Background: an optimization exercise with open tools, aiming at small area. Do not read the settings as production practice.
RTL that was checked went through simulation tests only; none was proved equivalent to the original.
Some runs may be left out. An edit can pass the tests and still lose a function that they never use.
Function not checked in runs 2 to 4: the RTL went through the layout flow alone.
Power and IR drop assume default switching activity.

==> config.mk <==
export PLATFORM = sky130hd
export DESIGN_NAME = ALU_ft
export DESIGN_NICKNAME = ALU_ft
export VERILOG_FILES = /design/flow/design.v
export SDC_FILE = /design/flow/constraint.sdc
export NUM_CORES = 4
export LEC_CHECK = 0
export CAP_MARGIN = 30
export CORE_MARGIN = 2
export CORE_UTILIZATION = 40
export SLEW_MARGIN = 30
==> constraint.sdc <==
create_clock -name core_clock -period 6.0 [get_ports {clk}]
set_input_delay 1.2000 -clock core_clock [delete_from_list [all_inputs] [get_ports {clk}]]
set_output_delay 1.2000 -clock core_clock [all_outputs]
set_load 0.01 [all_outputs]
==> design.v <==
module ALU(
    input [31:0] A, B,
    input [2:0] ALUControl,
    output Carry, OverFlow, Zero, Negative,
    output [31:0] Result
);
    wire [31:0] B_inv;
    wire [32:0] Sum_result;
    wire is_sub;
    assign is_sub = (ALUControl == 3'b001);
    assign B_inv = is_sub ? ~B : B;
    assign Sum_result = A + B_inv + is_sub;
    reg [31:0] Result_reg;
    reg Cout_reg, OverFlow_reg;
    always @(*) begin
        Result_reg = 32'h0;
        Cout_reg = 1'b0;
        OverFlow_reg = 1'b0;
        case (ALUControl)
            3'b000: begin  
                Result_reg = Sum_result[31:0];
                Cout_reg = Sum_result[32];
                OverFlow_reg = (A[31] == B[31]) && (Result_reg[31] != A[31]);
            end
            3'b001: begin  
                Result_reg = Sum_result[31:0];
                Cout_reg = Sum_result[32];
                OverFlow_reg = (A[31] != B[31]) && (Result_reg[31] != A[31]);
            end
            3'b010: Result_reg = A & B;    
            3'b011: Result_reg = A | B;    
            3'b100: Result_reg = A ^ B;    
            3'b101: Result_reg = ($signed(A) < $signed(B)) ? 32'b1 : 32'b0;  
            3'b110: Result_reg = A << B[4:0];  
            3'b111: Result_reg = A >> B[4:0];  
            default: Result_reg = 32'h0;
        endcase
    end
    assign Result   = Result_reg;
    assign Zero     = (Result_reg == 32'b0);
    assign Negative = Result_reg[31];
    assign Carry    = Cout_reg;
    assign OverFlow = OverFlow_reg;
endmodule
`timescale 1ns / 1ps
module ALU_ft (
    input              clk,
    input              rst,
    input      [31:0]  A,
    input      [31:0]  B,
    input      [2:0]   ALUControl,
    output reg [31:0]  Result,
    output reg         Zero,
    output reg         Carry,
    output reg         OverFlow,
    output reg         Negative,
    output reg         fault_detected_out
);
    wire [31:0] alu_res;
    wire alu_z, alu_c, alu_v, alu_n;
    ALU u_alu (
        .A(A),
        .B(B),
        .ALUControl(ALUControl),
        .Result(alu_res),
        .Zero(alu_z),
        .Carry(alu_c),
        .OverFlow(alu_v),
        .Negative(alu_n)
    );
    reg [31:0] res_t1;
    reg [31:0] res_t2;
    localparam STAGE1 = 2'b00;
    localparam STAGE2 = 2'b01;
    localparam STAGE3 = 2'b10;
    reg [1:0] state;
    always @(posedge clk or negedge rst) begin
        if (!rst) begin
            state              <= STAGE1;
            fault_detected_out <= 1'b0;
            res_t1             <= 32'b0;
            res_t2             <= 32'b0;
            Result             <= 32'b0;
            Zero               <= 1'b0;
            Carry              <= 1'b0;
            OverFlow           <= 1'b0;
            Negative           <= 1'b0;
        end
        else begin
            case (state)
                STAGE1: begin
                    res_t1 <= alu_res;           
                    fault_detected_out <= 1'b0;
                    state <= STAGE2;
                end
                STAGE2: begin
                    res_t2 <= alu_res;           
                    if (res_t2 == res_t1) begin
                        Result   <= alu_res;
                        Zero     <= alu_z;
                        Carry    <= alu_c;
                        OverFlow <= alu_v;
                        Negative <= alu_n;
                        state    <= STAGE1;
                    end
                    else begin
                        fault_detected_out <= 1'b1;
                        state <= STAGE3;
                    end
                end
                STAGE3: begin
                    Result   <= alu_res;
                    Zero     <= alu_z;
                    Carry    <= alu_c;
                    OverFlow <= alu_v;
                    Negative <= alu_n;
                    state <= STAGE1;
                end
            endcase
        end
    end
endmodule
==> run.sh <==
#!/bin/bash
# synth_recipe.tcl (not shown) runs the flow's synth.tcl, then flattens the netlist and writes it again
# the make line also repeats each setting of config.mk as NAME=value (left out here)
make -C /OpenROAD-flow-scripts/flow DESIGN_CONFIG=/design/flow/config.mk WORK_HOME=/design/flow/orfs CLKGATE_MAP_FILE= SYNTH_SCRIPT=/design/flow/synth_recipe.tcl finish
Run 1, M1 wires:
Scale bar: 50 um.
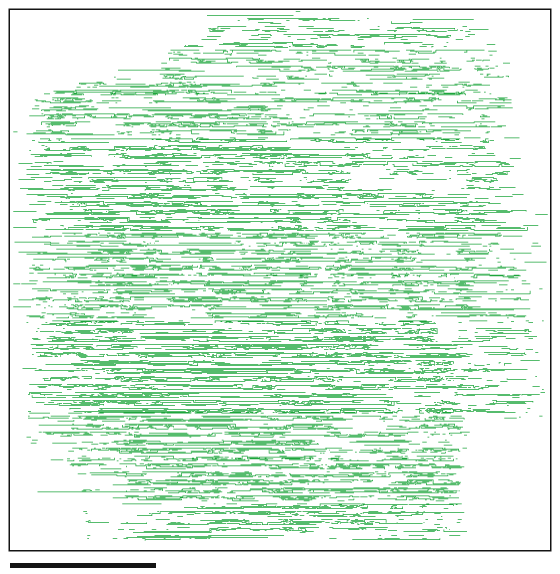
share of all routed wire: 41%
nets with wire on the layer: 1,685
via count: 13,262
grt met1 use: 0.4329
drt total wl: 55.41 mm

Run 1, metal 2:
Scale bar: 50 um.
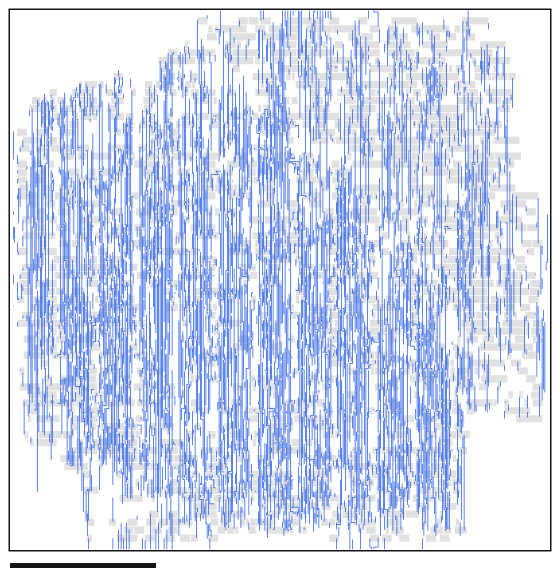
nets with wire on the layer: 1,516
longest straight run: 77.5 um
met2 usage in global routing: 0.5386

==> qor.txt, run 1 <==
Kind of critical path -> input port to flop
I/O pin count -> 106
GRT overflow -> 0
Fillers -> 3,189
Worst setup SP type -> input port
Clk pin slew, worst setup/hold paths -> 0.07 ns
Worst vdd ir -> 0.1561 mV
Die height -> 184.6 um
FP Rows -> 66
Slowest-stage cell, CP -> or4b_1
Worst skew pair latency -> 0.35 ns
Synthesized flop and latch total -> 102
Post-CTS Setup Bufs -> 0
Hold_buf cts -> 0
Post-DR wirelength/cell -> 26.22 um
Total GRT Usage -> 0.3291
Footprint of the multi-input gates -> 9632 sq um
Worst-Margin Slew -> 0.9903 ns
Hold Path Depth -> 2
Critical Path Most Common Cell -> nand4_1
Worst EP arrival -> 5.97 ns
Comb pwr share -> 0.489
Final Cycle Share -> 0.9531
Clk_skew -> 0.01205 ns
Hold WC Path Type -> flop to flop
Post-Synthesis Cells -> 1,547
Sequential share of the synthesized area -> 0.1956
Switch Pwr -> 0.001177 W
# DRC -> 0
1st-iter DRT viols -> 1,443
DR vias/cell -> 6.276
Synth top area share -> 0.1956
Ant. Diodes -> 0
Cell taking the most area after synthesis -> dfrtp_1
Most frequent cell after synthesis -> nand2_1
Top cells by area, synth -> dfrtp_1 20%, ha_1 13%, mux4_2 8.8%, a21oi_1 4.6%, mux2i_1 4.5%
Core area -> 32,290 sq um
Pin count of the biggest net entering global routing -> 79
DP Wirelength -> 43.99 mm
Final Hold Fails -> 0
Final Net Count -> 1,867
Max Clk Rate -> 0.1749 GHz
Flop2flop setup slack -> 2.64 ns
Worst path max stage delay -> 0.58 ns
Share of layout cells above drive strength 1 -> 0.1616
Total number of H-tree levels -> 3
Share of flip-flops with an asynchronous set or reset -> 1.000
DRT Pass-1 Iters -> 5
Max Cap Viol -> 0
Max-slew violations -> 0
Worst Setup End Kind -> flop
Seq. cell area -> 2552 sq um
Area Overhead vs Synth -> 18.45%
Clk pwr share -> 0.219
Initial antenna violation count -> 1
Sw Ratio -> 0.3981
Die ar. -> 34,080 sq um
Share of power burned in registers -> 0.292
Status -> timing/DRC/antenna clean
Vias in the first global route -> 13,054
Leak -> 6.708 nW
Starting Density -> 0.4041
Netlist Area Pre-Place -> 13,050 sq um
Period minus WS final -> 5.719 ns
Critical-path cell list -> clkdlybuf4s50_1 -> or2_2 -> nor2_4 -> xnor2_1 -> ha_1 -> nand4_1 -> a211oi_1 -> nor2_1 -> buf_4 -> o21ba_2 -> xor2_1 -> o2111a_1 -> nand3_1 -> or4b_1 -> nor4_2 -> nand4_1 -> o41ai_2
Clock Sinks -> 102
Ys Warns -> 2
Gpl congestion -> 1.026
Worst-case reg-to-reg path depth -> 11
Post-synth EDFFs -> 0
Crit path from -> ALUControl[1]
FF-to-FF Start -> res_t1[22]
Setup WS pre-CTS -> -0.1656 ns
P_int -> 0.001779 W
Run 1, metal 3:
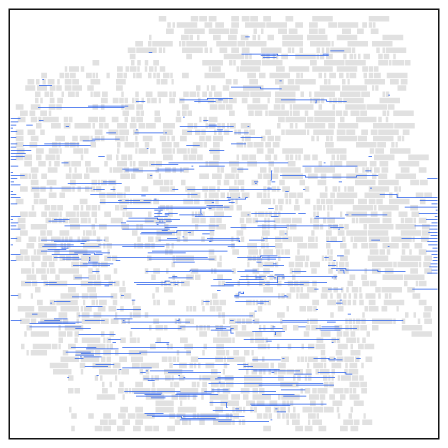
nets with wire on the layer: 258
wire length on this layer: 4,030 um
GRT met3 Usage: 0.04386

[run 1: stage by stage]
step / setup TNS, ns / cells / area (sq um) / utilization
2_1_floorplan: 0 / 1547 / 13050 / -
3_3_place_gp: -0.1220 / 2097 / 15100 / 0.4676
3_5_place_dp: -0.1656 / 2097 / 15110 / 0.4679
4_1_cts: 0 / 2113 / 15440 / 0.4781
5_1_grt: 0 / 2113 / 15450 / 0.4786
6_report: 0 / 2113 / 15450 / 0.4786
[run 1: metal layers]
layer | up-vias | wire length, um | track usage
li1 | 5934 | - | -
met1 | 6530 | 22930 | 0.4329
met2 | 642 | 25570 | 0.5386
met3 | 156 | 4028 | 0.04386
met4 | 0 | 2887 | 0.1472
met5 | - | 0 | 0
[run 1: critical path: cells and delay by family]
kind	cells	cell delay, ns
XOR/XNOR	2	0.46
buffers and inverters	2	0.62
AO/OA/AOI/OAI	4	1.17
AND/OR/NAND/NOR	8	2.13
adder cells (fa/ha/maj)	1	0.36
[run 1: cells in the final DEF, fill, tap and decap left out, drive strengths merged, types with 18 or more instances in the layout]
master,instances
nor2,132
mux2,51
o21ai,84
nor3,19
nand3,27
o22ai,20
a211oi,25
nand4,18
buf,129
dfrtp,102
a22oi,33
a21oi,120
xor2,42
nor4,22
nand2,134
xnor2,39
ha,131
clkdlybuf4s50,100
inv,96
mux4,54
o21a,19
mux2i,59
[run 1: cell type report]
type                       count  area share
clock buffer                  10     0.01482
timing repair buffer         229      0.1312
tap                          442     0.03578
clock inverter                 6    0.006477
sequential                   102      0.1652
multi-input combinational   1228      0.6232
inverter                      96     0.02332
[run 1: kinds of logic (layout without fill, tap and decap cells)]
| group | count (synthesis) | count (layout) | share of synthesized area |
|---|---|---|---|
| buf+inv | 217 | 341 | 0.07048 |
| mux | 164 | 164 | 0.1839 |
| simple gates | 415 | 415 | 0.1477 |
| fa+ha+maj | 132 | 132 | 0.1272 |
| xor+xnor | 81 | 81 | 0.05437 |
| compound gates | 436 | 436 | 0.2208 |
| flops | 102 | 102 | 0.1956 |
[run 1: worst min-delay path by stage]
| stage | start | to | slack, ns |
|---|---|---|---|
| floorplan | state[1] | state[1] | 0.47 |
| global placement | Result[26] | Result[26] | 0.46 |
| detailed placement | Result[26] | Result[26] | 0.47 |
| CTS | Result[26] | Result[26] | 0.49 |
| global route | Result[26] | Result[26] | 0.51 |
| finish | Result[23] | Result[23] | 0.48 |
[run 1: power by group through the flow]
stage | clock (W) | combinational, W | sequential [W]
finish | 0.000647 | 0.00145 | 0.000863
global route | 0.000681 | 0.00155 | 0.000877
CTS | 0.000652 | 0.00142 | 0.000863
detailed placement | 0 | 0.00141 | 0.000877
global placement | 0 | 0.00141 | 0.000872
floorplan | 0 | 0.000794 | 0.000883
--- run 2 (diff from run 1) ---
==> design.v (replaced) <==
module ALU(
    input  [31:0] A, B,
    input  [2:0]  ALUControl,
    output        Carry, OverFlow, Zero, Negative,
    output [31:0] Result
);
    wire op_arith = (ALUControl[2:1] == 2'b00);
    wire is_sub   = (ALUControl == 3'b001) | (ALUControl == 3'b101);
    wire [31:0] bx = B ^ {32{is_sub}};
    wire [31:0] p  = A ^ bx;
    wire [31:0] g  = A & bx;
    wire [32:0] c;
    wire [7:0]  bg, bp;
    assign c[0] = is_sub;
    genvar i;
    generate
        for (i = 0; i < 8; i = i + 1) begin : blk
            assign bp[i] = &p[4*i+3:4*i];
            assign bg[i] = g[4*i+3] | (p[4*i+3] & g[4*i+2])
                         | (p[4*i+3] & p[4*i+2] & g[4*i+1])
                         | (p[4*i+3] & p[4*i+2] & p[4*i+1] & g[4*i]);
            assign c[4*i+1] = g[4*i]   | (p[4*i]   & c[4*i]);
            assign c[4*i+2] = g[4*i+1] | (p[4*i+1] & c[4*i+1]);
            assign c[4*i+3] = g[4*i+2] | (p[4*i+2] & c[4*i+2]);
            assign c[4*i+4] = bg[i]    | (bp[i]    & c[4*i]);
        end
    endgenerate
    wire [31:0] sum = p ^ c[31:0];
    wire slt = (A[31] ^ B[31]) ? A[31] : sum[31];
    wire [31:0] a_rev;
    generate
        for (i = 0; i < 32; i = i + 1) begin : rev_in
            assign a_rev[i] = A[31-i];
        end
    endgenerate
    wire [31:0] sh_in = ALUControl[0] ? A : a_rev;
    wire [31:0] sh = sh_in >> B[4:0];
    wire [31:0] sh_rev;
    generate
        for (i = 0; i < 32; i = i + 1) begin : rev_out
            assign sh_rev[i] = sh[31-i];
        end
    endgenerate
    reg [31:0] r;
    always @(*) begin
        case (ALUControl)
            3'b000, 3'b001: r = sum;
            3'b010: r = g;
            3'b011: r = p | g;
            3'b100: r = p;
            3'b101: r = {31'b0, slt};
            3'b110: r = sh_rev;
            default: r = sh;
        endcase
    end
    assign Result   = r;
    assign Zero     = (r == 32'b0);
    assign Negative = r[31];
    assign Carry    = op_arith & c[32];
    assign OverFlow = op_arith & (c[32] ^ c[31]);
endmodule
`timescale 1ns / 1ps
module ALU_ft (
    input              clk,
    input              rst,
    input      [31:0]  A,
    input      [31:0]  B,
    input      [2:0]   ALUControl,
    output reg [31:0]  Result,
    output reg         Zero,
    output reg         Carry,
    output reg         OverFlow,
    output             Negative,
    output reg         fault_detected_out
);
    wire [31:0] alu_res;
    wire alu_z, alu_c, alu_v, alu_n;
    ALU u_alu (
        .A(A),
        .B(B),
        .ALUControl(ALUControl),
        .Result(alu_res),
        .Zero(alu_z),
        .Carry(alu_c),
        .OverFlow(alu_v),
        .Negative(alu_n)
    );
    reg        q;
    reg        t2_valid;
    reg        mism;
    reg [31:0] t2;
    wire f    = fault_detected_out;
    wire s3   = q & f;
    wire load = q & (f | ~mism);
    always @(posedge clk or negedge rst) begin
        if (!rst) begin
            q                  <= 1'b0;
            fault_detected_out <= 1'b0;
            t2_valid           <= 1'b0;
            Result             <= 32'b0;
            Zero               <= 1'b0;
            Carry              <= 1'b0;
            OverFlow           <= 1'b0;
        end
        else begin
            q                  <= ~q | (~f & mism);
            fault_detected_out <= q & (f | mism);
            t2_valid           <= 1'b1;
            if (load) begin
                Result   <= alu_res;
                Zero     <= alu_z;
                Carry    <= alu_c;
                OverFlow <= alu_v;
            end
        end
    end
    always @(posedge clk) begin
        mism <= t2_valid ? (t2 != alu_res) : ~alu_z;
        if (!s3)
            t2 <= alu_res;
    end
    assign Negative = Result[31];
endmodule
--- a/config.mk
+++ b/config.mk
@@ -6,4 +6,5 @@
 export NUM_CORES = 4
 export LEC_CHECK = 0
+export ABC_AREA = 1
 export CAP_MARGIN = 30
 export CORE_MARGIN = 2
Run 2, metal 3:
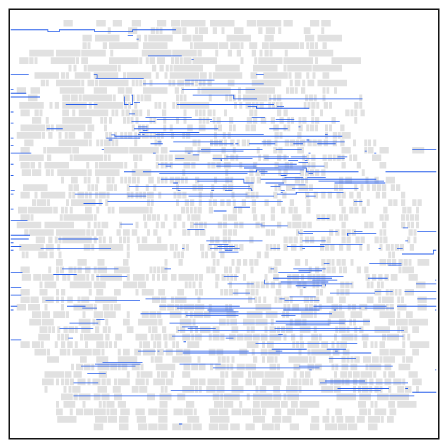
wire length on this layer: 3,530 um
nets with wire on the layer: 191
share of all routed wire: 9.8%
main direction: horizontal
GRT met3 Usage: 0.06667
drt total wl: 36.00 mm

Run 2, supply voltage drop heat map:
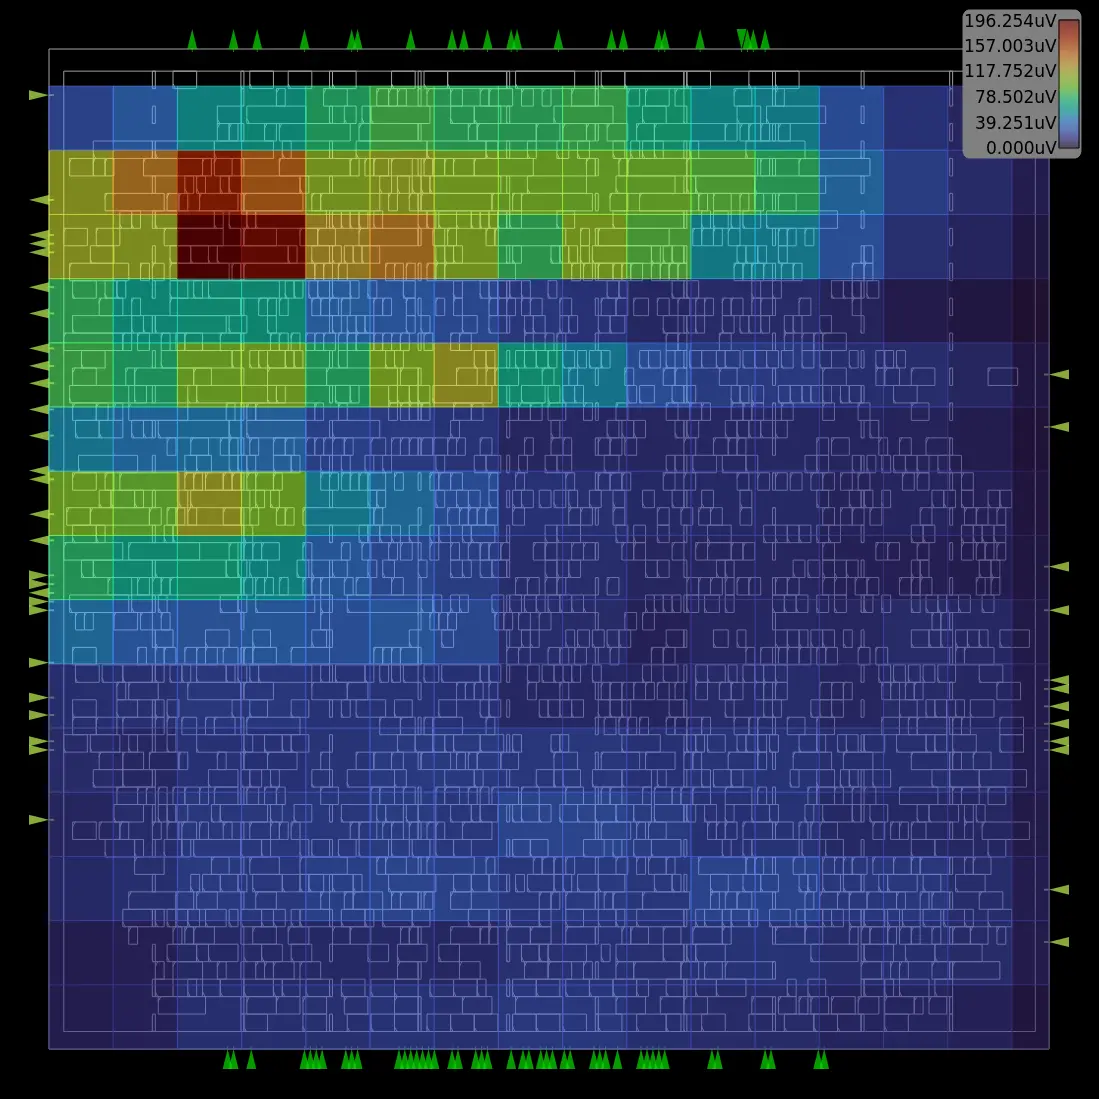
Pwr Total: 0.003037 W
power per cell area: 260.6 nW/um^2
P_int: 0.001758 W
Switch Pwr: 0.001279 W

==> qor.txt, run 2 <==
Status -> timing/DRC/antenna clean
Die ar. -> 24,260 sq um (-29%)
Worst-case reg-to-reg path depth -> 5 (-6)
Hold WC Path Type -> flop to flop
Core area -> 22,640 sq um (-30%)
Fillers -> 2,265 (-29%)
Flop2flop setup slack -> 4.38 ns (+1.74 ns)
Yosys cell types -> 50
Hold_sp -> Result[12]
IO Port Bufs -> 105
Vias in the first global route -> 9,727 (-25%)
Initial antenna violation count -> 0 (-1)
GRT overflow -> 0 (unchanged)
Most common cell after layout, fill and taps aside -> nand2_1
FF-to-FF Start -> mism
Crit path buffers/inverters -> 2 (unchanged)
Crit Reg-Reg Endpoint -> Carry
Critical Path RT -> 6.24 ns
Starting Density -> 0.4070 (+0.002871)
Instance area after placement -> 11,240 sq um (-26%)
Worst rel slew slack -> 0.5098
Max-slew violations -> 0 (unchanged)
Post-Route M1 WL -> 15.56 mm (-32%)
Footprint of the multi-input gates -> 6304 sq um (-35%)
Worst Setup End Kind -> flop
Via count -> 10,332 (-22%)
Critical Path Most Common Cell -> nand2_1
Synth top area share -> 0.1646 (-0.03104)
Final Net Count -> 1,753 (-6.1%)
Hold Path Depth -> 2 (unchanged)
Ys Warns -> 2 (unchanged)
Hold Path Sink -> Result[12]
Worst setup SP type -> input port
Netlist Area Pre-Place -> 9214 sq um (-29%)
# setup viols final -> 0
1st-iter DRT viols -> 1,059 (-27%)
Max Clk Rate -> 0.1784 GHz (+2.0%)
Worst setup margin -> 0.3956 ns
Worst vdd ir -> 0.2360 mV (+51%)
Pin count of the biggest net entering global routing -> 69 (-13%)
Fin area -> 11,650 sq um (-25%)
Total number of H-tree levels -> 3 (unchanged)
I/O pin count -> 106 (unchanged)
Dominant synthesized flop cell -> dfrtp_1
Clk pin slew, worst setup/hold paths -> 0.06 ns (about the same)
Worst-case clock buffer depth -> 2
Most frequent cells in the layout -> 380 x nand2_1, 303 x nand3_1, 171 x inv_1
Clock Sinks -> 71 (-30%)
Post-synth EDFFs -> 32 (+32)
CTS tree -> done
DRT Pass-1 Iters -> 6 (+1)
Largest regs -> Result (32), t2 (32)
Worst path max stage delay -> 0.55 ns (-0.03 ns)
DP Wirelength -> 28.76 mm (-35%)
Sequential share of the synthesized area -> 0.2097 (+0.01404)
Post-DR wirelength/cell -> 19.08 um (-27%)
Slowest-stage cell, CP -> clkdlybuf4s50_1
RSZ-0062 raised after global routing -> false
Die height -> 155.8 um (-16%)
Synthesized flop and latch total -> 71 (-30%)
Clock root cell -> clkbuf_16
Setup WS pre-CTS -> -0.4577 ns (-0.2921 ns)
Max Cap Viol -> 0 (unchanged)
Top cells by area, synth -> nand3_1 16%, nand2_1 16%, edfxtp_1 10%, dfrtp_1 10%, ha_1 8.7%
Cell taking the most area after synthesis -> nand3_1
# DRC -> 0 (unchanged)
Ant. Diodes -> 0 (unchanged)
DR WL met3 -> 3.531 mm (-12%)
Share of layout cells above drive strength 1 -> 0.1298 (-0.03174)
Post-Synthesis Cells -> 1,420 (-8.2%)
FP Rows -> 55 (-17%)
Clk_skew -> 0.008518 ns (-0.003534 ns)
Mean Syn Cell Area -> 6.489 sq um
Worst skew pair latency -> 0.34 ns (about the same)
Num CTS Buffers -> 9
Period minus WS final -> 5.604 ns (-0.1142 ns)
Post-synth top cells -> 381 x nand2_1, 303 x nand3_1, 174 x inv_1
Leak -> 5.897 nW (-12%)
Final Cycle Share -> 0.9341 (-0.01903)
DR vias/cell -> 5.475 (-13%)
Number of routed nets with antenna violations -> 0
Worst-Margin Slew -> 0.7329 ns (-0.2574 ns)
Syn_nets -> 1,576
Seq. cell area -> 1932 sq um (-24%)
Gpl congestion -> 1.001 (-2.5%)
Final Hold Fails -> 0 (unchanged)
Die X -> 155.8 um
Share of flip-flops with an asynchronous set or reset -> 0.5352 (-0.4648)
WL met2 -> 15.32 mm (-40%)
Largest delay share family, worst path -> simple AND/OR/NAND/NOR gates
Top Metal Used -> met4
Worst EP arrival -> 5.84 ns (-0.13 ns)
Kind of critical path -> input port to flop
Total GRT Usage -> 0.3000 (-0.02909)
Most frequent cell after synthesis -> nand2_1
Wire length of the first global-routing pass -> 55.43 mm
Crit Path Max Fanout -> 4
Area Overhead vs Synth -> 26.47%
[run 2: cell types whose count changed after synthesis, sizes merged, moves of 51 or more]
cell / before / now
nand2: 134 / 390
dfrtp: 102 / 38
mux4: 54 / 0
mux2: 51 / 0
clkbuf: 70 / 19
a21oi: 120 / 12
ha: 131 / 64
inv: 93 / 182
mux2i: 59 / 0
nand3: 27 / 318
[run 2: layer usage]
layer,vias up,global-route usage
li1,5039,-
met1,4776,0.4121
met2,446,0.4545
met3,71,0.06667
met4,0,0.1280
met5,-,0
[run 2: area by class of cell]
class / count / area share
inverter: 183 / 0.05927
clock buffer: 10 / 0.02051
clock inverter: 6 / 0.004510
tap: 285 / 0.03060
sequential: 71 / 0.1658
timing repair buffer: 238 / 0.1784
multi-input combinational: 1094 / 0.5410
[run 2: through the flow]
| stage | total power, W | hold slack [ns] | cells | TNS, ns | utilization |
|---|---|---|---|---|---|
| 2_1_floorplan | 0.001757 | 0.4172 | 1420 | 0 | - |
| 6_report | 0.003037 | 0.4796 | 1887 | 0 | 0.5147 |
| 3_3_place_gp | 0.002479 | 0.4670 | 1869 | -0.4972 | 0.4963 |
| 3_5_place_dp | 0.002502 | 0.4716 | 1869 | -1.496 | 0.4964 |
| 5_1_grt | 0.003279 | 0.5069 | 1887 | 0 | 0.5147 |
| 4_1_cts | 0.003040 | 0.4859 | 1885 | 0 | 0.5120 |
[run 2: worst max path at each step]
stage,from,endpoint,slack (ns),depth (start not counted)
global route,ALUControl[1],mism,0.04,38
global placement,ALUControl[1],mism,-0.24,36
finish,A[7],mism,0.40,32
detailed placement,ALUControl[1],mism,-0.46,30
floorplan,ALUControl[1],mism,0.08,35
CTS,ALUControl[1],mism,0.04,36
[run 2: worst register-to-register path, stage by stage (launching register included)]
cell and delay, ns:
dfxtp_1 0.39, inv_1 0.09, o21ai_4 0.16, buf_4 0.50, nor2_1 0.12, a22o_1 0.24
[run 2: repair_timing]
item | in CTS | in global routing
endpoints found under the hold margin | 0 | 0
pin swaps | 2 | 2
resized for setup | 11 | 16
buffers inserted | 0 | 1
hold buffers | 0 | 0
endpoints found under the setup margin | 2 | 7
cloned | 0 | 1
[run 2: cells by family after synthesis]
family,Yosys count,synth area share
buf+inv,256,0.1173
fa+ha+maj,87,0.1369
compound gates,137,0.09261
xor+xnor,38,0.03612
flops,71,0.2097
simple gates,830,0.4070
other cells,1,0.0004070
[run 2: power by group]
part / switching (W) / internal (W) / total [W]
registers: 0.000118 / 0.000761 / 0.000879
clock network: 0.000223 / 0.000298 / 0.000520
logic: 0.000938 / 0.000699 / 0.00164
--- run 3 (diff from run 2) ---
--- a/config.mk
+++ b/config.mk
@@ -10,3 +10,4 @@
 export CORE_MARGIN = 2
 export CORE_UTILIZATION = 40
+export GPL_TIMING_DRIVEN = 0
 export SLEW_MARGIN = 30
Run 3, M1 wires:
Scale bar: 50 um.
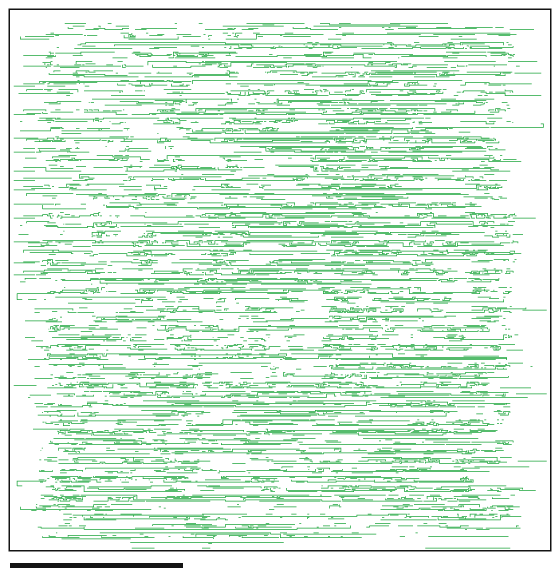
wire length on this layer: 18,000 um
nets with wire on the layer: 1,581
longest straight run: 61.4 um

Run 3, metal 3:
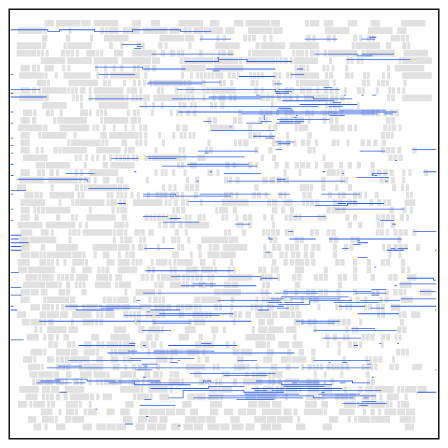
nets with wire on the layer: 199
wire length on this layer: 3,440 um
longest straight run: 91.5 um
main direction: horizontal
share of all routed wire: 8.6%
drt total wl: 40.26 mm
via count: 10,398
GRT met3 Usage: 0.05889

==> qor.txt, run 3 <==
Post-DR wirelength/cell -> 21.87 um (+15%)
Most common cell after layout, fill and taps aside -> nand2_1
Hold WC Path Type -> flop to flop
Die height -> 155.8 um (unchanged)
Netlist Area Pre-Place -> 9214 sq um (unchanged)
Wire length of the first global-routing pass -> 60.17 mm (+8.6%)
Worst path max stage delay -> 0.63 ns (+0.08 ns)
Starting Density -> 0.4070 (unchanged)
Ant. Diodes -> 0 (unchanged)
Synthesized flop and latch total -> 71 (unchanged)
Share of layout cells above drive strength 1 -> 0.1112 (-0.01866)
Ys Warns -> 2 (unchanged)
Core area -> 22,640 sq um (unchanged)
Post-Synthesis Cells -> 1,420 (unchanged)
Pin count of the biggest net entering global routing -> 27 (-61%)
I/O pin count -> 106 (unchanged)
Gpl congestion -> 1.003 (+0.20%)
GRT overflow -> 0 (unchanged)
Initial antenna violation count -> 0 (unchanged)
P_int -> 0.001737 W (-1.2%)
Switch Pwr -> 0.001338 W (+4.6%)
Worst Setup End Kind -> flop
Num CTS Buffers -> 9 (unchanged)
Worst setup SP type -> input port
Slowest-stage cell, CP -> a221oi_1
DP Wirelength -> 32.84 mm (+14%)
Kind of critical path -> input port to flop
Dominant synthesized flop cell -> dfrtp_1
Clk_skew -> 0.009493 ns (+0.0009758 ns)
# DRC -> 0 (unchanged)
FP Rows -> 55 (unchanged)
RSZ-0062 raised after global routing -> true
Most frequent cell after synthesis -> nand2_1
Worst-Margin Slew -> 0.9048 ns (+0.1719 ns)
Max Cap Viol -> 0 (unchanged)
Fillers -> 2,349 (+3.7%)
Syn_nets -> 1,576 (unchanged)
Synth top area share -> 0.1646 (unchanged)
Number of routed nets with antenna violations -> 0 (unchanged)
Share of power burned in registers -> 0.282 (-0.008)
DRT Pass-1 Iters -> 8 (+2)
Clk pwr share -> 0.179 (+0.008)
Die ar. -> 24,260 sq um (unchanged)
Clk pin slew, worst setup/hold paths -> 0.06 ns (about the same)
Clock Sinks -> 71 (unchanged)
Max Clk Rate -> 0.1712 GHz (-4.1%)
IO Port Bufs -> 100 (-4.8%)
Max-slew violations -> 0 (unchanged)
Share of flip-flops with an asynchronous set or reset -> 0.5352 (unchanged)
Top cells by area, synth -> nand3_1 16%, nand2_1 16%, edfxtp_1 10%, dfrtp_1 10%, ha_1 8.7%
Area Overhead vs Synth -> 24.21%
# setup viols final -> 0 (unchanged)
Yosys cell types -> 50 (unchanged)
Die X -> 155.8 um (unchanged)
Mean Syn Cell Area -> 6.489 sq um (unchanged)
Critical Path Most Common Cell -> nand2_1
1st-iter DRT viols -> 1,086 (+2.5%)
Worst-case clock buffer depth -> 2 (unchanged)
Post-synth top cells -> 381 x nand2_1, 303 x nand3_1, 174 x inv_1
Clock root cell -> clkbuf_16
Period minus WS final -> 5.843 ns (+0.2382 ns)
Critical Path RT -> 6.23 ns (about the same)
Final Cycle Share -> 0.9738 (+0.03971)
DR vias/cell -> 5.648 (+3.2%)
Placed cell count -> 1,808 (-3.3%)
Most frequent cells in the layout -> 366 x nand2_1, 302 x nand3_1, 172 x inv_1
Non-filler instance count after layout -> 1,841 (-2.4%)
Status -> timing/DRC/antenna clean
Total GRT Usage -> 0.3345 (+0.03456)
Largest regs -> Result (32), t2 (32)
Sw Ratio -> 0.4351 (+0.01393)
Worst skew pair latency -> 0.34 ns (about the same)
Setup TNS -> 0 ns (unchanged)
Worst vdd ir -> 0.2806 mV (+19%)
CTS tree -> done
Sequential share of the synthesized area -> 0.2097 (unchanged)
Worst EP arrival -> 6.07 ns (+0.23 ns)
Leak -> 5.673 nW (-3.8%)
Final Hold Fails -> 0 (unchanged)
Power per cell area -> 268.7 nW/um^2 (+3.1%)
Vias in the first global route -> 9,984 (+2.6%)
Crit Path Max Fanout -> 6 (+2)
Final Net Count -> 1,707 (-2.6%)
Total number of H-tree levels -> 3 (unchanged)
Post-synth EDFFs -> 32 (unchanged)
Worst rel slew slack -> 0.3953 (-0.1145)
Cell taking the most area after synthesis -> nand3_1
Comb pwr share -> 0.539 (about the same)
==> run 3: cells by family (layout without fill, tap and decap cells) <==
| kind of cell | count (synthesis) | count (layout) | synth area share |
|---|---|---|---|
| AO/OA/AOI/OAI | 137 | 137 | 0.09261 |
| XOR/XNOR | 38 | 38 | 0.03612 |
| adder cells (fa/ha/maj) | 87 | 87 | 0.1369 |
| buffers and inverters | 256 | 392 | 0.1173 |
| flip-flops | 71 | 71 | 0.2097 |
| other | 1 | 1 | 0.0004070 |
| AND/OR/NAND/NOR | 830 | 830 | 0.4070 |
==> run 3: layout make-up <==
class	count	area, sq um	area share
multi-input combinational	1093	6482	0.5664
sequential	71	1932	0.1688
timing repair buffer	123	1251	0.1093
inverter	183	701.9	0.06133
buffer	70	422.9	0.03695
tap	285	356.6	0.03116
clock buffer	10	229.0	0.02001
clock inverter	6	68.82	0.006013
==> run 3: metal layers <==
layer,GRT usage,part of all wire
met1,0.4720,0.45
met2,0.5206,0.43
met3,0.05889,0.086
met4,0.1066,0.035
met5,0,0
==> run 3: path summary, 6_finish.rpt <==
check,start,end,slack (ns),cells after the start
worst max-delay path,ALUControl[1],mism,0.16,28
worst min-delay path,mism,fault_detected_out,0.45,2
worst max register to register,fault_detected_out,Result[13],4.32,3
worst min register to register,mism,fault_detected_out,0.45,2
max in group asynchronous,rst,Result[24],4.76,2
min in group asynchronous,rst,Result[11],0.78,1
==> run 3: power by group through the flow <==
stage / Combinational (W) / Clock (W) / Sequential [W]
2_1_floorplan: 0.000851 / 0 / 0.000906
3_3_place_gp: 0.00153 / 0 / 0.000874
3_5_place_dp: 0.00158 / 0 / 0.000871
4_1_cts: 0.00161 / 0.000558 / 0.000868
5_1_grt: 0.00184 / 0.000580 / 0.000895
6_report: 0.00166 / 0.000551 / 0.000868
==> run 3: timing repair <==
action,CTS,global route
hold buffers,0,0
setup buffers,9,11
endpoints found under the setup margin,43,4
pin swaps,12,27
gates resized for setup,42,57
==> run 3: worst max-delay path, delay by kind of cell <==
family,cells,cell delay [ns]
xor+xnor,1,0.20
simple gates,14,1.61
buf+inv,6,0.64
fa+ha+maj,4,1.52
compound gates,3,0.85
==> run 3: stage by stage <==
step / setup WS, ns / util / total power, W / hold WS (ns) / instance area (sq um)
5_1_grt: -0.1565 / 0.5055 / 0.003318 / 0.4584 / 11440
3_3_place_gp: -2.091 / 0.4669 / 0.002406 / 0.4357 / 10570
4_1_cts: 0.005529 / 0.4907 / 0.003032 / 0.4544 / 11110
6_report: 0.1573 / 0.5055 / 0.003076 / 0.4464 / 11440
2_1_floorplan: 0.08401 / - / 0.001757 / 0.4172 / 9214
3_5_place_dp: -2.009 / 0.4704 / 0.002446 / 0.4439 / 10650
--- run 4: outline of the changes from run 3 ---
design.v: 123 -> 806 lines; modules unchanged: 0
  c_xor2: new, 3 lines
  c_xnor2: new, 3 lines
  c_nand2: new, 3 lines
  c_nor2: new, 3 lines
  c_nand3: new, 3 lines
  c_nand4: new, 3 lines
  c_and2: new, 3 lines
  c_or4: new, 3 lines
  c_nor4: new, 3 lines
  c_inv: new, 3 lines
  c_a21o: new, 3 lines
  c_a21oi: new, 3 lines
  c_o21ai: new, 3 lines
  c_o22ai: new, 3 lines
  c_o22a: new, 3 lines
  c_a222oi: new, 3 lines
  c_mux2i: new, 3 lines
  c_ha: new, 4 lines
  ALU: edited, 61 -> 652 lines
  ALU_ft: edited, 61 -> 98 lines
==> module c_nand2 as of run 4 <==
module c_nand2(input a, input b, output y);
    assign y = ~(a & b);
endmodule
==> module ALU_ft as of run 4 <==
module ALU_ft (
    input              clk,
    input              rst,
    input      [31:0]  A,
    input      [31:0]  B,
    input      [2:0]   ALUControl,
    output reg [31:0]  Result,
    output reg         Zero,
    output reg         Carry,
    output reg         OverFlow,
    output             Negative,
    output reg         fault_detected_out
);
    wire [31:0] res;
    wire z, nz, cflag, vflag;
    ALU u_alu (
        .A(A),
        .B(B),
        .ALUControl(ALUControl),
        .res(res),
        .z(z),
        .nz(nz),
        .cflag(cflag),
        .vflag(vflag)
    );
    reg        q;
    reg        mism;
    reg [31:0] t2;
    wire f     = fault_detected_out;
    wire s3    = q & f;
    wire load  = q & (f | ~mism);
    wire nload = ~load;
    wire [31:0] r_d;
    genvar i;
    generate
        for (i = 0; i < 32; i = i + 1) begin : hold
            c_o22a u_h (.a1(res[i]), .a2(nload), .b1(Result[i]), .b2(load), .y(r_d[i]));
        end
    endgenerate
    wire [31:0] t2_d;
    wire ns3 = ~s3;
    generate
        for (i = 0; i < 32; i = i + 1) begin : t2hold
            c_o22a u_t (.a1(res[i]), .a2(s3), .b1(t2[i]), .b2(ns3), .y(t2_d[i]));
        end
    endgenerate
    wire zero_d, carry_d, ovf_d, mism_d, cmp_r;
    wire nmism = ~mism;
    c_o22a u_zd (.a1(z), .a2(nload), .b1(Zero), .b2(load), .y(zero_d));
    c_o22a u_cd (.a1(cflag), .a2(nload), .b1(Carry), .b2(load), .y(carry_d));
    c_o22a u_vd (.a1(vflag), .a2(nload), .b1(OverFlow), .b2(load), .y(ovf_d));
    c_o22a u_mc (.a1(ne), .a2(mism), .b1(nz), .b2(nmism), .y(cmp_r));
    assign mism_d = ~q & cmp_r;
    wire [31:0] eq;
    wire [7:0]  e4n;
    wire [1:0]  e16;
    wire        ne;
    generate
        for (i = 0; i < 32; i = i + 1) begin : cmp
            c_xnor2 u_x (.a(res[i]), .b(t2[i]), .y(eq[i]));
        end
        for (i = 0; i < 8; i = i + 1) begin : cmp4
            c_nand4 u_n (.a(eq[4*i]), .b(eq[4*i+1]), .c(eq[4*i+2]), .d(eq[4*i+3]), .y(e4n[i]));
        end
        for (i = 0; i < 2; i = i + 1) begin : cmp16
            c_nor4 u_r (.a(e4n[4*i]), .b(e4n[4*i+1]), .c(e4n[4*i+2]), .d(e4n[4*i+3]), .y(e16[i]));
        end
    endgenerate
    c_nand2 u_ne (.a(e16[0]), .b(e16[1]), .y(ne));
    always @(posedge clk or negedge rst) begin
        if (!rst) begin
            q                  <= 1'b0;
            fault_detected_out <= 1'b0;
            Result             <= 32'b0;
            Zero               <= 1'b0;
            Carry              <= 1'b0;
            OverFlow           <= 1'b0;
        end
        else begin
            q                  <= ~q | (~f & mism);
            fault_detected_out <= q & (f | mism);
            Result             <= r_d;
            Zero               <= zero_d;
            Carry              <= carry_d;
            OverFlow           <= ovf_d;
        end
    end
    always @(posedge clk or negedge rst) begin
        if (!rst)
            mism <= 1'b1;
        else
            mism <= mism_d;
    end
    always @(posedge clk) begin
        t2 <= t2_d;
    end
    assign Negative = Result[31];
endmodule
==> module c_inv as of run 4 <==
module c_inv(input a, output y);
    assign y = ~a;
endmodule
==> module c_nand3 as of run 4 <==
module c_nand3(input a, input b, input c, output y);
    assign y = ~(a & b & c);
endmodule
==> module c_nand4 as of run 4 <==
module c_nand4(input a, input b, input c, input d, output y);
    assign y = ~(a & b & c & d);
endmodule
==> module c_o22ai as of run 4 <==
module c_o22ai(input a1, input a2, input b1, input b2, output y);
    assign y = ~((a1 | a2) & (b1 | b2));
endmodule
==> module c_o21ai as of run 4 <==
module c_o21ai(input a1, input a2, input b1, output y);
    assign y = ~((a1 | a2) & b1);
endmodule
==> module c_ha as of run 4 <==
module c_ha(input a, input b, output s, output c);
    assign s = a ^ b;
    assign c = a & b;
endmodule
==> module c_mux2i as of run 4 <==
module c_mux2i(input a0, input a1, input s, output y);
    assign y = ~(s ? a1 : a0);
endmodule
==> module c_or4 as of run 4 <==
module c_or4(input a, input b, input c, input d, output y);
    assign y = a | b | c | d;
endmodule
==> module c_a21o as of run 4 <==
module c_a21o(input a1, input a2, input b1, output y);
    assign y = (a1 & a2) | b1;
endmodule
==> module c_and2 as of run 4 <==
module c_and2(input a, input b, output y);
    assign y = a & b;
endmodule
==> module c_a21oi as of run 4 <==
module c_a21oi(input a1, input a2, input b1, output y);
    assign y = ~((a1 & a2) | b1);
endmodule
==> module c_o22a as of run 4 <==
module c_o22a(input a1, input a2, input b1, input b2, output y);
    assign y = (a1 | a2) & (b1 | b2);
endmodule
==> module c_xnor2 as of run 4 <==
module c_xnor2(input a, input b, output y);
    assign y = ~(a ^ b);
endmodule
==> module c_nor2 as of run 4 <==
module c_nor2(input a, input b, output y);
    assign y = ~(a | b);
endmodule
==> module c_a222oi as of run 4 <==
module c_a222oi(input a1, input a2, input b1, input b2, input c1, input c2, output y);
    assign y = ~((a1 & a2) | (b1 & b2) | (c1 & c2));
endmodule
==> module c_nor4 as of run 4 <==
module c_nor4(input a, input b, input c, input d, output y);
    assign y = ~(a | b | c | d);
endmodule
==> module c_xor2 as of run 4 <==
module c_xor2(input a, input b, output y);
    assign y = a ^ b;
endmodule
==> flow/run.sh (new file) <==
#!/bin/bash
# Own flow: the standard layout (standard.sh, unchanged synthesis) with
#  - the synthesized netlist's combinational cells set to drive strength 1
#    (flow/downsize.py) before floorplanning; the flow's repair steps size
#    them up again where needed;
#  - port buffers made sky130_fd_sc_hd__buf_1 (BUFFER_PORTS_ARGS);
#  - clock tree synthesis without dummy loads, with clkbuf_4 buffers
#    (CTS_ARGS; the rest as cts.tcl sets them).
# Every tool's full output stays in orfs/logs/ under this folder; make's
# output goes to synth.log and layout.log here, downsize.py's to downsize.log.
set -euo pipefail
export BUFFER_PORTS_ARGS="-buffer_cell sky130_fd_sc_hd__buf_1"
export CTS_ARGS="-sink_clustering_enable -repair_clock_nets -buf_list sky130_fd_sc_hd__clkbuf_4 -sink_clustering_size 30 -dont_use_dummy_load"
res=orfs/results/$FLOW_PLATFORM/ALU_ft/base
bash standard.sh synth > synth.log 2>&1
python3 flow/downsize.py $res/1_2_yosys.v $FLOW_HOME/platforms/$FLOW_PLATFORM/lib/sky130_fd_sc_hd__tt_025C_1v80.lib > downsize.log 2>&1
touch $res/1_2_yosys.v $res/1_2_yosys.sdc
rm -f $res/1_synth.odb $res/1_synth.sdc
bash standard.sh finish > layout.log 2>&1
test -f out/final.def
==> flow/downsize.py (new file) <==
#!/usr/bin/env python3
"""Sets every combinational cell of a synthesized netlist to its smallest
drive strength variant (same function and pins).
Flip-flops, latches, tie cells and other special cells are left alone.
The layout flow's repair steps upsize cells again where timing, slew or
capacitance need it.  Usage: downsize.py NETLIST LIBERTY"""
import re, sys

net, lib = sys.argv[1], sys.argv[2]
area = {}
text = open(lib).read()
heads = [(m.start(), m.group(1)) for m in re.finditer(r'^\s*cell\s*\(\s*"?(sky130_fd_sc_hd__\w+?)"?\s*\)', text, re.M)]
for k, (pos, name) in enumerate(heads):
    end = heads[k + 1][0] if k + 1 < len(heads) else len(text)
    m = re.search(r'\barea\s*:\s*([0-9.]+)', text[pos:end])
    if m:
        area[name] = float(m.group(1))
variants = {}
for name in area:
    m = re.match(r'(sky130_fd_sc_hd__[a-z0-9]+?)_(\d+)$', name)
    if m:
        variants.setdefault(m.group(1), []).append(m.group(2))
skip = re.compile(r'sky130_fd_sc_hd__(df|edf|sdf|sedf|dl|conb|tap|fill|decap|diode|probe|lpflow|clk)')
pat = re.compile(r'^(\s*)(sky130_fd_sc_hd__[a-z0-9]+?)_(\d+)(\s)', re.M)
count = {}
def repl(m):
    base, size = m.group(2), m.group(3)
    cur = f'{base}_{size}'
    if skip.match(base + '_') or cur not in area:
        return m.group(0)
    # smallest variant; on a tie keep the current one, else prefer _1
    best = min(variants[base], key=lambda v: (area[f'{base}_{v}'], v != size, v != '1'))
    if best == size:
        return m.group(0)
    count[cur] = count.get(cur, 0) + 1
    return f'{m.group(1)}{base}_{best}{m.group(4)}'
text = pat.sub(repl, open(net).read())
open(net, 'w').write(text)
for k, v in sorted(count.items()):
    print(f'downsized {v} x {k}')
==> standard.sh (new file) <==
#!/bin/bash
# synth_recipe.tcl (not shown) runs the flow's synth.tcl, then flattens the netlist and writes it again
# the make line also repeats each setting of config.mk as NAME=value (left out here)
make -C /OpenROAD-flow-scripts/flow DESIGN_CONFIG=/design/flow/config.mk WORK_HOME=/design/flow/orfs CLKGATE_MAP_FILE= SYNTH_SCRIPT=/design/flow/synth_recipe.tcl "${@:-finish}"
--- a/config.mk
+++ b/config.mk
@@ -6,8 +6,7 @@
 export NUM_CORES = 4
 export LEC_CHECK = 0
-export ABC_AREA = 1
-export CAP_MARGIN = 30
+export CAP_MARGIN = 10
 export CORE_MARGIN = 2
 export CORE_UTILIZATION = 40
-export GPL_TIMING_DRIVEN = 0
-export SLEW_MARGIN = 30
+export SLEW_MARGIN = 10
+export SYNTH_HIERARCHICAL = 1
removed: run.sh
Run 4, metal 3:
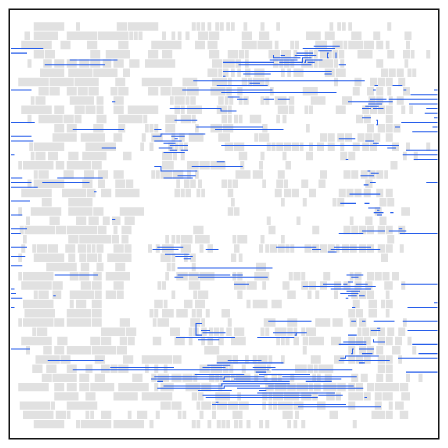
wire length on this layer: 1,920 um
main direction: horizontal
share of all routed wire: 8.3%

Run 4, supply voltage drop heat map:
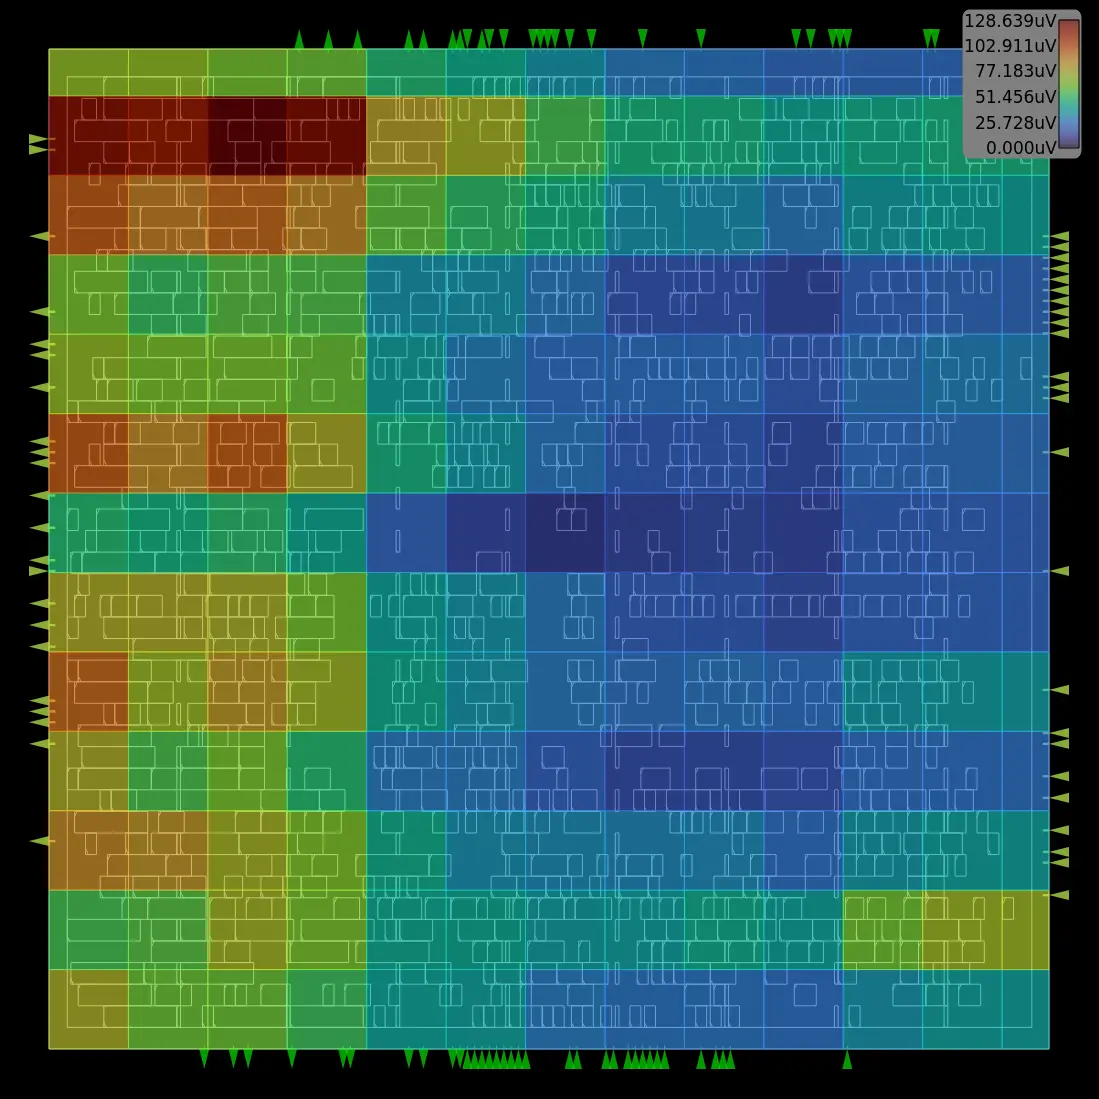
Switch Pwr: 0.0008760 W
Pwr Total: 0.002060 W
P_int: 0.001184 W
power per cell area: 299.8 nW/um^2

==> qor.txt, run 4 <==
Most common cell after layout, fill and taps aside -> o22ai_1
Die ar. -> 15,850 sq um (-35%)
Die X -> 125.9 um (-19%)
Final Net Count -> 971 (-43%)
Mean Syn Cell Area -> 8.143 sq um (+25%)
Worst skew pair latency -> 0.41 ns (+0.07 ns)
Hold WC Path Type -> flop to flop
DR vias/cell -> 6.567 (+16%)
Worst-case clock buffer depth -> 2 (unchanged)
Area Overhead vs Synth -> 15.62%
Total number of H-tree levels -> 3 (unchanged)
Clk pin slew, worst setup/hold paths -> 0.07 ns (about the same)
Syn_nets -> 831 (-47%)
Final Cycle Share -> 0.9134 (-0.06034)
Post-Synthesis Cells -> 730 (-49%)
Worst-case reg-to-reg path depth -> 6 (+3)
Die height -> 125.9 um (-19%)
Status -> timing/DRC/antenna clean
I/O pin count -> 106 (unchanged)
Netlist Area Pre-Place -> 5944 sq um (-35%)
Fin area -> 6873 sq um (-40%)
Initial antenna violation count -> 0 (unchanged)
# setup viols final -> 0 (unchanged)
Crit Path Max Fanout -> 4 (-2)
Largest regs -> Result (32), t2 (32)
DRT Pass-1 Iters -> 9 (+1)
Crit Reg-Reg Endpoint -> mism
Clk_skew -> 0.02550 ns (+0.01601 ns)
Worst setup margin -> 0.5194 ns (+0.3620 ns)
Non-filler instance count after layout -> 1,052 (-43%)
Hold_buf cts -> 0 (unchanged)
Final Hold Fails -> 0 (unchanged)
Worst Setup End Kind -> flop
Post-CTS Setup Bufs -> 0 (-9)
Total GRT Usage -> 0.2817 (-0.05283)
Worst vdd ir -> 0.2400 mV (-14%)
Slowest-stage cell, CP -> nor4_1
Hold Path Sink -> t2[16]
Setup WS pre-CTS -> 0.2195 ns (+2.229 ns)
Leak -> 2.645 nW (-53%)
Pin count of the biggest net entering global routing -> 39 (+44%)
FP Rows -> 44 (-20%)
Worst EP arrival -> 5.79 ns (-0.28 ns)
Starting Density -> 0.4090 (+0.002042)
Post-DR wirelength/cell -> 22.02 um (+0.68%)
Flop2flop setup slack -> 4.55 ns (+0.23 ns)
Hold_sp -> t2[16]
Gpl congestion -> 1.003 (about the same)
Core area -> 14,530 sq um (-36%)
1st-iter DRT viols -> 916 (-16%)
Fillers -> 1,547 (-34%)
GRT overflow -> 0 (unchanged)
Setup TNS -> 0 ns (unchanged)
Instance area after placement -> 6804 sq um (-36%)
Largest delay share family, worst path -> compound AO/OA/AOI/OAI gates
Max Clk Rate -> 0.1825 GHz (+6.6%)
Share of layout cells above drive strength 1 -> 0.05645 (-0.05473)
Kind of critical path -> input port to flop
Via count -> 6,909 (-34%)
Max-slew violations -> 0 (unchanged)
Hold Path Depth -> 1 (-1)
Ant. Diodes -> 0 (unchanged)
# resized after CTS -> 0 (-100%)
# DRC -> 0 (unchanged)
Wire length of the first global-routing pass -> 35.62 mm (-41%)
CTS tree -> done
DP Wirelength -> 18.18 mm (-45%)
Period minus WS final -> 5.481 ns (-0.3620 ns)
Clock Sinks -> 70 (-1.4%)
Crit path buffers/inverters -> 5 (-1)
IO Port Bufs -> 105 (+5.0%)
Drt total wl -> 23.17 mm (-42%)
FF-to-FF Start -> t2[18]
Clock root cell -> clkbuf_4
Critical Path RT -> 6.31 ns (+0.08 ns)
Number of routed nets with antenna violations -> 0 (unchanged)
RSZ-0062 raised after global routing -> false
Ys Warns -> 7 (+5)
Worst rel slew slack -> 0.1916 (-0.2037)
Placed cell count -> 1,043 (-42%)
Most frequent cells in the layout -> 161 x o22ai_1, 104 x nand2_1, 104 x buf_1
Worst setup SP type -> input port
Worst-Margin Slew -> 1.213 ns (+0.3078 ns)
Max Cap Viol -> 0 (unchanged)
Vias in the first global route -> 6,459 (-35%)
Worst path max stage delay -> 0.45 ns (-0.18 ns)
Num CTS Buffers -> 9 (unchanged)
run 4: final cells by class:
class / instances / area [sq um] / area share
clock buffers: 9 / 67.56 / 0.009831
inverters: 18 / 71.32 / 0.01038
multi-input cells: 640 / 4308 / 0.6268
flip-flops and latches: 70 / 1593 / 0.2317
well taps: 184 / 230.2 / 0.03350
repair buffers: 131 / 603.1 / 0.08775
run 4: how the worst max path moves through the flow:
stage | endpoint | startpoint | cells past startpoint
2_1_floorplan | mism | ALUControl[0] | 26
3_3_place_gp | mism | ALUControl[0] | 26
3_5_place_dp | mism | ALUControl[0] | 26
4_1_cts | mism | ALUControl[0] | 26
5_1_grt | mism | ALUControl[0] | 27
6_report | mism | ALUControl[0] | 26
run 4: metrics by stage:
step                      utilization  hold slack (ns)
final                          0.4729           0.4905
after global routing           0.4729           0.5081
after CTS                      0.4728           0.4923
after detailed placement       0.4681           0.4666
after global placement         0.4681           0.4613
after floorplan                     -           0.4208
run 4: report_power, final:
part / internal (W) / switching, W
logic: 0.000476 / 0.000641
clock network: 0.0000697 / 0.000135
registers: 0.000638 / 0.000100
run 4: layer usage:
metal  vias up  global-route usage  wire length, um
met5         -                   0                0
met4         0              0.1041              716
met3        47             0.05438             1924
met2       395              0.4418            10580
met1      3255              0.3862             9941
li1       3212                   -                -
## Run 5: large edit since run 4, in outline
design.v: 806 -> 809 lines; modules unchanged: 16
  ALU: edited, 652 -> 673 lines
  ALU_ft: edited, 98 -> 86 lines
  removed: c_nor4, c_a21oi
==> module ALU_ft as of run 5 <==
module ALU_ft (
    input              clk,
    input              rst,
    input      [31:0]  A,
    input      [31:0]  B,
    input      [2:0]   ALUControl,
    output reg [31:0]  Result,
    output reg         Zero,
    output reg         Carry,
    output reg         OverFlow,
    output             Negative,
    output reg         fault_detected_out
);
    wire [31:0] res;
    wire z, nz, cout, c31;
    ALU u_alu (
        .A(A),
        .B(B),
        .ALUControl(ALUControl),
        .res(res),
        .z(z),
        .nz(nz),
        .cout(cout),
        .c31(c31)
    );
    reg        q;
    reg        t2_valid;
    reg        mism;
    reg [31:0] t2;
    wire f     = fault_detected_out;
    wire s3    = q & f;
    wire load  = q & (f | ~mism);
    wire nload = ~load;
    wire arith = ~ALUControl[2] & ~ALUControl[1];
    wire [31:0] r_d;
    genvar i;
    generate
        for (i = 0; i < 32; i = i + 1) begin : hold
            c_o22a u_h (.a1(res[i]), .a2(nload), .b1(Result[i]), .b2(load), .y(r_d[i]));
        end
    endgenerate
    wire [31:0] eq;
    wire [7:0]  e4n;
    wire [3:0]  e8;
    wire        ne;
    generate
        for (i = 0; i < 32; i = i + 1) begin : cmp
            c_xnor2 u_x (.a(res[i]), .b(t2[i]), .y(eq[i]));
        end
        for (i = 0; i < 8; i = i + 1) begin : cmp4
            c_nand4 u_n (.a(eq[4*i]), .b(eq[4*i+1]), .c(eq[4*i+2]), .d(eq[4*i+3]), .y(e4n[i]));
        end
        for (i = 0; i < 4; i = i + 1) begin : cmp8
            c_nor2 u_r (.a(e4n[2*i]), .b(e4n[2*i+1]), .y(e8[i]));
        end
    endgenerate
    c_nand4 u_ne (.a(e8[0]), .b(e8[1]), .c(e8[2]), .d(e8[3]), .y(ne));
    always @(posedge clk or negedge rst) begin
        if (!rst) begin
            q                  <= 1'b0;
            fault_detected_out <= 1'b0;
            t2_valid           <= 1'b0;
            Result             <= 32'b0;
            Zero               <= 1'b0;
            Carry              <= 1'b0;
            OverFlow           <= 1'b0;
        end
        else begin
            q                  <= ~q | (~f & mism);
            fault_detected_out <= q & (f | mism);
            t2_valid           <= 1'b1;
            Result             <= r_d;
            if (load) begin
                Zero     <= z;
                Carry    <= arith & cout;
                OverFlow <= arith & (cout ^ c31);
            end
        end
    end
    always @(posedge clk) begin
        mism <= t2_valid ? ne : nz;
        if (!s3)
            t2 <= res;
    end
    assign Negative = Result[31];
endmodule
==> flow/run.sh (replaced) <==
#!/bin/bash
# Own flow: the standard layout (standard.sh, unchanged synthesis), with
# the port buffers that buffer_ports inserts made sky130_fd_sc_hd__buf_1
# instead of the default it picks. Every tool's full output stays in
# orfs/logs/ under this folder; make's output goes to layout.log here.
set -euo pipefail
export BUFFER_PORTS_ARGS="-buffer_cell sky130_fd_sc_hd__buf_1"
bash standard.sh finish > layout.log 2>&1
test -f out/final.def
--- a/config.mk
+++ b/config.mk
@@ -6,7 +6,7 @@
 export NUM_CORES = 4
 export LEC_CHECK = 0
-export CAP_MARGIN = 10
+export CAP_MARGIN = 30
 export CORE_MARGIN = 2
 export CORE_UTILIZATION = 40
-export SLEW_MARGIN = 10
+export SLEW_MARGIN = 30
 export SYNTH_HIERARCHICAL = 1
removed: flow/downsize.py
Run 5, metal 3:
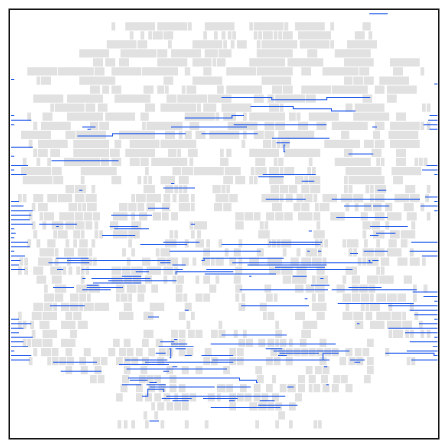
longest straight run: 43.7 um
nets with wire on the layer: 167
share of all routed wire: 8.3%
main direction: horizontal
wire length on this layer: 1,820 um
drt total wl: 22.00 mm
via count: 6,596

Run 5, signal wires on met4:
Scale bar: 50 um.
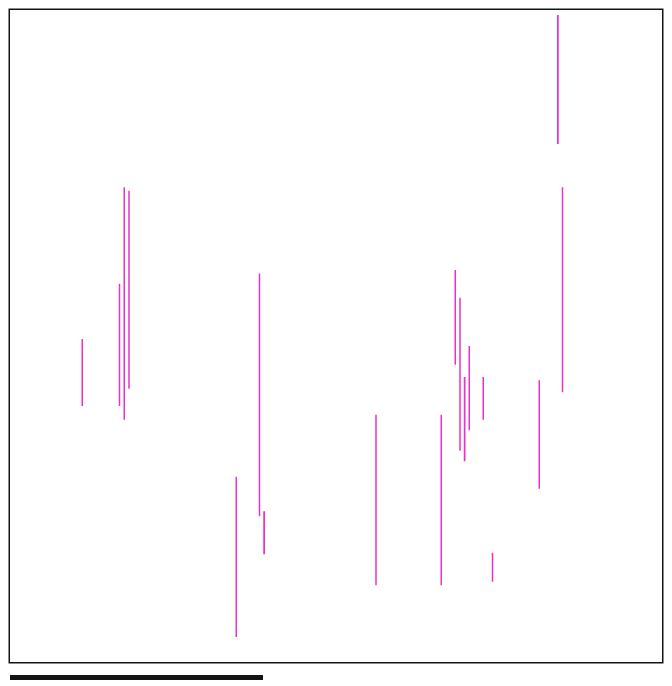
wire length on this layer: 456 um
share of all routed wire: 2.1%
main direction: vertical
longest straight run: 47.6 um

==> qor.txt, run 5 <==
Status -> timing/DRC/antenna clean
Clk pwr share -> 0.230 (+0.131)
Largest delay share family, worst path -> compound AO/OA/AOI/OAI gates
Max-slew violations -> 0 (unchanged)
Power per cell area -> 336.0 nW/um^2 (+12%)
Worst path max stage delay -> 0.54 ns (+0.09 ns)
Util after Layout -> 0.4826 (+0.009669)
Post-Synthesis Cells -> 694 (-4.9%)
Clk pin slew, worst setup/hold paths -> 0.06 ns (about the same)
Share of power burned in registers -> 0.330 (-0.028)
Slowest-stage cell, CP -> or4_1
Sw Ratio -> 0.3710 (-0.05418)
Crit Path Max Fanout -> 8 (+4)
Area Overhead vs Synth -> 18.04%
Comb pwr share -> 0.440 (-0.102)
Initial antenna violation count -> 0 (unchanged)
Hold WC Path Type -> flop to flop
RSZ-0062 raised after global routing -> false
Total GRT Usage -> 0.2614 (-0.02026)
IO Port Bufs -> 105 (unchanged)
Wire length of the first global-routing pass -> 33.93 mm (-4.8%)
Starting Density -> 0.4088 (about the same)
Most common cell after layout, fill and taps aside -> o22ai_1
Hold Path Depth -> 1 (unchanged)
Hold Path Sink -> Result[25]
Ant. Diodes -> 0 (unchanged)
Worst rel slew slack -> 0.3721 (+0.1805)
Worst Setup End Kind -> flop
Die X -> 128.6 um (+2.2%)
Worst-Margin Slew -> 0.9408 ns (-0.2718 ns)
Ys Warns -> 7 (unchanged)
# resized after CTS -> 0 (unchanged)
Leak -> 3.050 nW (+15%)
Setup TNS -> 0 ns (unchanged)
Worst setup SP type -> input port
Switch Pwr -> 0.0009146 W (+4.4%)
Core area -> 15,200 sq um (+4.6%)
Crit Reg-Reg Endpoint -> Result[30]
Period minus WS final -> 5.532 ns (+0.05178 ns)
Die ar. -> 16,550 sq um (+4.4%)
Pin count of the biggest net entering global routing -> 39 (unchanged)
# DRC -> 0 (unchanged)
Clock root cell -> clkbuf_16
Final Hold Fails -> 0 (unchanged)
Clock Sinks -> 71 (+1.4%)
Max Clk Rate -> 0.1808 GHz (-0.94%)
Max Cap Viol -> 0 (unchanged)
Kind of critical path -> input port to flop
I/O pin count -> 106 (unchanged)
DRT Pass-1 Iters -> 8 (-1)
Num CTS Buffers -> 9 (unchanged)
Crit path buffers/inverters -> 4 (-1)
Post-CTS Setup Bufs -> 0 (unchanged)
DP Wirelength -> 16.74 mm (-8.0%)
FF-to-FF Start -> fault_detected_out
Share of layout cells above drive strength 1 -> 0.05776 (+0.001310)
Critical Path RT -> 6.21 ns (-0.10 ns)
Gpl congestion -> 0.9346 (-6.8%)
GRT overflow -> 0 (unchanged)
# setup viols final -> 0 (unchanged)
Worst EP arrival -> 5.74 ns (-0.05 ns)
Worst vdd ir -> 0.2350 mV (-2.1%)
1st-iter DRT viols -> 722 (-21%)
Most frequent cells in the layout -> 161 x o22ai_1, 110 x nand2_1, 104 x buf_1
Hold_sp -> Result[25]
Flop2flop setup slack -> 4.30 ns (-0.25 ns)
Netlist Area Pre-Place -> 6215 sq um (+4.5%)
P_int -> 0.001550 W (+31%)
Total number of H-tree levels -> 3 (unchanged)
Largest regs -> Result (32), t2 (32)
Syn_nets -> 795 (-4.3%)
Worst-case clock buffer depth -> 2 (unchanged)
Final Cycle Share -> 0.9221 (+0.008629)
FP Rows -> 45 (+2.3%)
Final Net Count -> 927 (-4.5%)
## run 5: layout make-up
cell class	count	area [sq um]
Tap cell	188	235.2
Inverter	9	33.78
Clock buffer	9	225.2
Fill cell	1550	7866
Timing Repair Buffer	122	545.5
Multi-Input combinational cell	613	4267
Sequential cell	71	1932
Clock inverter	7	97.59
## run 5: cells by family (layout without fill, tap and decap cells)
kind of cell             count (synthesis)  count (layout)  synth area share
AND/OR/NAND/NOR                        191             191            0.1365
AO/OA/AOI/OAI                          287             287            0.3346
buffers and inverters                   10             147          0.006644
other                                    1               1         0.0006034
XOR/XNOR                                97              97            0.1367
multiplexers                             5               5          0.009663
flip-flops                              71              71            0.3109
adder cells (fa/ha/maj)                 32              32           0.06442
## run 5: worst register-to-register path, stage by stage, from the launching register on
cell	delay, ns
dfrtp_1	0.43
o21ai_4	0.39
buf_16	0.23
inv_2	0.26
o22a_1	0.28
## run 5: how the worst max path moves through the flow
| stage | from | endpoint | slack, ns | cells past startpoint |
|---|---|---|---|---|
| 6_report | ALUControl[0] | mism | 0.47 | 25 |
| 3_3_place_gp | ALUControl[0] | mism | 0.37 | 25 |
| 5_1_grt | ALUControl[0] | mism | 0.20 | 25 |
| 4_1_cts | ALUControl[0] | mism | 0.56 | 25 |
| 3_5_place_dp | ALUControl[0] | mism | 0.26 | 25 |
| 2_1_floorplan | ALUControl[0] | mism | 0.02 | 23 |
## run 5: power groups by stage
stage | registers, W | logic [W] | clock network (W)
3_5_place_dp | 0.000825 | 0.00106 | 0
2_1_floorplan | 0.000863 | 0.000679 | 0
3_3_place_gp | 0.000816 | 0.00105 | 0
4_1_cts | 0.000817 | 0.00107 | 0.000572
5_1_grt | 0.000834 | 0.00119 | 0.000595
6_report | 0.000815 | 0.00108 | 0.000566
## run 5: per-module statistics from Yosys, one instance, submodules excluded, a selection
module	area, sq um	cells	times used
ALU	80.08	15	1
c_a21o	7.507	1	58
c_a222oi	10.01	1	32
c_and2	6.256	1	26
c_ha	12.51	1	32
c_inv	3.754	1	1
c_nand2	3.754	1	108
c_nand3	5.005	1	1
c_nand4	6.256	1	9
c_nor2	3.754	1	30
c_o22a	8.758	1	32
c_o22ai	6.256	1	161
c_or4	7.507	1	8
c_xnor2	8.758	1	64
c_xor2	8.758	1	32
## run 5: routing by layer
layer,wire length (um),share of wire,up-vias,global-route usage
met3,1818,0.083,37,0.04324
met4,455,0.021,0,0.06074
met5,0,0,-,0
met1,9905,0.45,3171,0.3689
met2,9823,0.45,326,0.4211
li1,-,-,3062,-
## run 5: through the flow
stage	total power (W)	area, sq um	setup WS (ns)	std cells	hold WS, ns
after CTS	0.002461	7306	0.5589	1018	0.4878
after global routing	0.002615	7336	0.2037	1019	0.5006
final	0.002465	7336	0.4676	1019	0.4829
after floorplan	0.001542	6222	0.01848	694	0.4475
after detailed placement	0.001888	6983	0.2598	1002	0.4754
after global placement	0.001868	6975	0.3738	1002	0.4682
--- run 6 (diff from run 5) ---
--- a/config.mk
+++ b/config.mk
@@ -9,4 +9,6 @@
 export CORE_MARGIN = 2
 export CORE_UTILIZATION = 40
+export CTS_BUF_LIST = sky130_fd_sc_hd__clkbuf_4 sky130_fd_sc_hd__clkbuf_8
+export GPL_TIMING_DRIVEN = 0
 export SLEW_MARGIN = 30
 export SYNTH_HIERARCHICAL = 1
Run 6, metal 2:
Scale bar: 50 um.
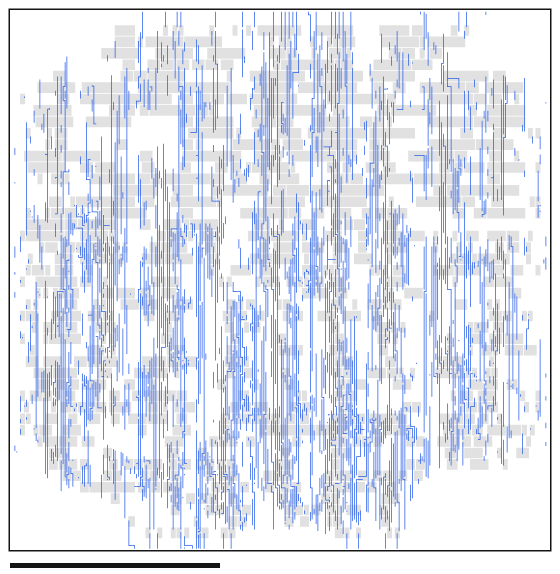
nets with wire on the layer: 822
longest straight run: 60.5 um
share of all routed wire: 46%
main direction: vertical
wire length on this layer: 10,100 um

Run 6, finished layout with every layer on:
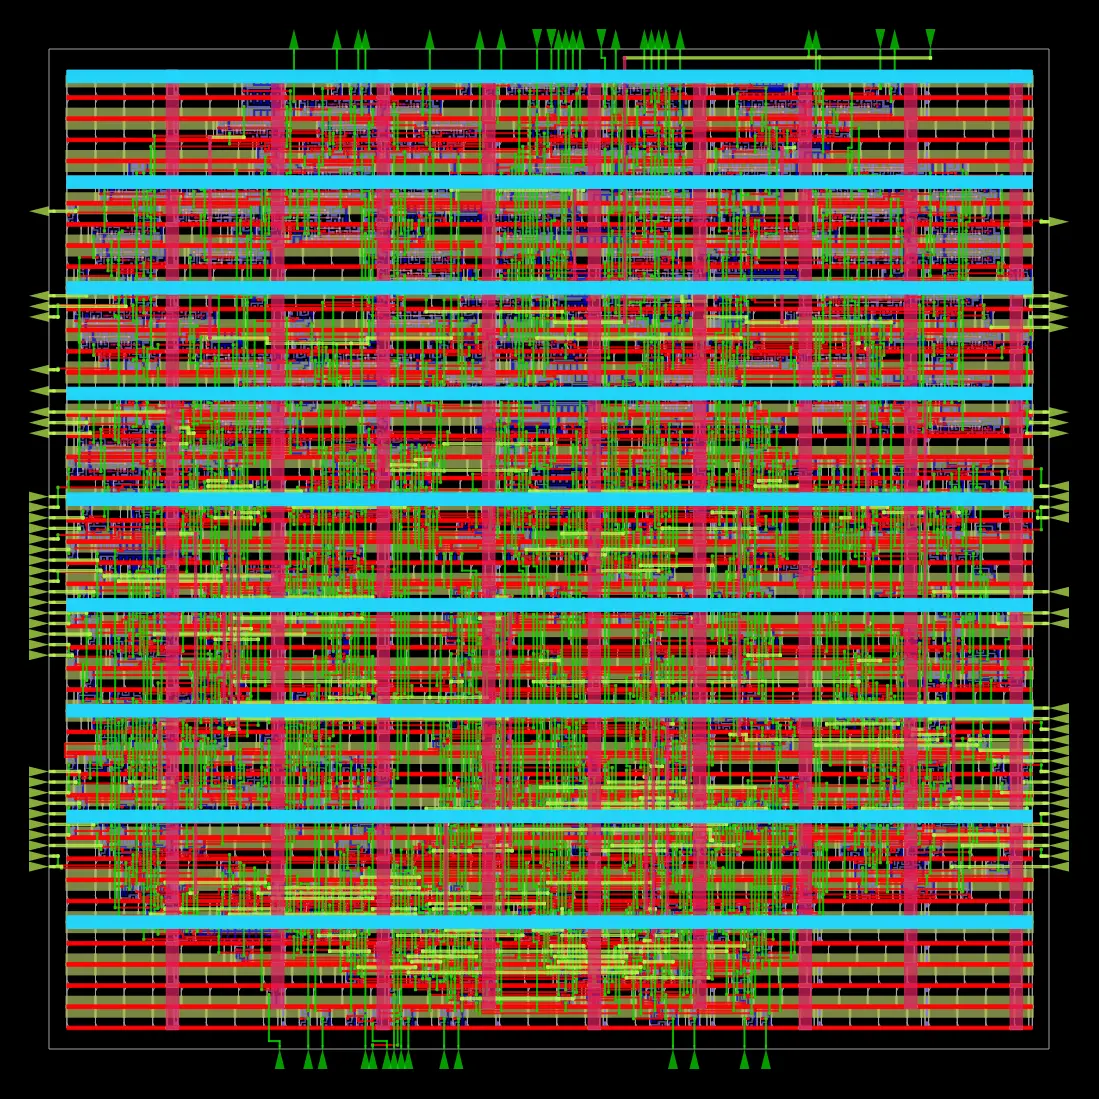
Die ar.: 16,550 sq um
I/O pin count: 106

==> qor.txt, run 6 <==
Clk_skew -> 0.006349 ns
Area Overhead vs Synth -> 18.82%
Slowest-stage cell, CP -> or4_1
Footprint of the multi-input gates -> 4322 sq um (+1.3%)
Cell taking the most area after synthesis -> o22ai_1
Vias in the first global route -> 6,221
Via count -> 6,502 (-1.4%)
Leak -> 3.053 nW (+0.11%)
Ant. Diodes -> 0 (unchanged)
Status -> timing/DRC/antenna clean
Gpl congestion -> 0.8727 (-6.6%)
Worst rel slew slack -> 0.3661 (-0.006086)
Max Cap Viol -> 0 (unchanged)
Setup WS pre-CTS -> -1.722 ns (-1.982 ns)
Worst path max stage delay -> 0.48 ns (-0.06 ns)
Share of flip-flops with an asynchronous set or reset -> 0.5352
Critical Path Most Common Cell -> a21o_1
Wire length of the first global-routing pass -> 33.34 mm (-1.7%)
Die X -> 128.6 um (unchanged)
Final Net Count -> 923 (-0.43%)
Starting Density -> 0.4088 (unchanged)
Mean Syn Cell Area -> 8.955 sq um
Dominant synthesized flop cell -> dfrtp_1
Most common cell after layout, fill and taps aside -> o22ai_1
Critical Path RT -> 6.24 ns (+0.03 ns)
Post-DR wirelength/cell -> 21.43 um
Crit Path Max Fanout -> 18 (+10)
Clock root cell -> clkbuf_8
Post-Synthesis Cells -> 694 (unchanged)
Synth top area share -> 0.1621
Syn_nets -> 795 (unchanged)
Total number of H-tree levels -> 3 (unchanged)
RSZ-0062 raised after global routing -> false
Final Cycle Share -> 0.9744 (+0.05238)
1st-iter DRT viols -> 701 (-2.9%)
DP Wirelength -> 16.44 mm (-1.8%)
DRT Pass-1 Iters -> 10 (+2)
Worst setup margin -> 0.1533 ns (-0.3143 ns)
Period minus WS final -> 5.847 ns (+0.3143 ns)
Largest regs -> Result (32), t2 (32)
Netlist Area Pre-Place -> 6215 sq um (unchanged)
# DRC -> 0 (unchanged)
Drt total wl -> 21.75 mm (-1.1%)
Worst vdd ir -> 0.2284 mV (-2.8%)
Synthesized flop and latch total -> 71
IO Port Bufs -> 105 (unchanged)
Crit path buffers/inverters -> 4 (unchanged)
Hold WC Path Type -> flop to flop
Fin Hold WS -> 0.4839 ns (+0.0009940 ns)
Sequential share of the synthesized area -> 0.3109
Initial antenna violation count -> 0 (unchanged)
Final Hold Fails -> 0 (unchanged)
DR vias/cell -> 6.406
Util after Layout -> 0.4858 (+0.003210)
Num CTS Buffers -> 9 (unchanged)
Die height -> 128.6 um
Worst-case clock buffer depth -> 2 (unchanged)
Worst-Margin Slew -> 0.9499 ns (+0.009119 ns)
Clock Sinks -> 71 (unchanged)
Largest delay share family, worst path -> compound AO/OA/AOI/OAI gates
Most frequent cell after synthesis -> o22ai_1
GRT overflow -> 0 (unchanged)
Power per cell area -> 311.9 nW/um^2 (-7.2%)
Fillers -> 1,507 (-2.8%)
Kind of critical path -> input port to flop
Total GRT Usage -> 0.2582 (-0.003206)
CTS tree -> done
Top cells by area, synth -> o22ai_1 16%, edfxtp_1 15%, dfrtp_1 15%, xnor2_1 9.2%, a21o_1 7.0%
Yosys cell types -> 30
Post-synth top cells -> 161 x o22ai_1, 110 x nand2_1, 65 x xnor2_1
Max Clk Rate -> 0.1710 GHz (-5.4%)
Core area -> 15,200 sq um (unchanged)
Ys Warns -> 7 (unchanged)
Most frequent cells in the layout -> 161 x o22ai_1, 109 x nand2_1, 97 x buf_1
# setup viols final -> 0 (unchanged)
Max-slew violations -> 0 (unchanged)
Clk pin slew, worst setup/hold paths -> 0.07 ns (about the same)
Seq. cell area -> 1932 sq um (unchanged)
Worst skew pair latency -> 0.35 ns
Share of layout cells above drive strength 1 -> 0.06771 (+0.009953)
Post-synth EDFFs -> 32
FP Rows -> 45 (unchanged)
Worst setup SP type -> input port
Number of routed nets with antenna violations -> 0
Worst Setup End Kind -> flop
Worst EP arrival -> 6.09 ns (+0.35 ns)
Pin count of the biggest net entering global routing -> 38 (-2.6%)
-- run 6: cell counts after synthesis --
No cell type changed its count.
-- run 6: per-layer routing --
| metal | track usage | vias up | wire length (um) |
|---|---|---|---|
| li1 | - | 3040 | - |
| met1 | 0.3510 | 3105 | 9417 |
| met2 | 0.4251 | 315 | 10090 |
| met3 | 0.03867 | 42 | 1671 |
| met4 | 0.08056 | 0 | 580 |
| met5 | 0 | - | 0 |
-- run 6: logic make-up (layout without fill, tap and decap cells) --
logic type,Yosys count,in the layout,synth area share
flops,71,71,0.3109
other cells,1,1,0.0006034
simple gates,191,191,0.1365
mux,5,5,0.009663
xor+xnor,97,97,0.1367
compound gates,287,287,0.3346
buf+inv,10,143,0.006644
fa+ha+maj,32,32,0.06442
-- run 6: power breakdown --
| part | internal (W) | switching [W] | total, W |
|---|---|---|---|
| logic | 0.000486 | 0.000618 | 0.00110 |
| clock network | 0.000213 | 0.000174 | 0.000387 |
| registers | 0.000718 | 0.0000939 | 0.000812 |
-- run 6: stage by stage --
stage / power [W] / cell area (sq um) / setup TNS (ns) / instances
floorplan: 0.001542 / 6222 / 0 / 694
global placement: 0.001848 / 6852 / -74.30 / 987
detailed placement: 0.001892 / 7003 / -13.12 / 993
CTS: 0.002296 / 7251 / 0 / 1011
global route: 0.002456 / 7385 / 0 / 1015
finish: 0.002303 / 7385 / 0 / 1015
-- run 6: path summary, 6_finish.rpt --
check / from / to / slack (ns) / depth (start not counted)
min in group asynchronous: rst / Result[24] / 0.73 / 1
setup / recovery: ALUControl[0] / mism / 0.15 / 25
max in group asynchronous: rst / Result[0] / 4.84 / 2
hold / removal: mism / fault_detected_out / 0.48 / 1
setup reg to reg: fault_detected_out / Result[0] / 4.04 / 5
hold reg to reg: mism / fault_detected_out / 0.48 / 1
-- run 6: final cells by class --
type                    count  area share
plain buffers               1    0.001017
clock buffers              11     0.02050
multi-input cells         613      0.5852
repair inverters            1    0.001525
flip-flops and latches     71      0.2616
repair buffers            116     0.08251
well taps                 188     0.03185
inverters                   9    0.008133
clock inverters             5    0.007625
-- run 6: repair_timing --
| action | CTS | global route |
|---|---|---|
| hold buffers | 0 | 0 |
| cloned | 0 | 2 |
| buffers inserted | 2 | 1 |
| pin swaps | 2 | 2 |
| setup endpoints to repair | 13 | 2 |
| gates resized for setup | 9 | 12 |
-- run 6: modules after synthesis (local to each module, per instance), a selection --
module / area, sq um / flops+latches / cells inside
c_o22ai: 6.256 / 0 / 1
c_inv: 3.754 / 0 / 1
c_ha: 12.51 / 0 / 1
c_nand3: 5.005 / 0 / 1
c_nand2: 3.754 / 0 / 1
c_nor2: 3.754 / 0 / 1
c_and2: 6.256 / 0 / 1
c_o22a: 8.758 / 0 / 1
ALU: 80.08 / 0 / 15
c_or4: 7.507 / 0 / 1
c_a21o: 7.507 / 0 / 1
c_xnor2: 8.758 / 0 / 1
--- run 7 (diff from run 6) ---
==> run.sh (new file) <==
#!/bin/bash
# synth_recipe.tcl (not shown) runs the flow's synth.tcl, then flattens the netlist and writes it again
# the make line also repeats each setting of config.mk as NAME=value (left out here)
make -C /OpenROAD-flow-scripts/flow DESIGN_CONFIG=/design/flow/config.mk WORK_HOME=/design/flow/orfs CLKGATE_MAP_FILE= SYNTH_SCRIPT=/design/flow/synth_recipe.tcl finish
--- a/config.mk
+++ b/config.mk
@@ -9,6 +9,4 @@
 export CORE_MARGIN = 2
 export CORE_UTILIZATION = 40
-export CTS_BUF_LIST = sky130_fd_sc_hd__clkbuf_4 sky130_fd_sc_hd__clkbuf_8
-export GPL_TIMING_DRIVEN = 0
 export SLEW_MARGIN = 30
 export SYNTH_HIERARCHICAL = 1
removed: flow/run.sh
removed: standard.sh
Run 7, metal 3:
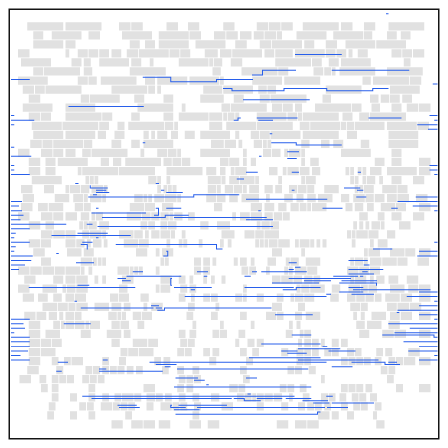
main direction: horizontal
share of all routed wire: 8.1%
nets with wire on the layer: 172
via count: 6,687
GRT met3 Usage: 0.03701
drt total wl: 22.91 mm

Run 7, supply voltage drop heat map:
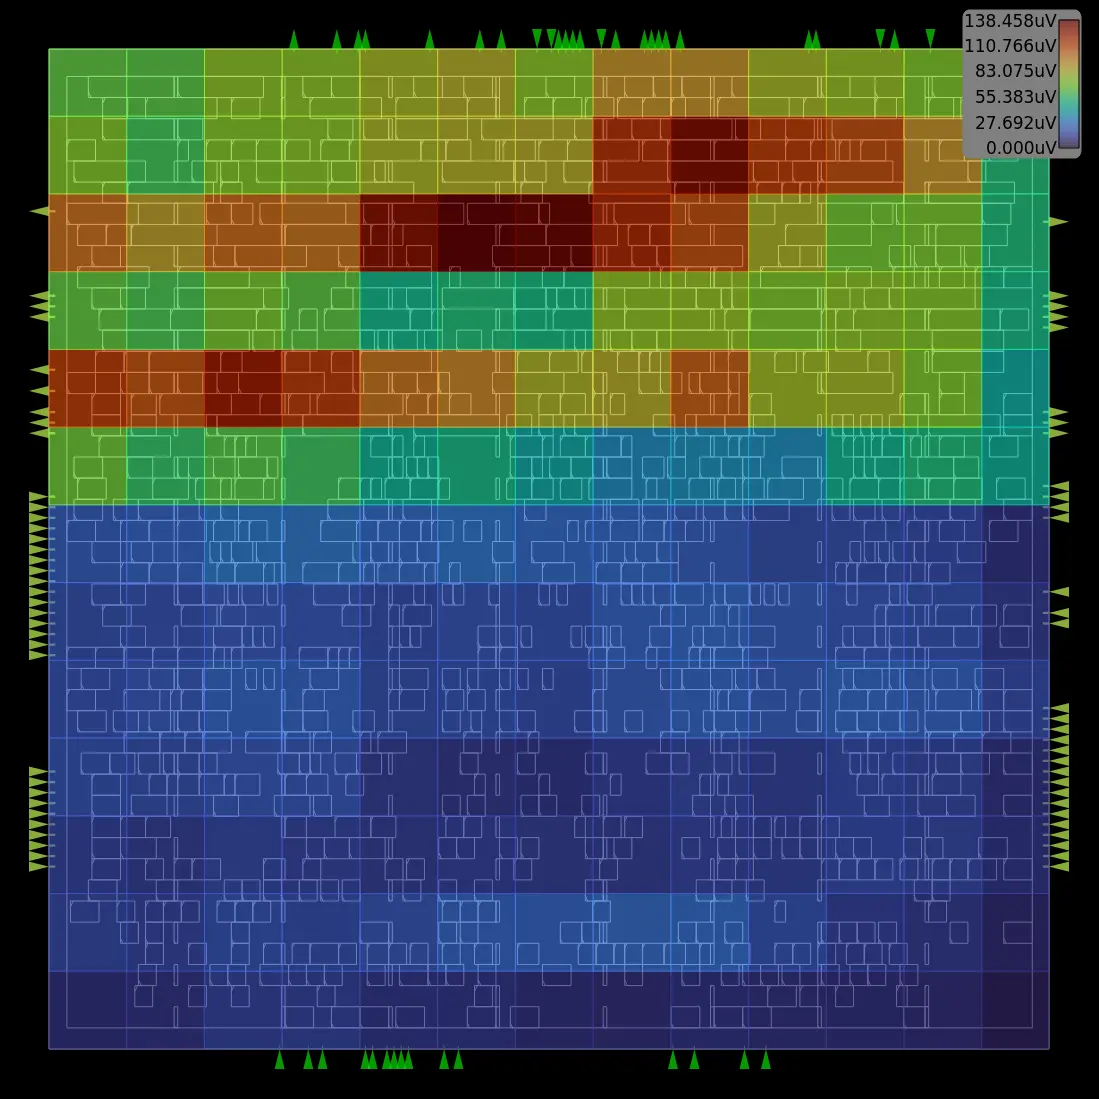
Pwr Total: 0.002588 W
P_int: 0.001674 W
power per cell area: 318.4 nW/um^2
Switch Pwr: 0.0009138 W

==> qor.txt, run 7 <==
Fin area -> 8127 sq um (+10%)
Sequential share of the synthesized area -> 0.3109 (unchanged)
Worst rel slew slack -> 0.3831 (+0.01708)
Synthesized flop and latch total -> 71 (unchanged)
Worst setup SP type -> input port
Synth top area share -> 0.1621 (unchanged)
Final Cycle Share -> 0.9471 (-0.02733)
Worst-case clock buffer depth -> 2 (unchanged)
Gpl congestion -> 0.9554 (+9.5%)
Ys Warns -> 7 (unchanged)
Post-Synthesis Cells -> 694 (unchanged)
Max Clk Rate -> 0.1760 GHz (+2.9%)
Clk_skew -> 0.004943 ns (-0.001406 ns)
Top cells by area, synth -> o22ai_1 16%, edfxtp_1 15%, dfrtp_1 15%, xnor2_1 9.2%, a21o_1 7.0%
Netlist Area Pre-Place -> 6215 sq um (unchanged)
GRT overflow -> 0 (unchanged)
Die X -> 128.6 um (unchanged)
Setup WS pre-CTS -> -0.02138 ns (+1.700 ns)
Area Overhead vs Synth -> 30.76%
1st-iter DRT viols -> 885 (+26%)
Main combinational cell family by area after synthesis -> compound AO/OA/AOI/OAI gates
Worst skew pair latency -> 0.32 ns (-0.03 ns)
FP Rows -> 45 (unchanged)
Post-synth EDFFs -> 32 (unchanged)
Ant. Diodes -> 0 (unchanged)
Period minus WS final -> 5.683 ns (-0.1639 ns)
Setup TNS -> 0 ns (unchanged)
# DRC -> 0 (unchanged)
Initial antenna violation count -> 0 (unchanged)
Number of routed nets with antenna violations -> 0 (unchanged)
Syn_nets -> 795 (unchanged)
Share of layout cells above drive strength 1 -> 0.08605 (+0.01833)
Final Net Count -> 956 (+3.6%)
I/O pin count -> 106 (unchanged)
Post-DR wirelength/cell -> 21.86 um (+2.0%)
Worst setup margin -> 0.3173 ns (+0.1640 ns)
Starting Density -> 0.4088 (unchanged)
DP Wirelength -> 17.64 mm (+7.3%)
Mux contribution to synthesized area -> 0.009664 (unchanged)
Die ar. -> 16,550 sq um (unchanged)
Leak -> 3.438 nW (+13%)
Crit Path Max Fanout -> 15 (-3)
Simple-gate portion of the synthesized area -> 0.1365 (unchanged)
Largest regs -> Result (32), t2 (32)
# setup viols final -> 0 (unchanged)
Compound-gate portion of the synthesized area -> 0.3346 (unchanged)
Num CTS Buffers -> 9 (unchanged)
Total number of H-tree levels -> 3 (unchanged)
Yosys cell types -> 30 (unchanged)
Worst EP arrival -> 5.90 ns (-0.19 ns)
Cell taking the most area after synthesis -> o22ai_1
DRT Pass-1 Iters -> 9 (-1)
Hold WC Path Type -> flop to flop
Worst vdd ir -> 0.2537 mV (+11%)
Worst-Margin Slew -> 0.9243 ns (-0.02559 ns)
Clk pin slew, worst setup/hold paths -> 0.06 ns (about the same)
Total GRT Usage -> 0.2754 (+0.01720)
Most frequent cell after synthesis -> o22ai_1
Most common cell after layout, fill and taps aside -> o22ai_1
CTS tree -> done
Clock Sinks -> 71 (unchanged)
Core area -> 15,200 sq um (unchanged)
Kind of critical path -> input port to flop
Adder-cell area share of the yosys netlist -> 0.06443 (unchanged)
Final Hold Fails -> 0 (unchanged)
# resized after CTS -> 0 (-9)
Instance area after placement -> 7846 sq um (+12%)
DR vias/cell -> 6.381 (-0.39%)
Post-CTS Setup Bufs -> 0 (-2)
Xor/xnor share of the synthesized area -> 0.1367 (unchanged)
Dominant synthesized flop cell -> dfrtp_1
Post-synth top cells -> 161 x o22ai_1, 110 x nand2_1, 65 x xnor2_1
Max-slew violations -> 0 (unchanged)
Critical Path RT -> 6.22 ns (-0.02 ns)
Die height -> 128.6 um (unchanged)
Share of flip-flops with an asynchronous set or reset -> 0.5352 (unchanged)
Status -> timing/DRC/antenna clean
Max Cap Viol -> 0 (unchanged)
Mean Syn Cell Area -> 8.955 sq um (unchanged)
Hold_buf cts -> 0 (unchanged)
IO Port Bufs -> 105 (unchanged)
Vias in the first global route -> 6,557 (+5.4%)
Wire length of the first global-routing pass -> 35.44 mm (+6.3%)
-- run 7: cell types whose count changed in the layout (fill, tap and decap cells not counted), moves of 7 or more --
cell             previous run  this run
buf_1                      97         0
buf_2                       7         0
buf_4                       4        45
clkbuf_16                   1         9
clkbuf_8                   11         0
clkdlybuf4s50_1             0       104
-- run 7: area by class of cell --
class / instances / area [sq um]
inverter: 9 / 33.78
fill: 1438 / 7076
multi-input combinational: 613 / 4262
sequential: 71 / 1932
clock buffer: 12 / 236.5
tap: 188 / 235.2
timing repair buffer: 151 / 1405
clock inverter: 4 / 22.52
-- run 7: modules after synthesis, one instance, submodules excluded, excerpt --
module    copies in the design  cells  flops+latches
ALU                          1     15              0
ALU_ft                       1     85             71
c_a21o                      58      1              0
c_a222oi                    32      1              0
c_and2                      26      1              0
c_nand2                    108      1              0
c_nand3                      1      1              0
c_nand4                      9      1              0
c_o22a                      32      1              0
c_xnor2                     64      1              0
c_xor2                      32      1              0
-- run 7: worst max-delay path: stages --
cell and delay [ns]:
clkdlybuf4s50_1 0.49, inv_2 0.07, nor2_4 0.14, buf_4 0.28, xor2_1 0.21, ha_1 0.30
and2_1 0.19, and2_1 0.16, a21o_1 0.20, a21o_1 0.18, a21o_1 0.20, a21o_1 0.18
a21o_1 0.17, a21o_1 0.17, nand2_1 0.08, xnor2_1 0.10, a222oi_1 0.37, nand2_1 0.11
or4_1 0.47, nor2_1 0.12, nand2_1 0.07, nor2_1 0.14, inv_1 0.05, mux2_2 0.25
-- run 7: cells by family after synthesis --
| family | count (synthesis) |
|---|---|
| other cells | 1 |
| buf+inv | 10 |
| xor+xnor | 97 |
| flops | 71 |
| compound gates | 287 |
| fa+ha+maj | 32 |
| mux | 5 |
| simple gates | 191 |
-- run 7: layer usage --
metal  GRT usage  vias to the layer above  part of all wire
met1      0.3916                     3185              0.45
li1            -                     3114                 -
met3     0.03701                       47             0.081
met2      0.4373                      341              0.45
met4     0.08312                        0             0.028
met5           0                        -                 0
-- run 7: final timing paths --
path / from / to / slack (ns) / depth (start not counted)
setup reg to reg: fault_detected_out / Result[6] / 4.20 / 3
hold / removal: Result[29] / Result[29] / 0.48 / 1
max in group asynchronous: rst / Result[7] / 4.81 / 1
min in group asynchronous: rst / Result[26] / 0.84 / 1
hold reg to reg: Result[29] / Result[29] / 0.48 / 1
setup / recovery: ALUControl[0] / mism / 0.32 / 24
-- run 7: where the power goes --
group	switching (W)	internal, W	total [W]
clock network	0.000186	0.000277	0.000464
logic	0.000629	0.000677	0.00131
registers	0.0000989	0.000719	0.000818
total	0.000914	0.00167	0.00259
-- run 7: per-stage QoR --
| step | util | hold slack (ns) | power (W) | instances |
|---|---|---|---|---|
| 4_1_cts | 0.5332 | 0.4869 | 0.002589 | 1047 |
| 3_5_place_dp | 0.5161 | 0.4744 | 0.002116 | 1031 |
| 5_1_grt | 0.5346 | 0.4988 | 0.002739 | 1048 |
| 2_1_floorplan | - | 0.4475 | 0.001542 | 694 |
| 6_report | 0.5346 | 0.4832 | 0.002588 | 1048 |
| 3_3_place_gp | 0.5160 | 0.4724 | 0.002095 | 1031 |
==> run 8: too many edits to list; what changed since run 7 <==
design.v: 809 -> 811 lines; modules unchanged: 16
  c_a21oi: new, 3 lines
  ALU: edited, 673 -> 662 lines
  ALU_ft: edited, 86 -> 96 lines
==> module c_a21oi as of run 8 <==
module c_a21oi(input a1, input a2, input b1, output y);
    assign y = ~((a1 & a2) | b1);
endmodule
==> module ALU_ft as of run 8 <==
module ALU_ft (
    input              clk,
    input              rst,
    input      [31:0]  A,
    input      [31:0]  B,
    input      [2:0]   ALUControl,
    output reg [31:0]  Result,
    output reg         Zero,
    output reg         Carry,
    output reg         OverFlow,
    output             Negative,
    output reg         fault_detected_out
);
    wire [31:0] res;
    wire z, nz, cout, c31;
    ALU u_alu (
        .A(A),
        .B(B),
        .ALUControl(ALUControl),
        .res(res),
        .z(z),
        .nz(nz),
        .cout(cout),
        .c31(c31)
    );
    reg        q;
    reg        t2_valid;
    reg        mism;
    reg [31:0] t2;
    wire f     = fault_detected_out;
    wire s3    = q & f;
    wire load  = q & (f | ~mism);
    wire nload = ~load;
    wire arith = ~ALUControl[2] & ~ALUControl[1];
    wire [31:0] r_d;
    genvar i;
    generate
        for (i = 0; i < 32; i = i + 1) begin : hold
            c_o22a u_h (.a1(res[i]), .a2(nload), .b1(Result[i]), .b2(load), .y(r_d[i]));
        end
    endgenerate
    wire [31:0] t2_d;
    wire ns3 = ~s3;
    generate
        for (i = 0; i < 32; i = i + 1) begin : t2hold
            c_o22a u_t (.a1(res[i]), .a2(s3), .b1(t2[i]), .b2(ns3), .y(t2_d[i]));
        end
    endgenerate
    wire zero_d, carry_d, ovf_d, mism_d;
    wire nt2v = ~t2_valid;
    c_o22a u_zd (.a1(z), .a2(nload), .b1(Zero), .b2(load), .y(zero_d));
    c_o22a u_cd (.a1(arith & cout), .a2(nload), .b1(Carry), .b2(load), .y(carry_d));
    c_o22a u_vd (.a1(arith & (cout ^ c31)), .a2(nload), .b1(OverFlow), .b2(load), .y(ovf_d));
    c_o22a u_md (.a1(ne), .a2(nt2v), .b1(nz), .b2(t2_valid), .y(mism_d));
    wire [31:0] eq;
    wire [7:0]  e4n;
    wire [3:0]  e8;
    wire        ne;
    generate
        for (i = 0; i < 32; i = i + 1) begin : cmp
            c_xnor2 u_x (.a(res[i]), .b(t2[i]), .y(eq[i]));
        end
        for (i = 0; i < 8; i = i + 1) begin : cmp4
            c_nand4 u_n (.a(eq[4*i]), .b(eq[4*i+1]), .c(eq[4*i+2]), .d(eq[4*i+3]), .y(e4n[i]));
        end
        for (i = 0; i < 4; i = i + 1) begin : cmp8
            c_nor2 u_r (.a(e4n[2*i]), .b(e4n[2*i+1]), .y(e8[i]));
        end
    endgenerate
    c_nand4 u_ne (.a(e8[0]), .b(e8[1]), .c(e8[2]), .d(e8[3]), .y(ne));
    always @(posedge clk or negedge rst) begin
        if (!rst) begin
            q                  <= 1'b0;
            fault_detected_out <= 1'b0;
            t2_valid           <= 1'b0;
            Result             <= 32'b0;
            Zero               <= 1'b0;
            Carry              <= 1'b0;
            OverFlow           <= 1'b0;
        end
        else begin
            q                  <= ~q | (~f & mism);
            fault_detected_out <= q & (f | mism);
            t2_valid           <= 1'b1;
            Result             <= r_d;
            Zero               <= zero_d;
            Carry              <= carry_d;
            OverFlow           <= ovf_d;
        end
    end
    always @(posedge clk) begin
        mism <= mism_d;
        t2   <= t2_d;
    end
    assign Negative = Result[31];
endmodule
==> flow/run.sh (new file) <==
#!/bin/bash
# Own flow: the standard layout (standard.sh, unchanged synthesis), with
# the port buffers that buffer_ports inserts made sky130_fd_sc_hd__buf_1
# instead of the default it picks. Every tool's full output stays in
# orfs/logs/ under this folder; make's output goes to layout.log here.
set -euo pipefail
export BUFFER_PORTS_ARGS="-buffer_cell sky130_fd_sc_hd__buf_1"
bash standard.sh finish > layout.log 2>&1
test -f out/final.def
==> standard.sh (new file) <==
#!/bin/bash
# synth_recipe.tcl (not shown) runs the flow's synth.tcl, then flattens the netlist and writes it again
# the make line also repeats each setting of config.mk as NAME=value (left out here)
make -C /OpenROAD-flow-scripts/flow DESIGN_CONFIG=/design/flow/config.mk WORK_HOME=/design/flow/orfs CLKGATE_MAP_FILE= SYNTH_SCRIPT=/design/flow/synth_recipe.tcl "${@:-finish}"
--- a/config.mk
+++ b/config.mk
@@ -6,7 +6,9 @@
 export NUM_CORES = 4
 export LEC_CHECK = 0
-export CAP_MARGIN = 30
+export CAP_MARGIN = 10
 export CORE_MARGIN = 2
 export CORE_UTILIZATION = 40
-export SLEW_MARGIN = 30
+export CTS_BUF_LIST = sky130_fd_sc_hd__clkbuf_4
+export CTS_CLUSTER_SIZE = 30
+export SLEW_MARGIN = 10
 export SYNTH_HIERARCHICAL = 1
removed: run.sh
Run 8, metal 3:
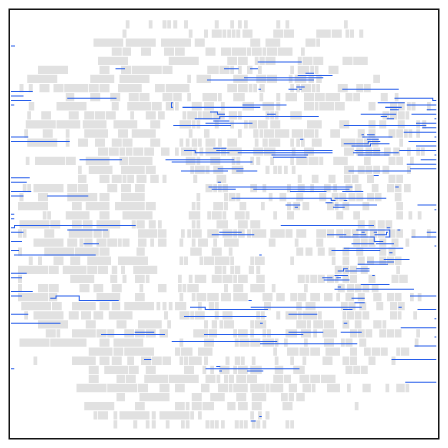
longest straight run: 42.8 um
share of all routed wire: 7.5%
main direction: horizontal
wire length on this layer: 1,600 um
via count: 6,750
drt total wl: 21.34 mm
GRT met3 Usage: 0.03088

Run 8, M1 wires:
Scale bar: 50 um.
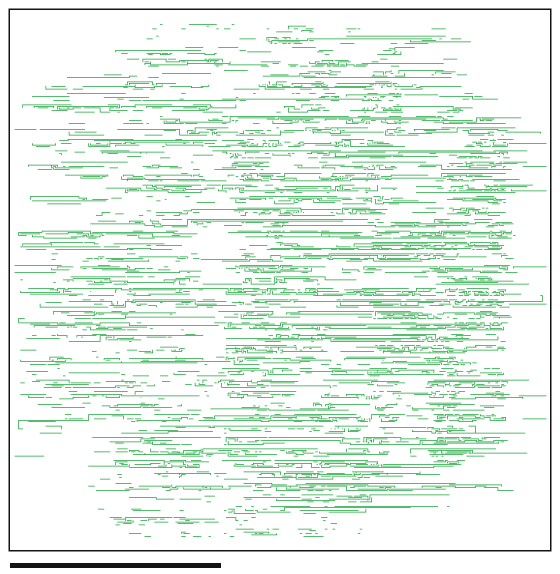
longest straight run: 43.6 um
main direction: horizontal
wire length on this layer: 9,850 um
share of all routed wire: 46%
nets with wire on the layer: 889

==> qor.txt, run 8 <==
Clk_skew -> 0.01094 ns (+0.005998 ns)
Clk pwr share -> 0.117 (-0.062)
Worst-case clock buffer depth -> 2 (unchanged)
Die ar. -> 16,400 sq um (-0.88%)
DR vias/cell -> 6.303 (-1.2%)
# setup viols final -> 0 (unchanged)
Util after Layout -> 0.4688 (-0.06575)
Wire length of the first global-routing pass -> 33.25 mm (-6.2%)
Most common cell after layout, fill and taps aside -> o22ai_1
GRT overflow -> 0 (unchanged)
Setup TNS -> 0 ns (unchanged)
# resized after CTS -> 0 (unchanged)
FP Rows -> 45 (unchanged)
Post-DR wirelength/cell -> 19.93 um (-8.9%)
1st-iter DRT viols -> 653 (-26%)
Crit Path Max Fanout -> 16 (+1)
Pin count of the biggest net entering global routing -> 39
Core area -> 15,150 sq um (-0.37%)
Ys Warns -> 7 (unchanged)
Comb pwr share -> 0.534 (+0.029)
Starting Density -> 0.4066 (-0.002198)
Cell taking the most area after synthesis -> o22ai_1
Period minus WS final -> 5.296 ns (-0.3870 ns)
Worst skew pair latency -> 0.40 ns (+0.08 ns)
Final Hold Fails -> 0 (unchanged)
Pwr Total -> 0.002432 W (-6.0%)
Netlist Area Pre-Place -> 6158 sq um (-0.91%)
I/O pin count -> 106 (unchanged)
Share of layout cells above drive strength 1 -> 0.09524 (+0.009192)
Post-synth EDFFs -> 0 (-100%)
DRT Pass-1 Iters -> 9 (unchanged)
Post-CTS Setup Bufs -> 0 (unchanged)
IO Port Bufs -> 105 (unchanged)
Placed cell count -> 1,054 (+2.2%)
Status -> timing/DRC/antenna clean
Total number of H-tree levels -> 3 (unchanged)
Instance area after placement -> 6972 sq um (-11%)
Flop2flop setup slack -> 4.31 ns (+0.11 ns)
Gpl congestion -> 0.9107 (-4.7%)
Dominant synthesized flop cell -> dfrtp_1
Worst EP arrival -> 5.60 ns (-0.30 ns)
Final Cycle Share -> 0.8826 (-0.06450)
Critical Path RT -> 6.30 ns (+0.08 ns)
Largest regs -> Result (32), t2 (32)
Power per cell area -> 342.5 nW/um^2 (+7.6%)
Die height -> 128.1 um (-0.44%)
DP Wirelength -> 16.41 mm (-7.0%)
Fin area -> 7101 sq um (-13%)
Worst Setup End Kind -> flop
Area Overhead vs Synth -> 15.30%
Vias in the first global route -> 6,169 (-5.9%)
Mean Syn Cell Area -> 8.322 sq um (-7.1%)
Max Clk Rate -> 0.1888 GHz (+7.3%)
Non-filler instance count after layout -> 1,071 (+2.2%)
Syn_nets -> 841 (+5.8%)
Clk pin slew, worst setup/hold paths -> 0.10 ns (+0.04 ns)
Number of routed nets with antenna violations -> 0 (unchanged)
Synthesized flop and latch total -> 71 (unchanged)
Most frequent cell after synthesis -> o22ai_1
Yosys cell types -> 30 (unchanged)
Kind of critical path -> input port to flop
RSZ-0062 raised after global routing -> false
Sequential share of the synthesized area -> 0.2617 (-0.04917)
Clock Sinks -> 71 (unchanged)
Die X -> 128.1 um (-0.44%)
Max-slew violations -> 0 (unchanged)
Max Cap Viol -> 0 (unchanged)
Total GRT Usage -> 0.2553 (-0.02012)
Switch Pwr -> 0.001014 W (+11%)
Post-Synthesis Cells -> 740 (+6.6%)
Final Net Count -> 978 (+2.3%)
P_int -> 0.001418 W (-15%)
Top cells by area, synth -> o22ai_1 16%, dfrtp_1 15%, dfxtp_1 11%, o22a_1 9.7%, xor2_1 7.5%
Share of power burned in registers -> 0.349 (+0.033)
Post-synth top cells -> 161 x o22ai_1, 106 x nand2_1, 68 x o22a_1
Share of flip-flops with an asynchronous set or reset -> 0.5352 (unchanged)
Synth top area share -> 0.1636 (+0.001482)
Worst rel slew slack -> 0.2394 (-0.1437)
Hold_buf cts -> 0 (unchanged)
Num CTS Buffers -> 9 (unchanged)
Worst-Margin Slew -> 1.141 ns (+0.2166 ns)
Worst setup SP type -> input port
Sw Ratio -> 0.4170 (+0.06384)
Worst vdd ir -> 0.2600 mV (+2.5%)
# DRC -> 0 (unchanged)
CTS tree -> done
Most frequent cells in the layout -> 161 x o22ai_1, 106 x nand2_1, 104 x buf_1
Clock root cell -> clkbuf_4
Leak -> 2.714 nW (-21%)
Hold WC Path Type -> flop to flop
Initial antenna violation count -> 1 (+1)
run 8: cell types whose count changed after synthesis, moves of 3 or more:
| cell | delta |
|---|---|
| a21o_1 | -58 |
| a21oi_2 | +40 |
| and2_1 | -25 |
| dfxtp_1 | +32 |
| edfxtp_1 | -32 |
| inv_1 | +12 |
| mux2_2 | -3 |
| nand2_1 | -4 |
| nor2_1 | +29 |
| o21ai_1 | +18 |
| o22a_1 | +36 |
| xnor2_1 | -21 |
| xor2_1 | +21 |
run 8: cell type report:
cell class                 instances  area [sq um]
timing repair buffer             127         560.5
tap                              188         235.2
fill                            1590          8045
multi-input combinational        647          4486
clock buffer                      10         75.07
sequential                        71          1612
clock inverter                     6         51.30
antenna                            1         2.502
inverter                          21         78.83
run 8: worst paths after layout:
check	start	to	depth (start not counted)
setup reg to reg	q	t2[19]	3
max in group asynchronous	rst	Result[27]	1
hold reg to reg	t2[21]	t2[21]	1
hold / removal	t2[21]	t2[21]	1
setup / recovery	ALUControl[1]	mism	25
min in group asynchronous	rst	Result[22]	1
run 8: per-layer routing:
layer	GRT usage	vias to the layer above	wire length [um]
met4	0.09244	0	547
met5	0	-	0
met1	0.3691	3182	9846
li1	-	3233	-
met2	0.3913	292	9348
met3	0.03088	43	1599
run 8: stage by stage:
| stage | hold slack (ns) | setup slack, ns |
|---|---|---|
| 6_report | 0.4935 | 0.7043 |
| 3_5_place_dp | 0.4719 | 0.3051 |
| 5_1_grt | 0.5069 | 0.2995 |
| 3_3_place_gp | 0.4659 | 0.3991 |
| 4_1_cts | 0.4956 | 0.7415 |
| 2_1_floorplan | 0.4475 | 0.005674 |
run 8: logic make-up (layout without fill, tap and decap cells):
kind of cell               Yosys count  count (layout)  synth area share
AOI/OAI and AO/OA                  325             325            0.3905
xor gates and xnor gates            97              97            0.1380
adders and majority gates           32              32           0.06501
buffers and inverters               22             164           0.01402
DFF                                 71              71            0.2617
muxes                                1               1          0.001828
other                                1               2         0.0006089
and+or+nand+nor                    191             191            0.1284
run 8: Yosys stat by module (local to each module, per instance), a selection:
module	area [sq um]	copies in the design	flops+latches	cells
c_nand4	6.256	9	0	1
c_a222oi	10.01	32	0	1
c_o22a	8.758	68	0	1
c_inv	3.754	12	0	1
ALU_ft	1687	1	71	83
c_o22ai	6.256	161	0	1
ALU	85.08	1	0	16
c_o21ai	5.005	18	0	1
c_or4	7.507	8	0	1
c_xor2	8.758	53	0	1
c_xnor2	8.758	43	0	1
c_ha	12.51	32	0	1
run 8: worst max-delay path: stages:
cell and delay (ns):
buf_1 0.13, nor2_4 0.22, buf_4 0.31, xor2_1 0.12, ha_1 0.35, nand2_1 0.08, nor2_1 0.21, nand2_1 0.08
o21ai_1 0.17, inv_1 0.09, o21ai_1 0.41, a21oi_2 0.13, o21ai_1 0.22, a21oi_2 0.09, nor2_1 0.12, xor2_1 0.09
mux2_2 0.27, nand2_1 0.07, nand3_1 0.17, or4_1 0.55, nor2_1 0.10, nand2_1 0.06, nor2_1 0.14, inv_1 0.05
o22a_1 0.14
run 8: power groups by stage:
stage	registers [W]	logic, W	clock network, W
floorplan	0.000893	0.000873	0
global placement	0.000855	0.00129	0
detailed placement	0.000860	0.00129	0
CTS	0.000849	0.00130	0.000294
global route	0.000878	0.00143	0.000313
finish	0.000848	0.00130	0.000285
--- run 9 (diff from run 8) ---
==> config.mk (replaced) <==
export PLATFORM = sky130hd
export DESIGN_NAME = ALU_ft
export DESIGN_NICKNAME = ALU_ft
export VERILOG_FILES = /design/flow/design.v
export SDC_FILE = /design/flow/constraint.sdc
export NUM_CORES = 4
export LEC_CHECK = 0
export CAP_MARGIN = 30
export CORE_MARGIN = 2
export CORE_UTILIZATION = 40
export CTS_BUF_LIST = sky130_fd_sc_hd__clkbuf_4 sky130_fd_sc_hd__clkbuf_8
export SLEW_MARGIN = 30
export SYNTH_HIERARCHICAL = 1
Run 9, finished layout with every layer on:
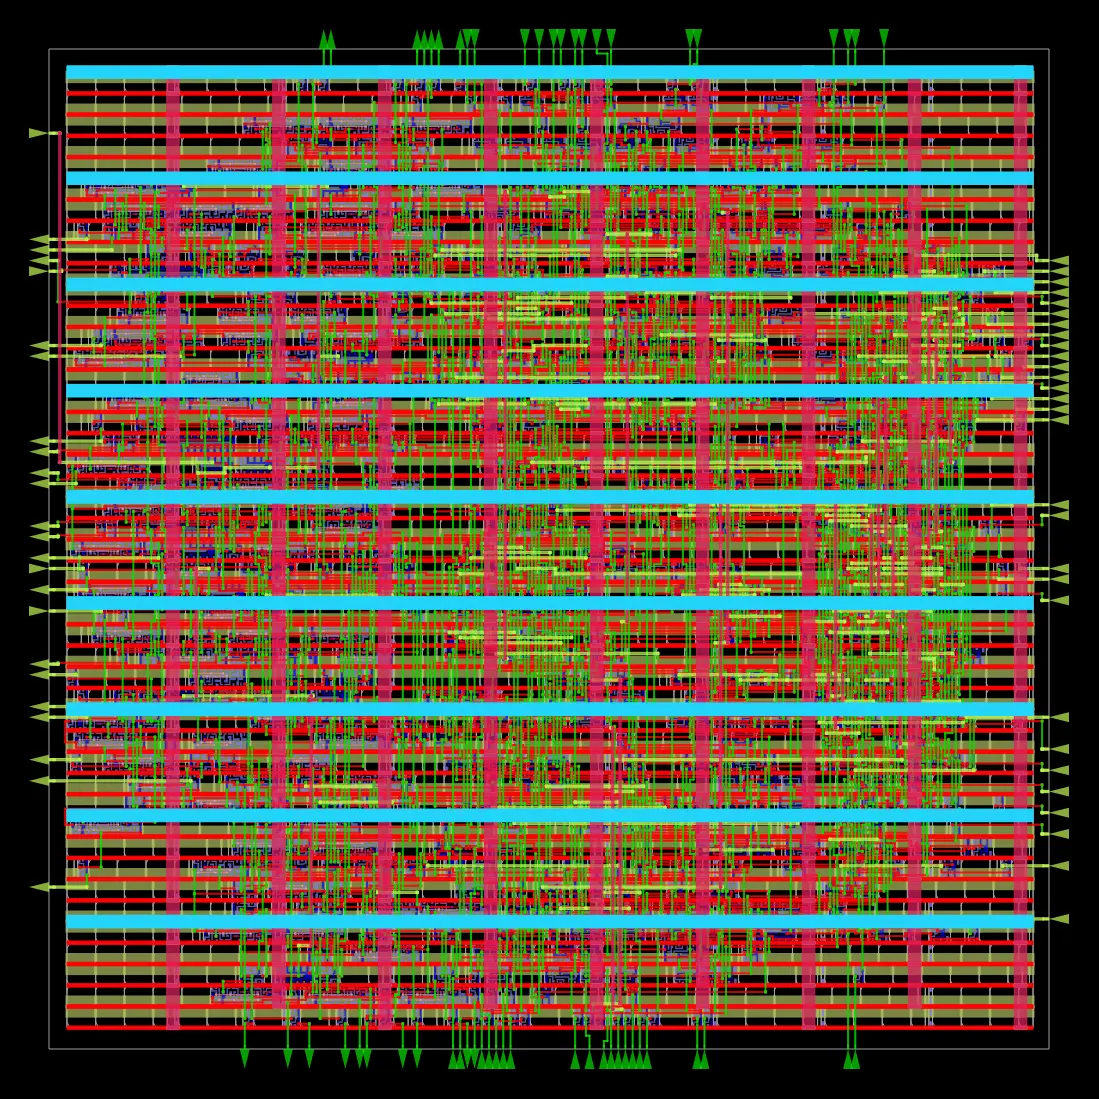
FP Rows: 45
Die ar.: 16,400 sq um
drt total wl: 21.38 mm
Die X: 128.1 um

Run 9, metal 2:
Scale bar: 50 um.
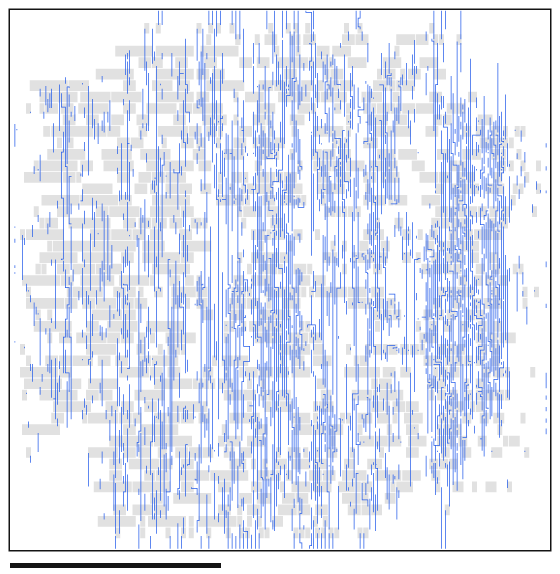
wire length on this layer: 9,250 um
nets with wire on the layer: 850
share of all routed wire: 43%
longest straight run: 52.0 um
main direction: vertical

==> qor.txt, run 9 <==
Ant. Diodes -> 0 (-1)
Yosys cell types -> 30 (unchanged)
Gpl congestion -> 0.9107 (unchanged)
# resized after CTS -> 0 (unchanged)
IO Port Bufs -> 105 (unchanged)
Leak -> 2.775 nW (+2.2%)
Ys Warns -> 7 (unchanged)
1st-iter DRT viols -> 705 (+8.0%)
Worst vdd ir -> 0.2647 mV (+1.8%)
Dominant synthesized flop cell -> dfrtp_1
Final Cycle Share -> 0.8938 (+0.01119)
Clk pin slew, worst setup/hold paths -> 0.07 ns (-0.03 ns)
Share of layout cells above drive strength 1 -> 0.1038 (+0.008599)
# DRC -> 0 (unchanged)
DRT Pass-1 Iters -> 8 (-1)
Sequential share of the synthesized area -> 0.2617 (unchanged)
Max-slew violations -> 0 (unchanged)
Total GRT Usage -> 0.2568 (+0.001501)
Netlist Area Pre-Place -> 6158 sq um (unchanged)
Vias in the first global route -> 6,183 (+0.23%)
Mean Syn Cell Area -> 8.322 sq um (unchanged)
Post-CTS Setup Bufs -> 0 (unchanged)
Largest regs -> Result (32), t2 (32)
Synth top area share -> 0.1636 (unchanged)
Starting Density -> 0.4066 (unchanged)
Post-synth EDFFs -> 0 (unchanged)
Worst setup margin -> 0.6371 ns (-0.06714 ns)
Initial antenna violation count -> 0 (-1)
Worst Setup End Kind -> flop
Post-Synthesis Cells -> 740 (unchanged)
Max Clk Rate -> 0.1865 GHz (-1.3%)
Worst-case clock buffer depth -> 2 (unchanged)
Crit Path Max Fanout -> 16 (unchanged)
Core area -> 15,150 sq um (unchanged)
Number of routed nets with antenna violations -> 0 (unchanged)
Max Cap Viol -> 0 (unchanged)
Worst-Margin Slew -> 0.9063 ns (-0.2346 ns)
Clock Sinks -> 71 (unchanged)
Worst skew pair latency -> 0.35 ns (-0.05 ns)
Setup TNS -> 0 ns (unchanged)
Post-DR wirelength/cell -> 19.91 um (about the same)
Clock root cell -> clkbuf_8
Pin count of the biggest net entering global routing -> 37 (-5.1%)
I/O pin count -> 106 (unchanged)
Most frequent cells in the layout -> 161 x o22ai_1, 106 x nand2_1, 104 x buf_1
Flop2flop setup slack -> 4.53 ns (+0.22 ns)
Post-synth top cells -> 161 x o22ai_1, 106 x nand2_1, 68 x o22a_1
Area Overhead vs Synth -> 17.45%
# setup viols final -> 0 (unchanged)
Share of flip-flops with an asynchronous set or reset -> 0.5352 (unchanged)
Hold_sp -> t2[11]
DR vias/cell -> 6.357 (+0.86%)
Worst EP arrival -> 5.60 ns (about the same)
Critical Path RT -> 6.24 ns (-0.06 ns)
Top cells by area, synth -> o22ai_1 16%, dfrtp_1 15%, dfxtp_1 11%, o22a_1 9.7%, xor2_1 7.5%
Most frequent cell after synthesis -> o22ai_1
Cell taking the most area after synthesis -> o22ai_1
Final Hold Fails -> 0 (unchanged)
Fin area -> 7233 sq um (+1.9%)
Syn_nets -> 841 (unchanged)
Period minus WS final -> 5.363 ns (+0.06714 ns)
Hold Path Sink -> t2[11]
Clk_skew -> 0.008616 ns (-0.002326 ns)
Hold WC Path Type -> flop to flop
CTS tree -> done
Final Net Count -> 982 (+0.41%)
FF-to-FF Start -> q
Num CTS Buffers -> 9 (unchanged)
RSZ-0062 raised after global routing -> false
DP Wirelength -> 16.60 mm (+1.2%)
Synthesized flop and latch total -> 71 (unchanged)
Seq. cell area -> 1612 sq um (unchanged)
Footprint of the multi-input gates -> 4487 sq um (about the same)
Fillers -> 1,549 (-2.6%)
Util after Layout -> 0.4776 (+0.008756)
Crit Reg-Reg Endpoint -> t2[27]
Hold Path Depth -> 1 (unchanged)
Via count -> 6,827 (+1.1%)
Fin Hold WS -> 0.4847 ns (-0.008779 ns)
Total number of H-tree levels -> 3 (unchanged)
Worst rel slew slack -> 0.3931 (+0.1537)
Status -> timing/DRC/antenna clean
GRT overflow -> 0 (unchanged)
Worst setup SP type -> input port
Most common cell after layout, fill and taps aside -> o22ai_1
Wire length of the first global-routing pass -> 33.59 mm (+1.0%)
Kind of critical path -> input port to flop
Worst-case reg-to-reg path depth -> 4 (+1)
[run 9: cell count changes in the layout (fill, tap and decap cells not counted)]
cell | before | now
bufinv_16 | 1 | 0
and3_2 | 0 | 1
clkbuf_4 | 10 | 2
and3_1 | 2 | 1
buf_16 | 0 | 2
diode_2 | 1 | 0
buf_8 | 0 | 2
clkbuf_8 | 0 | 10
clkinv_1 | 3 | 0
clkinv_2 | 2 | 3
clkinvlp_4 | 0 | 1
[run 9: kinds of logic after synthesis]
kind of cell	Yosys count	synth area share
compound gates	325	0.3905
simple gates	191	0.1284
xor+xnor	97	0.1380
flops	71	0.2617
fa+ha+maj	32	0.06501
buf+inv	22	0.01402
other cells	1	0.0006089
mux	1	0.001828
[run 9: per-stage QoR]
| step | instances | power (W) |
|---|---|---|
| detailed placement | 1057 | 0.002158 |
| finish | 1074 | 0.002505 |
| floorplan | 740 | 0.001766 |
| CTS | 1073 | 0.002506 |
| global placement | 1054 | 0.002141 |
| global route | 1074 | 0.002692 |
[run 9: per-layer routing]
metal / wire [um] / GRT usage / part of all wire
met2: 9252 / 0.3875 / 0.43
met3: 1494 / 0.02796 / 0.070
met1: 10010 / 0.3798 / 0.47
met5: 0 / 0 / 0
met4: 620 / 0.08856 / 0.029
[run 9: report_power, final]
part	total, W	switching, W	internal [W]
clock network	0.000337	0.000169	0.000168
logic	0.00132	0.000721	0.000598
registers	0.000849	0.000139	0.000710
total	0.00251	0.00103	0.00148
[run 9: critical path: stages]
cell	delay, ns
buf_1	0.11
inv_2	0.07
nor2_4	0.17
buf_4	0.31
xor2_1	0.12
ha_1	0.35
nand2_1	0.08
nor2_1	0.21
nand2_1	0.08
o21ai_1	0.19
inv_1	0.09
o21ai_1	0.41
a21oi_2	0.13
o21ai_1	0.22
a21oi_2	0.08
nor2_1	0.12
xor2_1	0.10
mux2_2	0.27
nand2_1	0.07
nand3_1	0.16
or4_1	0.55
nor2_1	0.10
nand2_1	0.06
nor2_1	0.14
inv_1	0.05
o22a_1	0.14
[run 9: per-module statistics from Yosys (local to each module, per instance), a selection]
module	flip-flops and latches	cells	area, sq um	copies in the design
c_nand3	0	1	5.005	1
c_o22a	0	1	8.758	68
c_nand4	0	1	6.256	9
c_a21oi	0	1	8.758	40
c_xnor2	0	1	8.758	43
c_xor2	0	1	8.758	53
c_nor2	0	1	3.754	59
c_inv	0	1	3.754	12
c_a222oi	0	1	10.01	32
c_nand2	0	1	3.754	105
c_o21ai	0	1	5.005	18
[run 9: worst max path at each step]
stage             startpoint   end  slack, ns
6_report       ALUControl[0]  mism       0.64
5_1_grt        ALUControl[0]  mism       0.26
4_1_cts        ALUControl[1]  mism       0.65
3_5_place_dp   ALUControl[1]  mism       0.31
3_3_place_gp   ALUControl[1]  mism       0.40
2_1_floorplan  ALUControl[0]  mism      0.006
[run 9: area by class of cell]
cell class | instances | area share
clock inverters | 4 | 0.003114
clock buffers | 12 | 0.02110
repair buffers | 131 | 0.08926
inverters | 21 | 0.01090
flip-flops and latches | 71 | 0.2228
multi-input cells | 647 | 0.6203
well taps | 188 | 0.03252
--- run 10 (diff from run 9) ---
==> flow/run.sh (replaced) <==
#!/bin/bash
# Own flow: the standard layout (standard.sh, unchanged synthesis) with
#  - port buffers made sky130_fd_sc_hd__buf_1 (BUFFER_PORTS_ARGS);
#  - clock tree synthesis without dummy loads, with clkbuf_4 buffers
#    (CTS_ARGS; the rest as cts.tcl sets them).
# Every tool's full output stays in orfs/logs/ under this folder; make's
# output goes to layout.log here.
set -euo pipefail
export BUFFER_PORTS_ARGS="-buffer_cell sky130_fd_sc_hd__buf_1"
export CTS_ARGS="-sink_clustering_enable -repair_clock_nets -buf_list sky130_fd_sc_hd__clkbuf_4 -sink_clustering_size 30 -dont_use_dummy_load"
bash standard.sh finish > layout.log 2>&1
test -f out/final.def
==> config.mk (replaced) <==
export PLATFORM = sky130hd
export DESIGN_NAME = ALU_ft
export DESIGN_NICKNAME = ALU_ft
export VERILOG_FILES = /design/flow/design.v
export SDC_FILE = /design/flow/constraint.sdc
export NUM_CORES = 4
export LEC_CHECK = 0
export CAP_MARGIN = 10
export CORE_MARGIN = 2
export CORE_UTILIZATION = 40
export SLEW_MARGIN = 10
export SYNTH_HIERARCHICAL = 1
Run 10, metal 2:
Scale bar: 50 um.
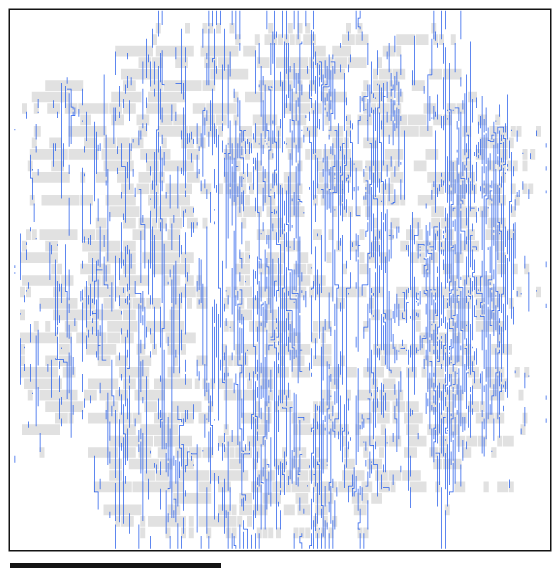
share of all routed wire: 43%
main direction: vertical
longest straight run: 50.0 um
nets with wire on the layer: 850
wire length on this layer: 9,180 um
via count: 6,745
met2 usage in global routing: 0.3910
drt total wl: 21.22 mm

Run 10, supply voltage drop heat map:
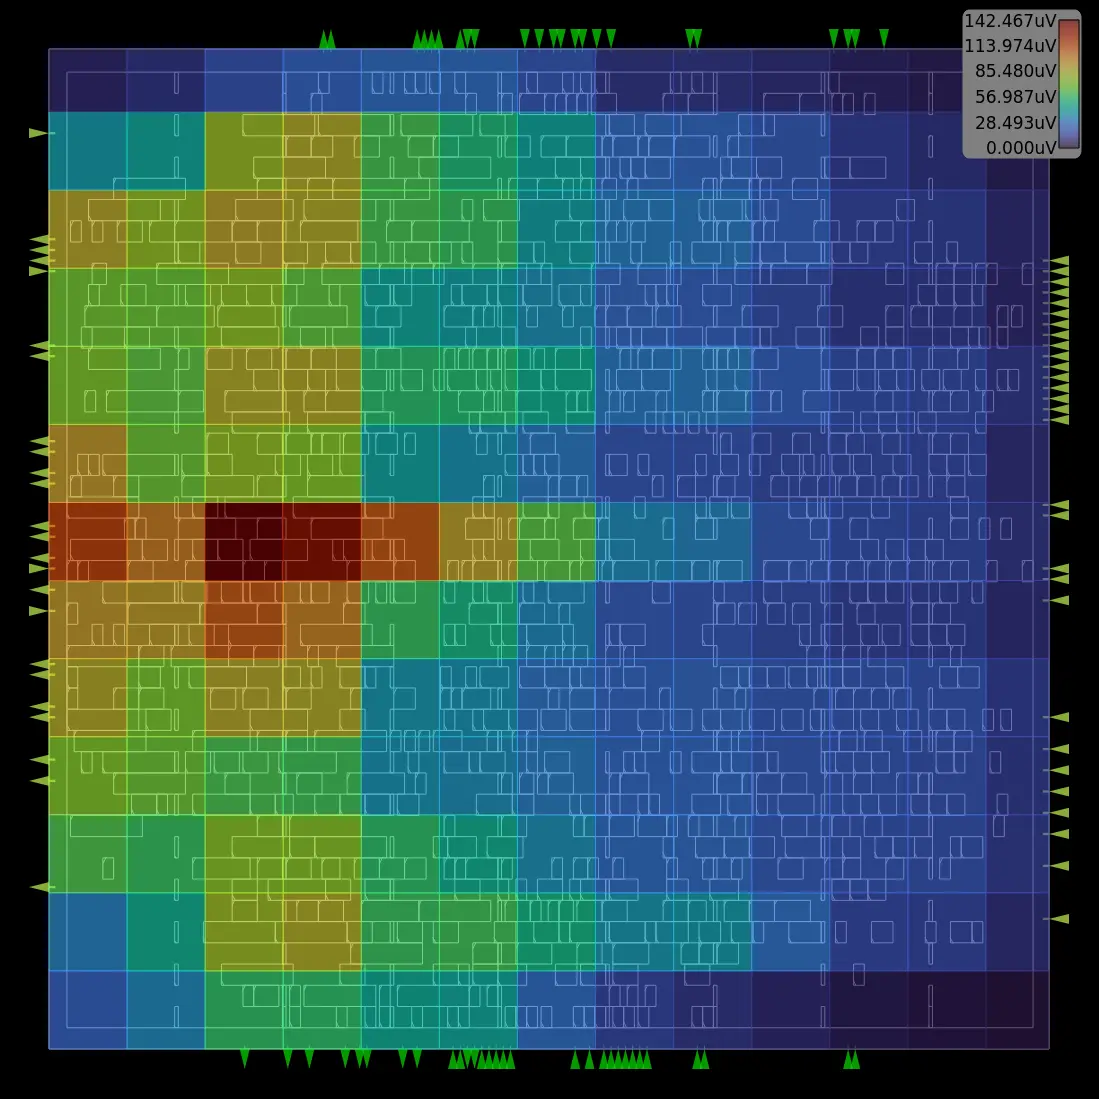
Switch Pwr: 0.0009959 W
Pwr Total: 0.002357 W

==> qor.txt, run 10 <==
Die ar. -> 16,400 sq um (unchanged)
DP Wirelength -> 16.41 mm (-1.2%)
Worst-Margin Slew -> 1.141 ns (+0.2345 ns)
Max-slew violations -> 0 (unchanged)
Critical Path RT -> 6.29 ns (+0.05 ns)
IO Port Bufs -> 105 (unchanged)
Netlist Area Pre-Place -> 6158 sq um (unchanged)
RSZ-0062 raised after global routing -> false
Clk pin slew, worst setup/hold paths -> 0.09 ns (+0.02 ns)
Clk pwr share -> 0.089 (-0.046)
Worst skew pair latency -> 0.40 ns (+0.05 ns)
1st-iter DRT viols -> 638 (-9.5%)
Die X -> 128.1 um (unchanged)
I/O pin count -> 106 (unchanged)
Core area -> 15,150 sq um (unchanged)
Final Hold Fails -> 0 (unchanged)
Largest regs -> Result (32), t2 (32)
Post-synth EDFFs -> 0 (unchanged)
Synthesized flop and latch total -> 71 (unchanged)
Worst rel slew slack -> 0.2395 (-0.1536)
Total GRT Usage -> 0.2550 (-0.001854)
Worst-case clock buffer depth -> 2 (unchanged)
Period minus WS final -> 5.323 ns (-0.03954 ns)
GRT overflow -> 0 (unchanged)
# DRC -> 0 (unchanged)
Final Cycle Share -> 0.8872 (-0.006590)
Clock Sinks -> 71 (unchanged)
Worst-case reg-to-reg path depth -> 3 (-1)
Dominant synthesized flop cell -> dfrtp_1
Wire length of the first global-routing pass -> 33.19 mm (-1.2%)
Post-DR wirelength/cell -> 19.94 um (+0.15%)
Most common cell after layout, fill and taps aside -> o22ai_1
Max Clk Rate -> 0.1879 GHz (+0.74%)
Share of flip-flops with an asynchronous set or reset -> 0.5352 (unchanged)
DRT Pass-1 Iters -> 7 (-1)
Clock root cell -> clkbuf_4
Status -> timing/DRC/antenna clean
Starting Density -> 0.4066 (unchanged)
Leak -> 2.683 nW (-3.3%)
# setup viols final -> 0 (unchanged)
Worst setup SP type -> input port
Gpl congestion -> 0.9107 (unchanged)
Hold WC Path Type -> flop to flop
Top cells by area, synth -> o22ai_1 16%, dfrtp_1 15%, dfxtp_1 11%, o22a_1 9.7%, xor2_1 7.5%
Synth top area share -> 0.1636 (unchanged)
Sequential share of the synthesized area -> 0.2617 (unchanged)
Initial antenna violation count -> 1 (+1)
Max Cap Viol -> 0 (unchanged)
Crit Path Max Fanout -> 16 (unchanged)
Total number of H-tree levels -> 3 (unchanged)
Hold Path Sink -> t2[2]
Cell taking the most area after synthesis -> o22ai_1
Worst Setup End Kind -> flop
Vias in the first global route -> 6,156 (-0.44%)
Post-synth top cells -> 161 x o22ai_1, 106 x nand2_1, 68 x o22a_1
Flop2flop setup slack -> 4.33 ns (-0.20 ns)
Fillers -> 1,599 (+3.2%)
DR vias/cell -> 6.339 (-0.27%)
Post-Synthesis Cells -> 740 (unchanged)
Sw Ratio -> 0.4225 (+0.01186)
Pin count of the biggest net entering global routing -> 39 (+5.4%)
Fin Hold WS -> 0.4882 ns (+0.003513 ns)
FF-to-FF Start -> q
Hold Path Depth -> 1 (unchanged)
Ys Warns -> 7 (unchanged)
Most frequent cells in the layout -> 161 x o22ai_1, 106 x nand2_1, 104 x buf_1
Comb pwr share -> 0.551 (+0.025)
Crit Reg-Reg Endpoint -> t2[19]
Mean Syn Cell Area -> 8.322 sq um (unchanged)
Share of layout cells above drive strength 1 -> 0.09143 (-0.01241)
Syn_nets -> 841 (unchanged)
FP Rows -> 45 (unchanged)
CTS tree -> done
Worst vdd ir -> 0.2526 mV (-4.6%)
Util after Layout -> 0.4649 (-0.01264)
Most frequent cell after synthesis -> o22ai_1
P_int -> 0.001361 W (-7.8%)
Clk_skew -> 0.02378 ns (+0.01516 ns)
Post-CTS Setup Bufs -> 0 (unchanged)
Share of power burned in registers -> 0.360 (+0.021)
Hold_sp -> t2[2]
-- run 10: cell type report --
type,count,area [sq um],share of cell area
flip-flops and latches,71,1612,0.2289
repair buffers,127,560.5,0.07960
clock buffers,9,67.56,0.009595
diodes,1,2.502,0.0003554
inverters,21,78.83,0.01119
multi-input cells,647,4486,0.6370
well taps,188,235.2,0.03340
-- run 10: power by group through the flow --
stage          Clock, W  Combinational, W  Sequential [W]
6_report       0.000211           0.00130        0.000849
5_1_grt        0.000237           0.00143        0.000878
4_1_cts        0.000220           0.00130        0.000850
3_5_place_dp          0           0.00129        0.000860
3_3_place_gp          0           0.00129        0.000855
2_1_floorplan         0          0.000873        0.000893
-- run 10: how the worst max path moves through the flow --
stage / start / end / slack (ns)
4_1_cts: ALUControl[1] / mism / 0.74
2_1_floorplan: ALUControl[0] / mism / 0.006
6_report: ALUControl[1] / mism / 0.68
3_5_place_dp: ALUControl[1] / mism / 0.31
3_3_place_gp: ALUControl[1] / mism / 0.40
5_1_grt: ALUControl[0] / mism / 0.29
-- run 10: cells by family after synthesis --
family	Yosys count	synth area share
XOR/XNOR	97	0.1380
other	1	0.0006089
multiplexers	1	0.001828
buffers and inverters	22	0.01402
flip-flops	71	0.2617
AO/OA/AOI/OAI	325	0.3905
AND/OR/NAND/NOR	191	0.1284
adder cells (fa/ha/maj)	32	0.06501
-- run 10: per-stage QoR --
| step | std cells | total power, W | setup slack [ns] |
|---|---|---|---|
| 2_1_floorplan | 740 | 0.001766 | 0.005674 |
| 3_3_place_gp | 1054 | 0.002141 | 0.3991 |
| 3_5_place_dp | 1054 | 0.002146 | 0.3051 |
| 4_1_cts | 1063 | 0.002366 | 0.7370 |
| 5_1_grt | 1064 | 0.002542 | 0.2879 |
| 6_report | 1064 | 0.002357 | 0.6767 |
-- run 10: Yosys stat by module, one instance, submodules excluded, a selection --
module	area, sq um	cells inside	flip-flops and latches
c_nand4	6.256	1	0
c_xnor2	8.758	1	0
c_nand2	3.754	1	0
c_a222oi	10.01	1	0
c_nand3	5.005	1	0
c_o22a	8.758	1	0
c_ha	12.51	1	0
c_xor2	8.758	1	0
ALU_ft	1687	83	71
c_nor2	3.754	1	0
c_o21ai	5.005	1	0
ALU	85.08	16	0
c_or4	7.507	1	0
c_a21oi	8.758	1	0
c_o22ai	6.256	1	0
-- run 10: layer usage --
layer / track usage / share of wire / vias up
li1: - / - / 3226
met4: 0.09244 / 0.027 / 0
met3: 0.03088 / 0.074 / 47
met1: 0.3683 / 0.47 / 3144
met5: 0 / 0 / -
met2: 0.3910 / 0.43 / 328
-- run 10: worst max-delay path, stage by stage --
cell and delay [ns]:
buf_1 0.13, nor2_4 0.22, buf_4 0.31, xor2_1 0.12, ha_1 0.35, nand2_1 0.08, nor2_1 0.22, nand2_1 0.08
o21ai_1 0.18, inv_1 0.09, o21ai_1 0.42, a21oi_2 0.13, o21ai_1 0.23, a21oi_2 0.09, nor2_1 0.12, xor2_1 0.10
mux2_2 0.27, nand2_1 0.07, nand3_1 0.16, or4_1 0.55, nor2_1 0.10, nand2_1 0.06, nor2_1 0.14, inv_1 0.05
o22a_1 0.14

-- separate check: timing with driven ports --
Ports are ideal in the flow. The routed layouts listed here were re-timed in OpenROAD.
Step 1: set_driving_cell puts a clkbuf_16 on clk and a buf_2 on each other input, an assumption about the parent block.
Step 2, shift: input delay + t, output delay - t, t = (earliest + latest rising clock arrival at the registers) / 2. This alone moves slack from input paths to output paths.
Three values: no drivers, after step 1, after step 2; two values: the first two.
run | t, ns | slack for setup (ns) | slew at the worst register clock pin (ns)
run 1 | 0.383 | 0.281 / 0.297 / -0.086 | 0.08 / 0.08
run 2 | 0.377 | 0.396 / 0.411 / 0.034 | 0.06 / 0.06
run 3 | 0.374 | 0.157 / 0.135 / -0.239 | 0.06 / 0.06
run 4 | 0.416 | 0.519 / 0.520 / 0.103 | 0.11 / 0.11
run 5 | 0.353 | 0.468 / 0.476 / 0.123 | 0.06 / 0.06
run 6 | 0.375 | 0.153 / 0.010 / -0.365 | 0.08 / 0.08
run 7 | 0.357 | 0.317 / 0.327 / -0.030 | 0.06 / 0.06
run 8 | 0.425 | 0.704 / 0.711 / 0.285 | 0.11 / 0.11
run 9 | 0.364 | 0.637 / 0.635 / 0.271 | 0.08 / 0.08
run 10 | 0.416 | 0.677 / 0.680 / 0.264 | 0.11 / 0.11
With both steps, setup timing fails in run 1, run 3, run 6 and run 7, where it was met with ideal ports. The setup slack of run 6, which loses most, moves by -0.143 ns with the drivers and by -0.518 ns with both steps.
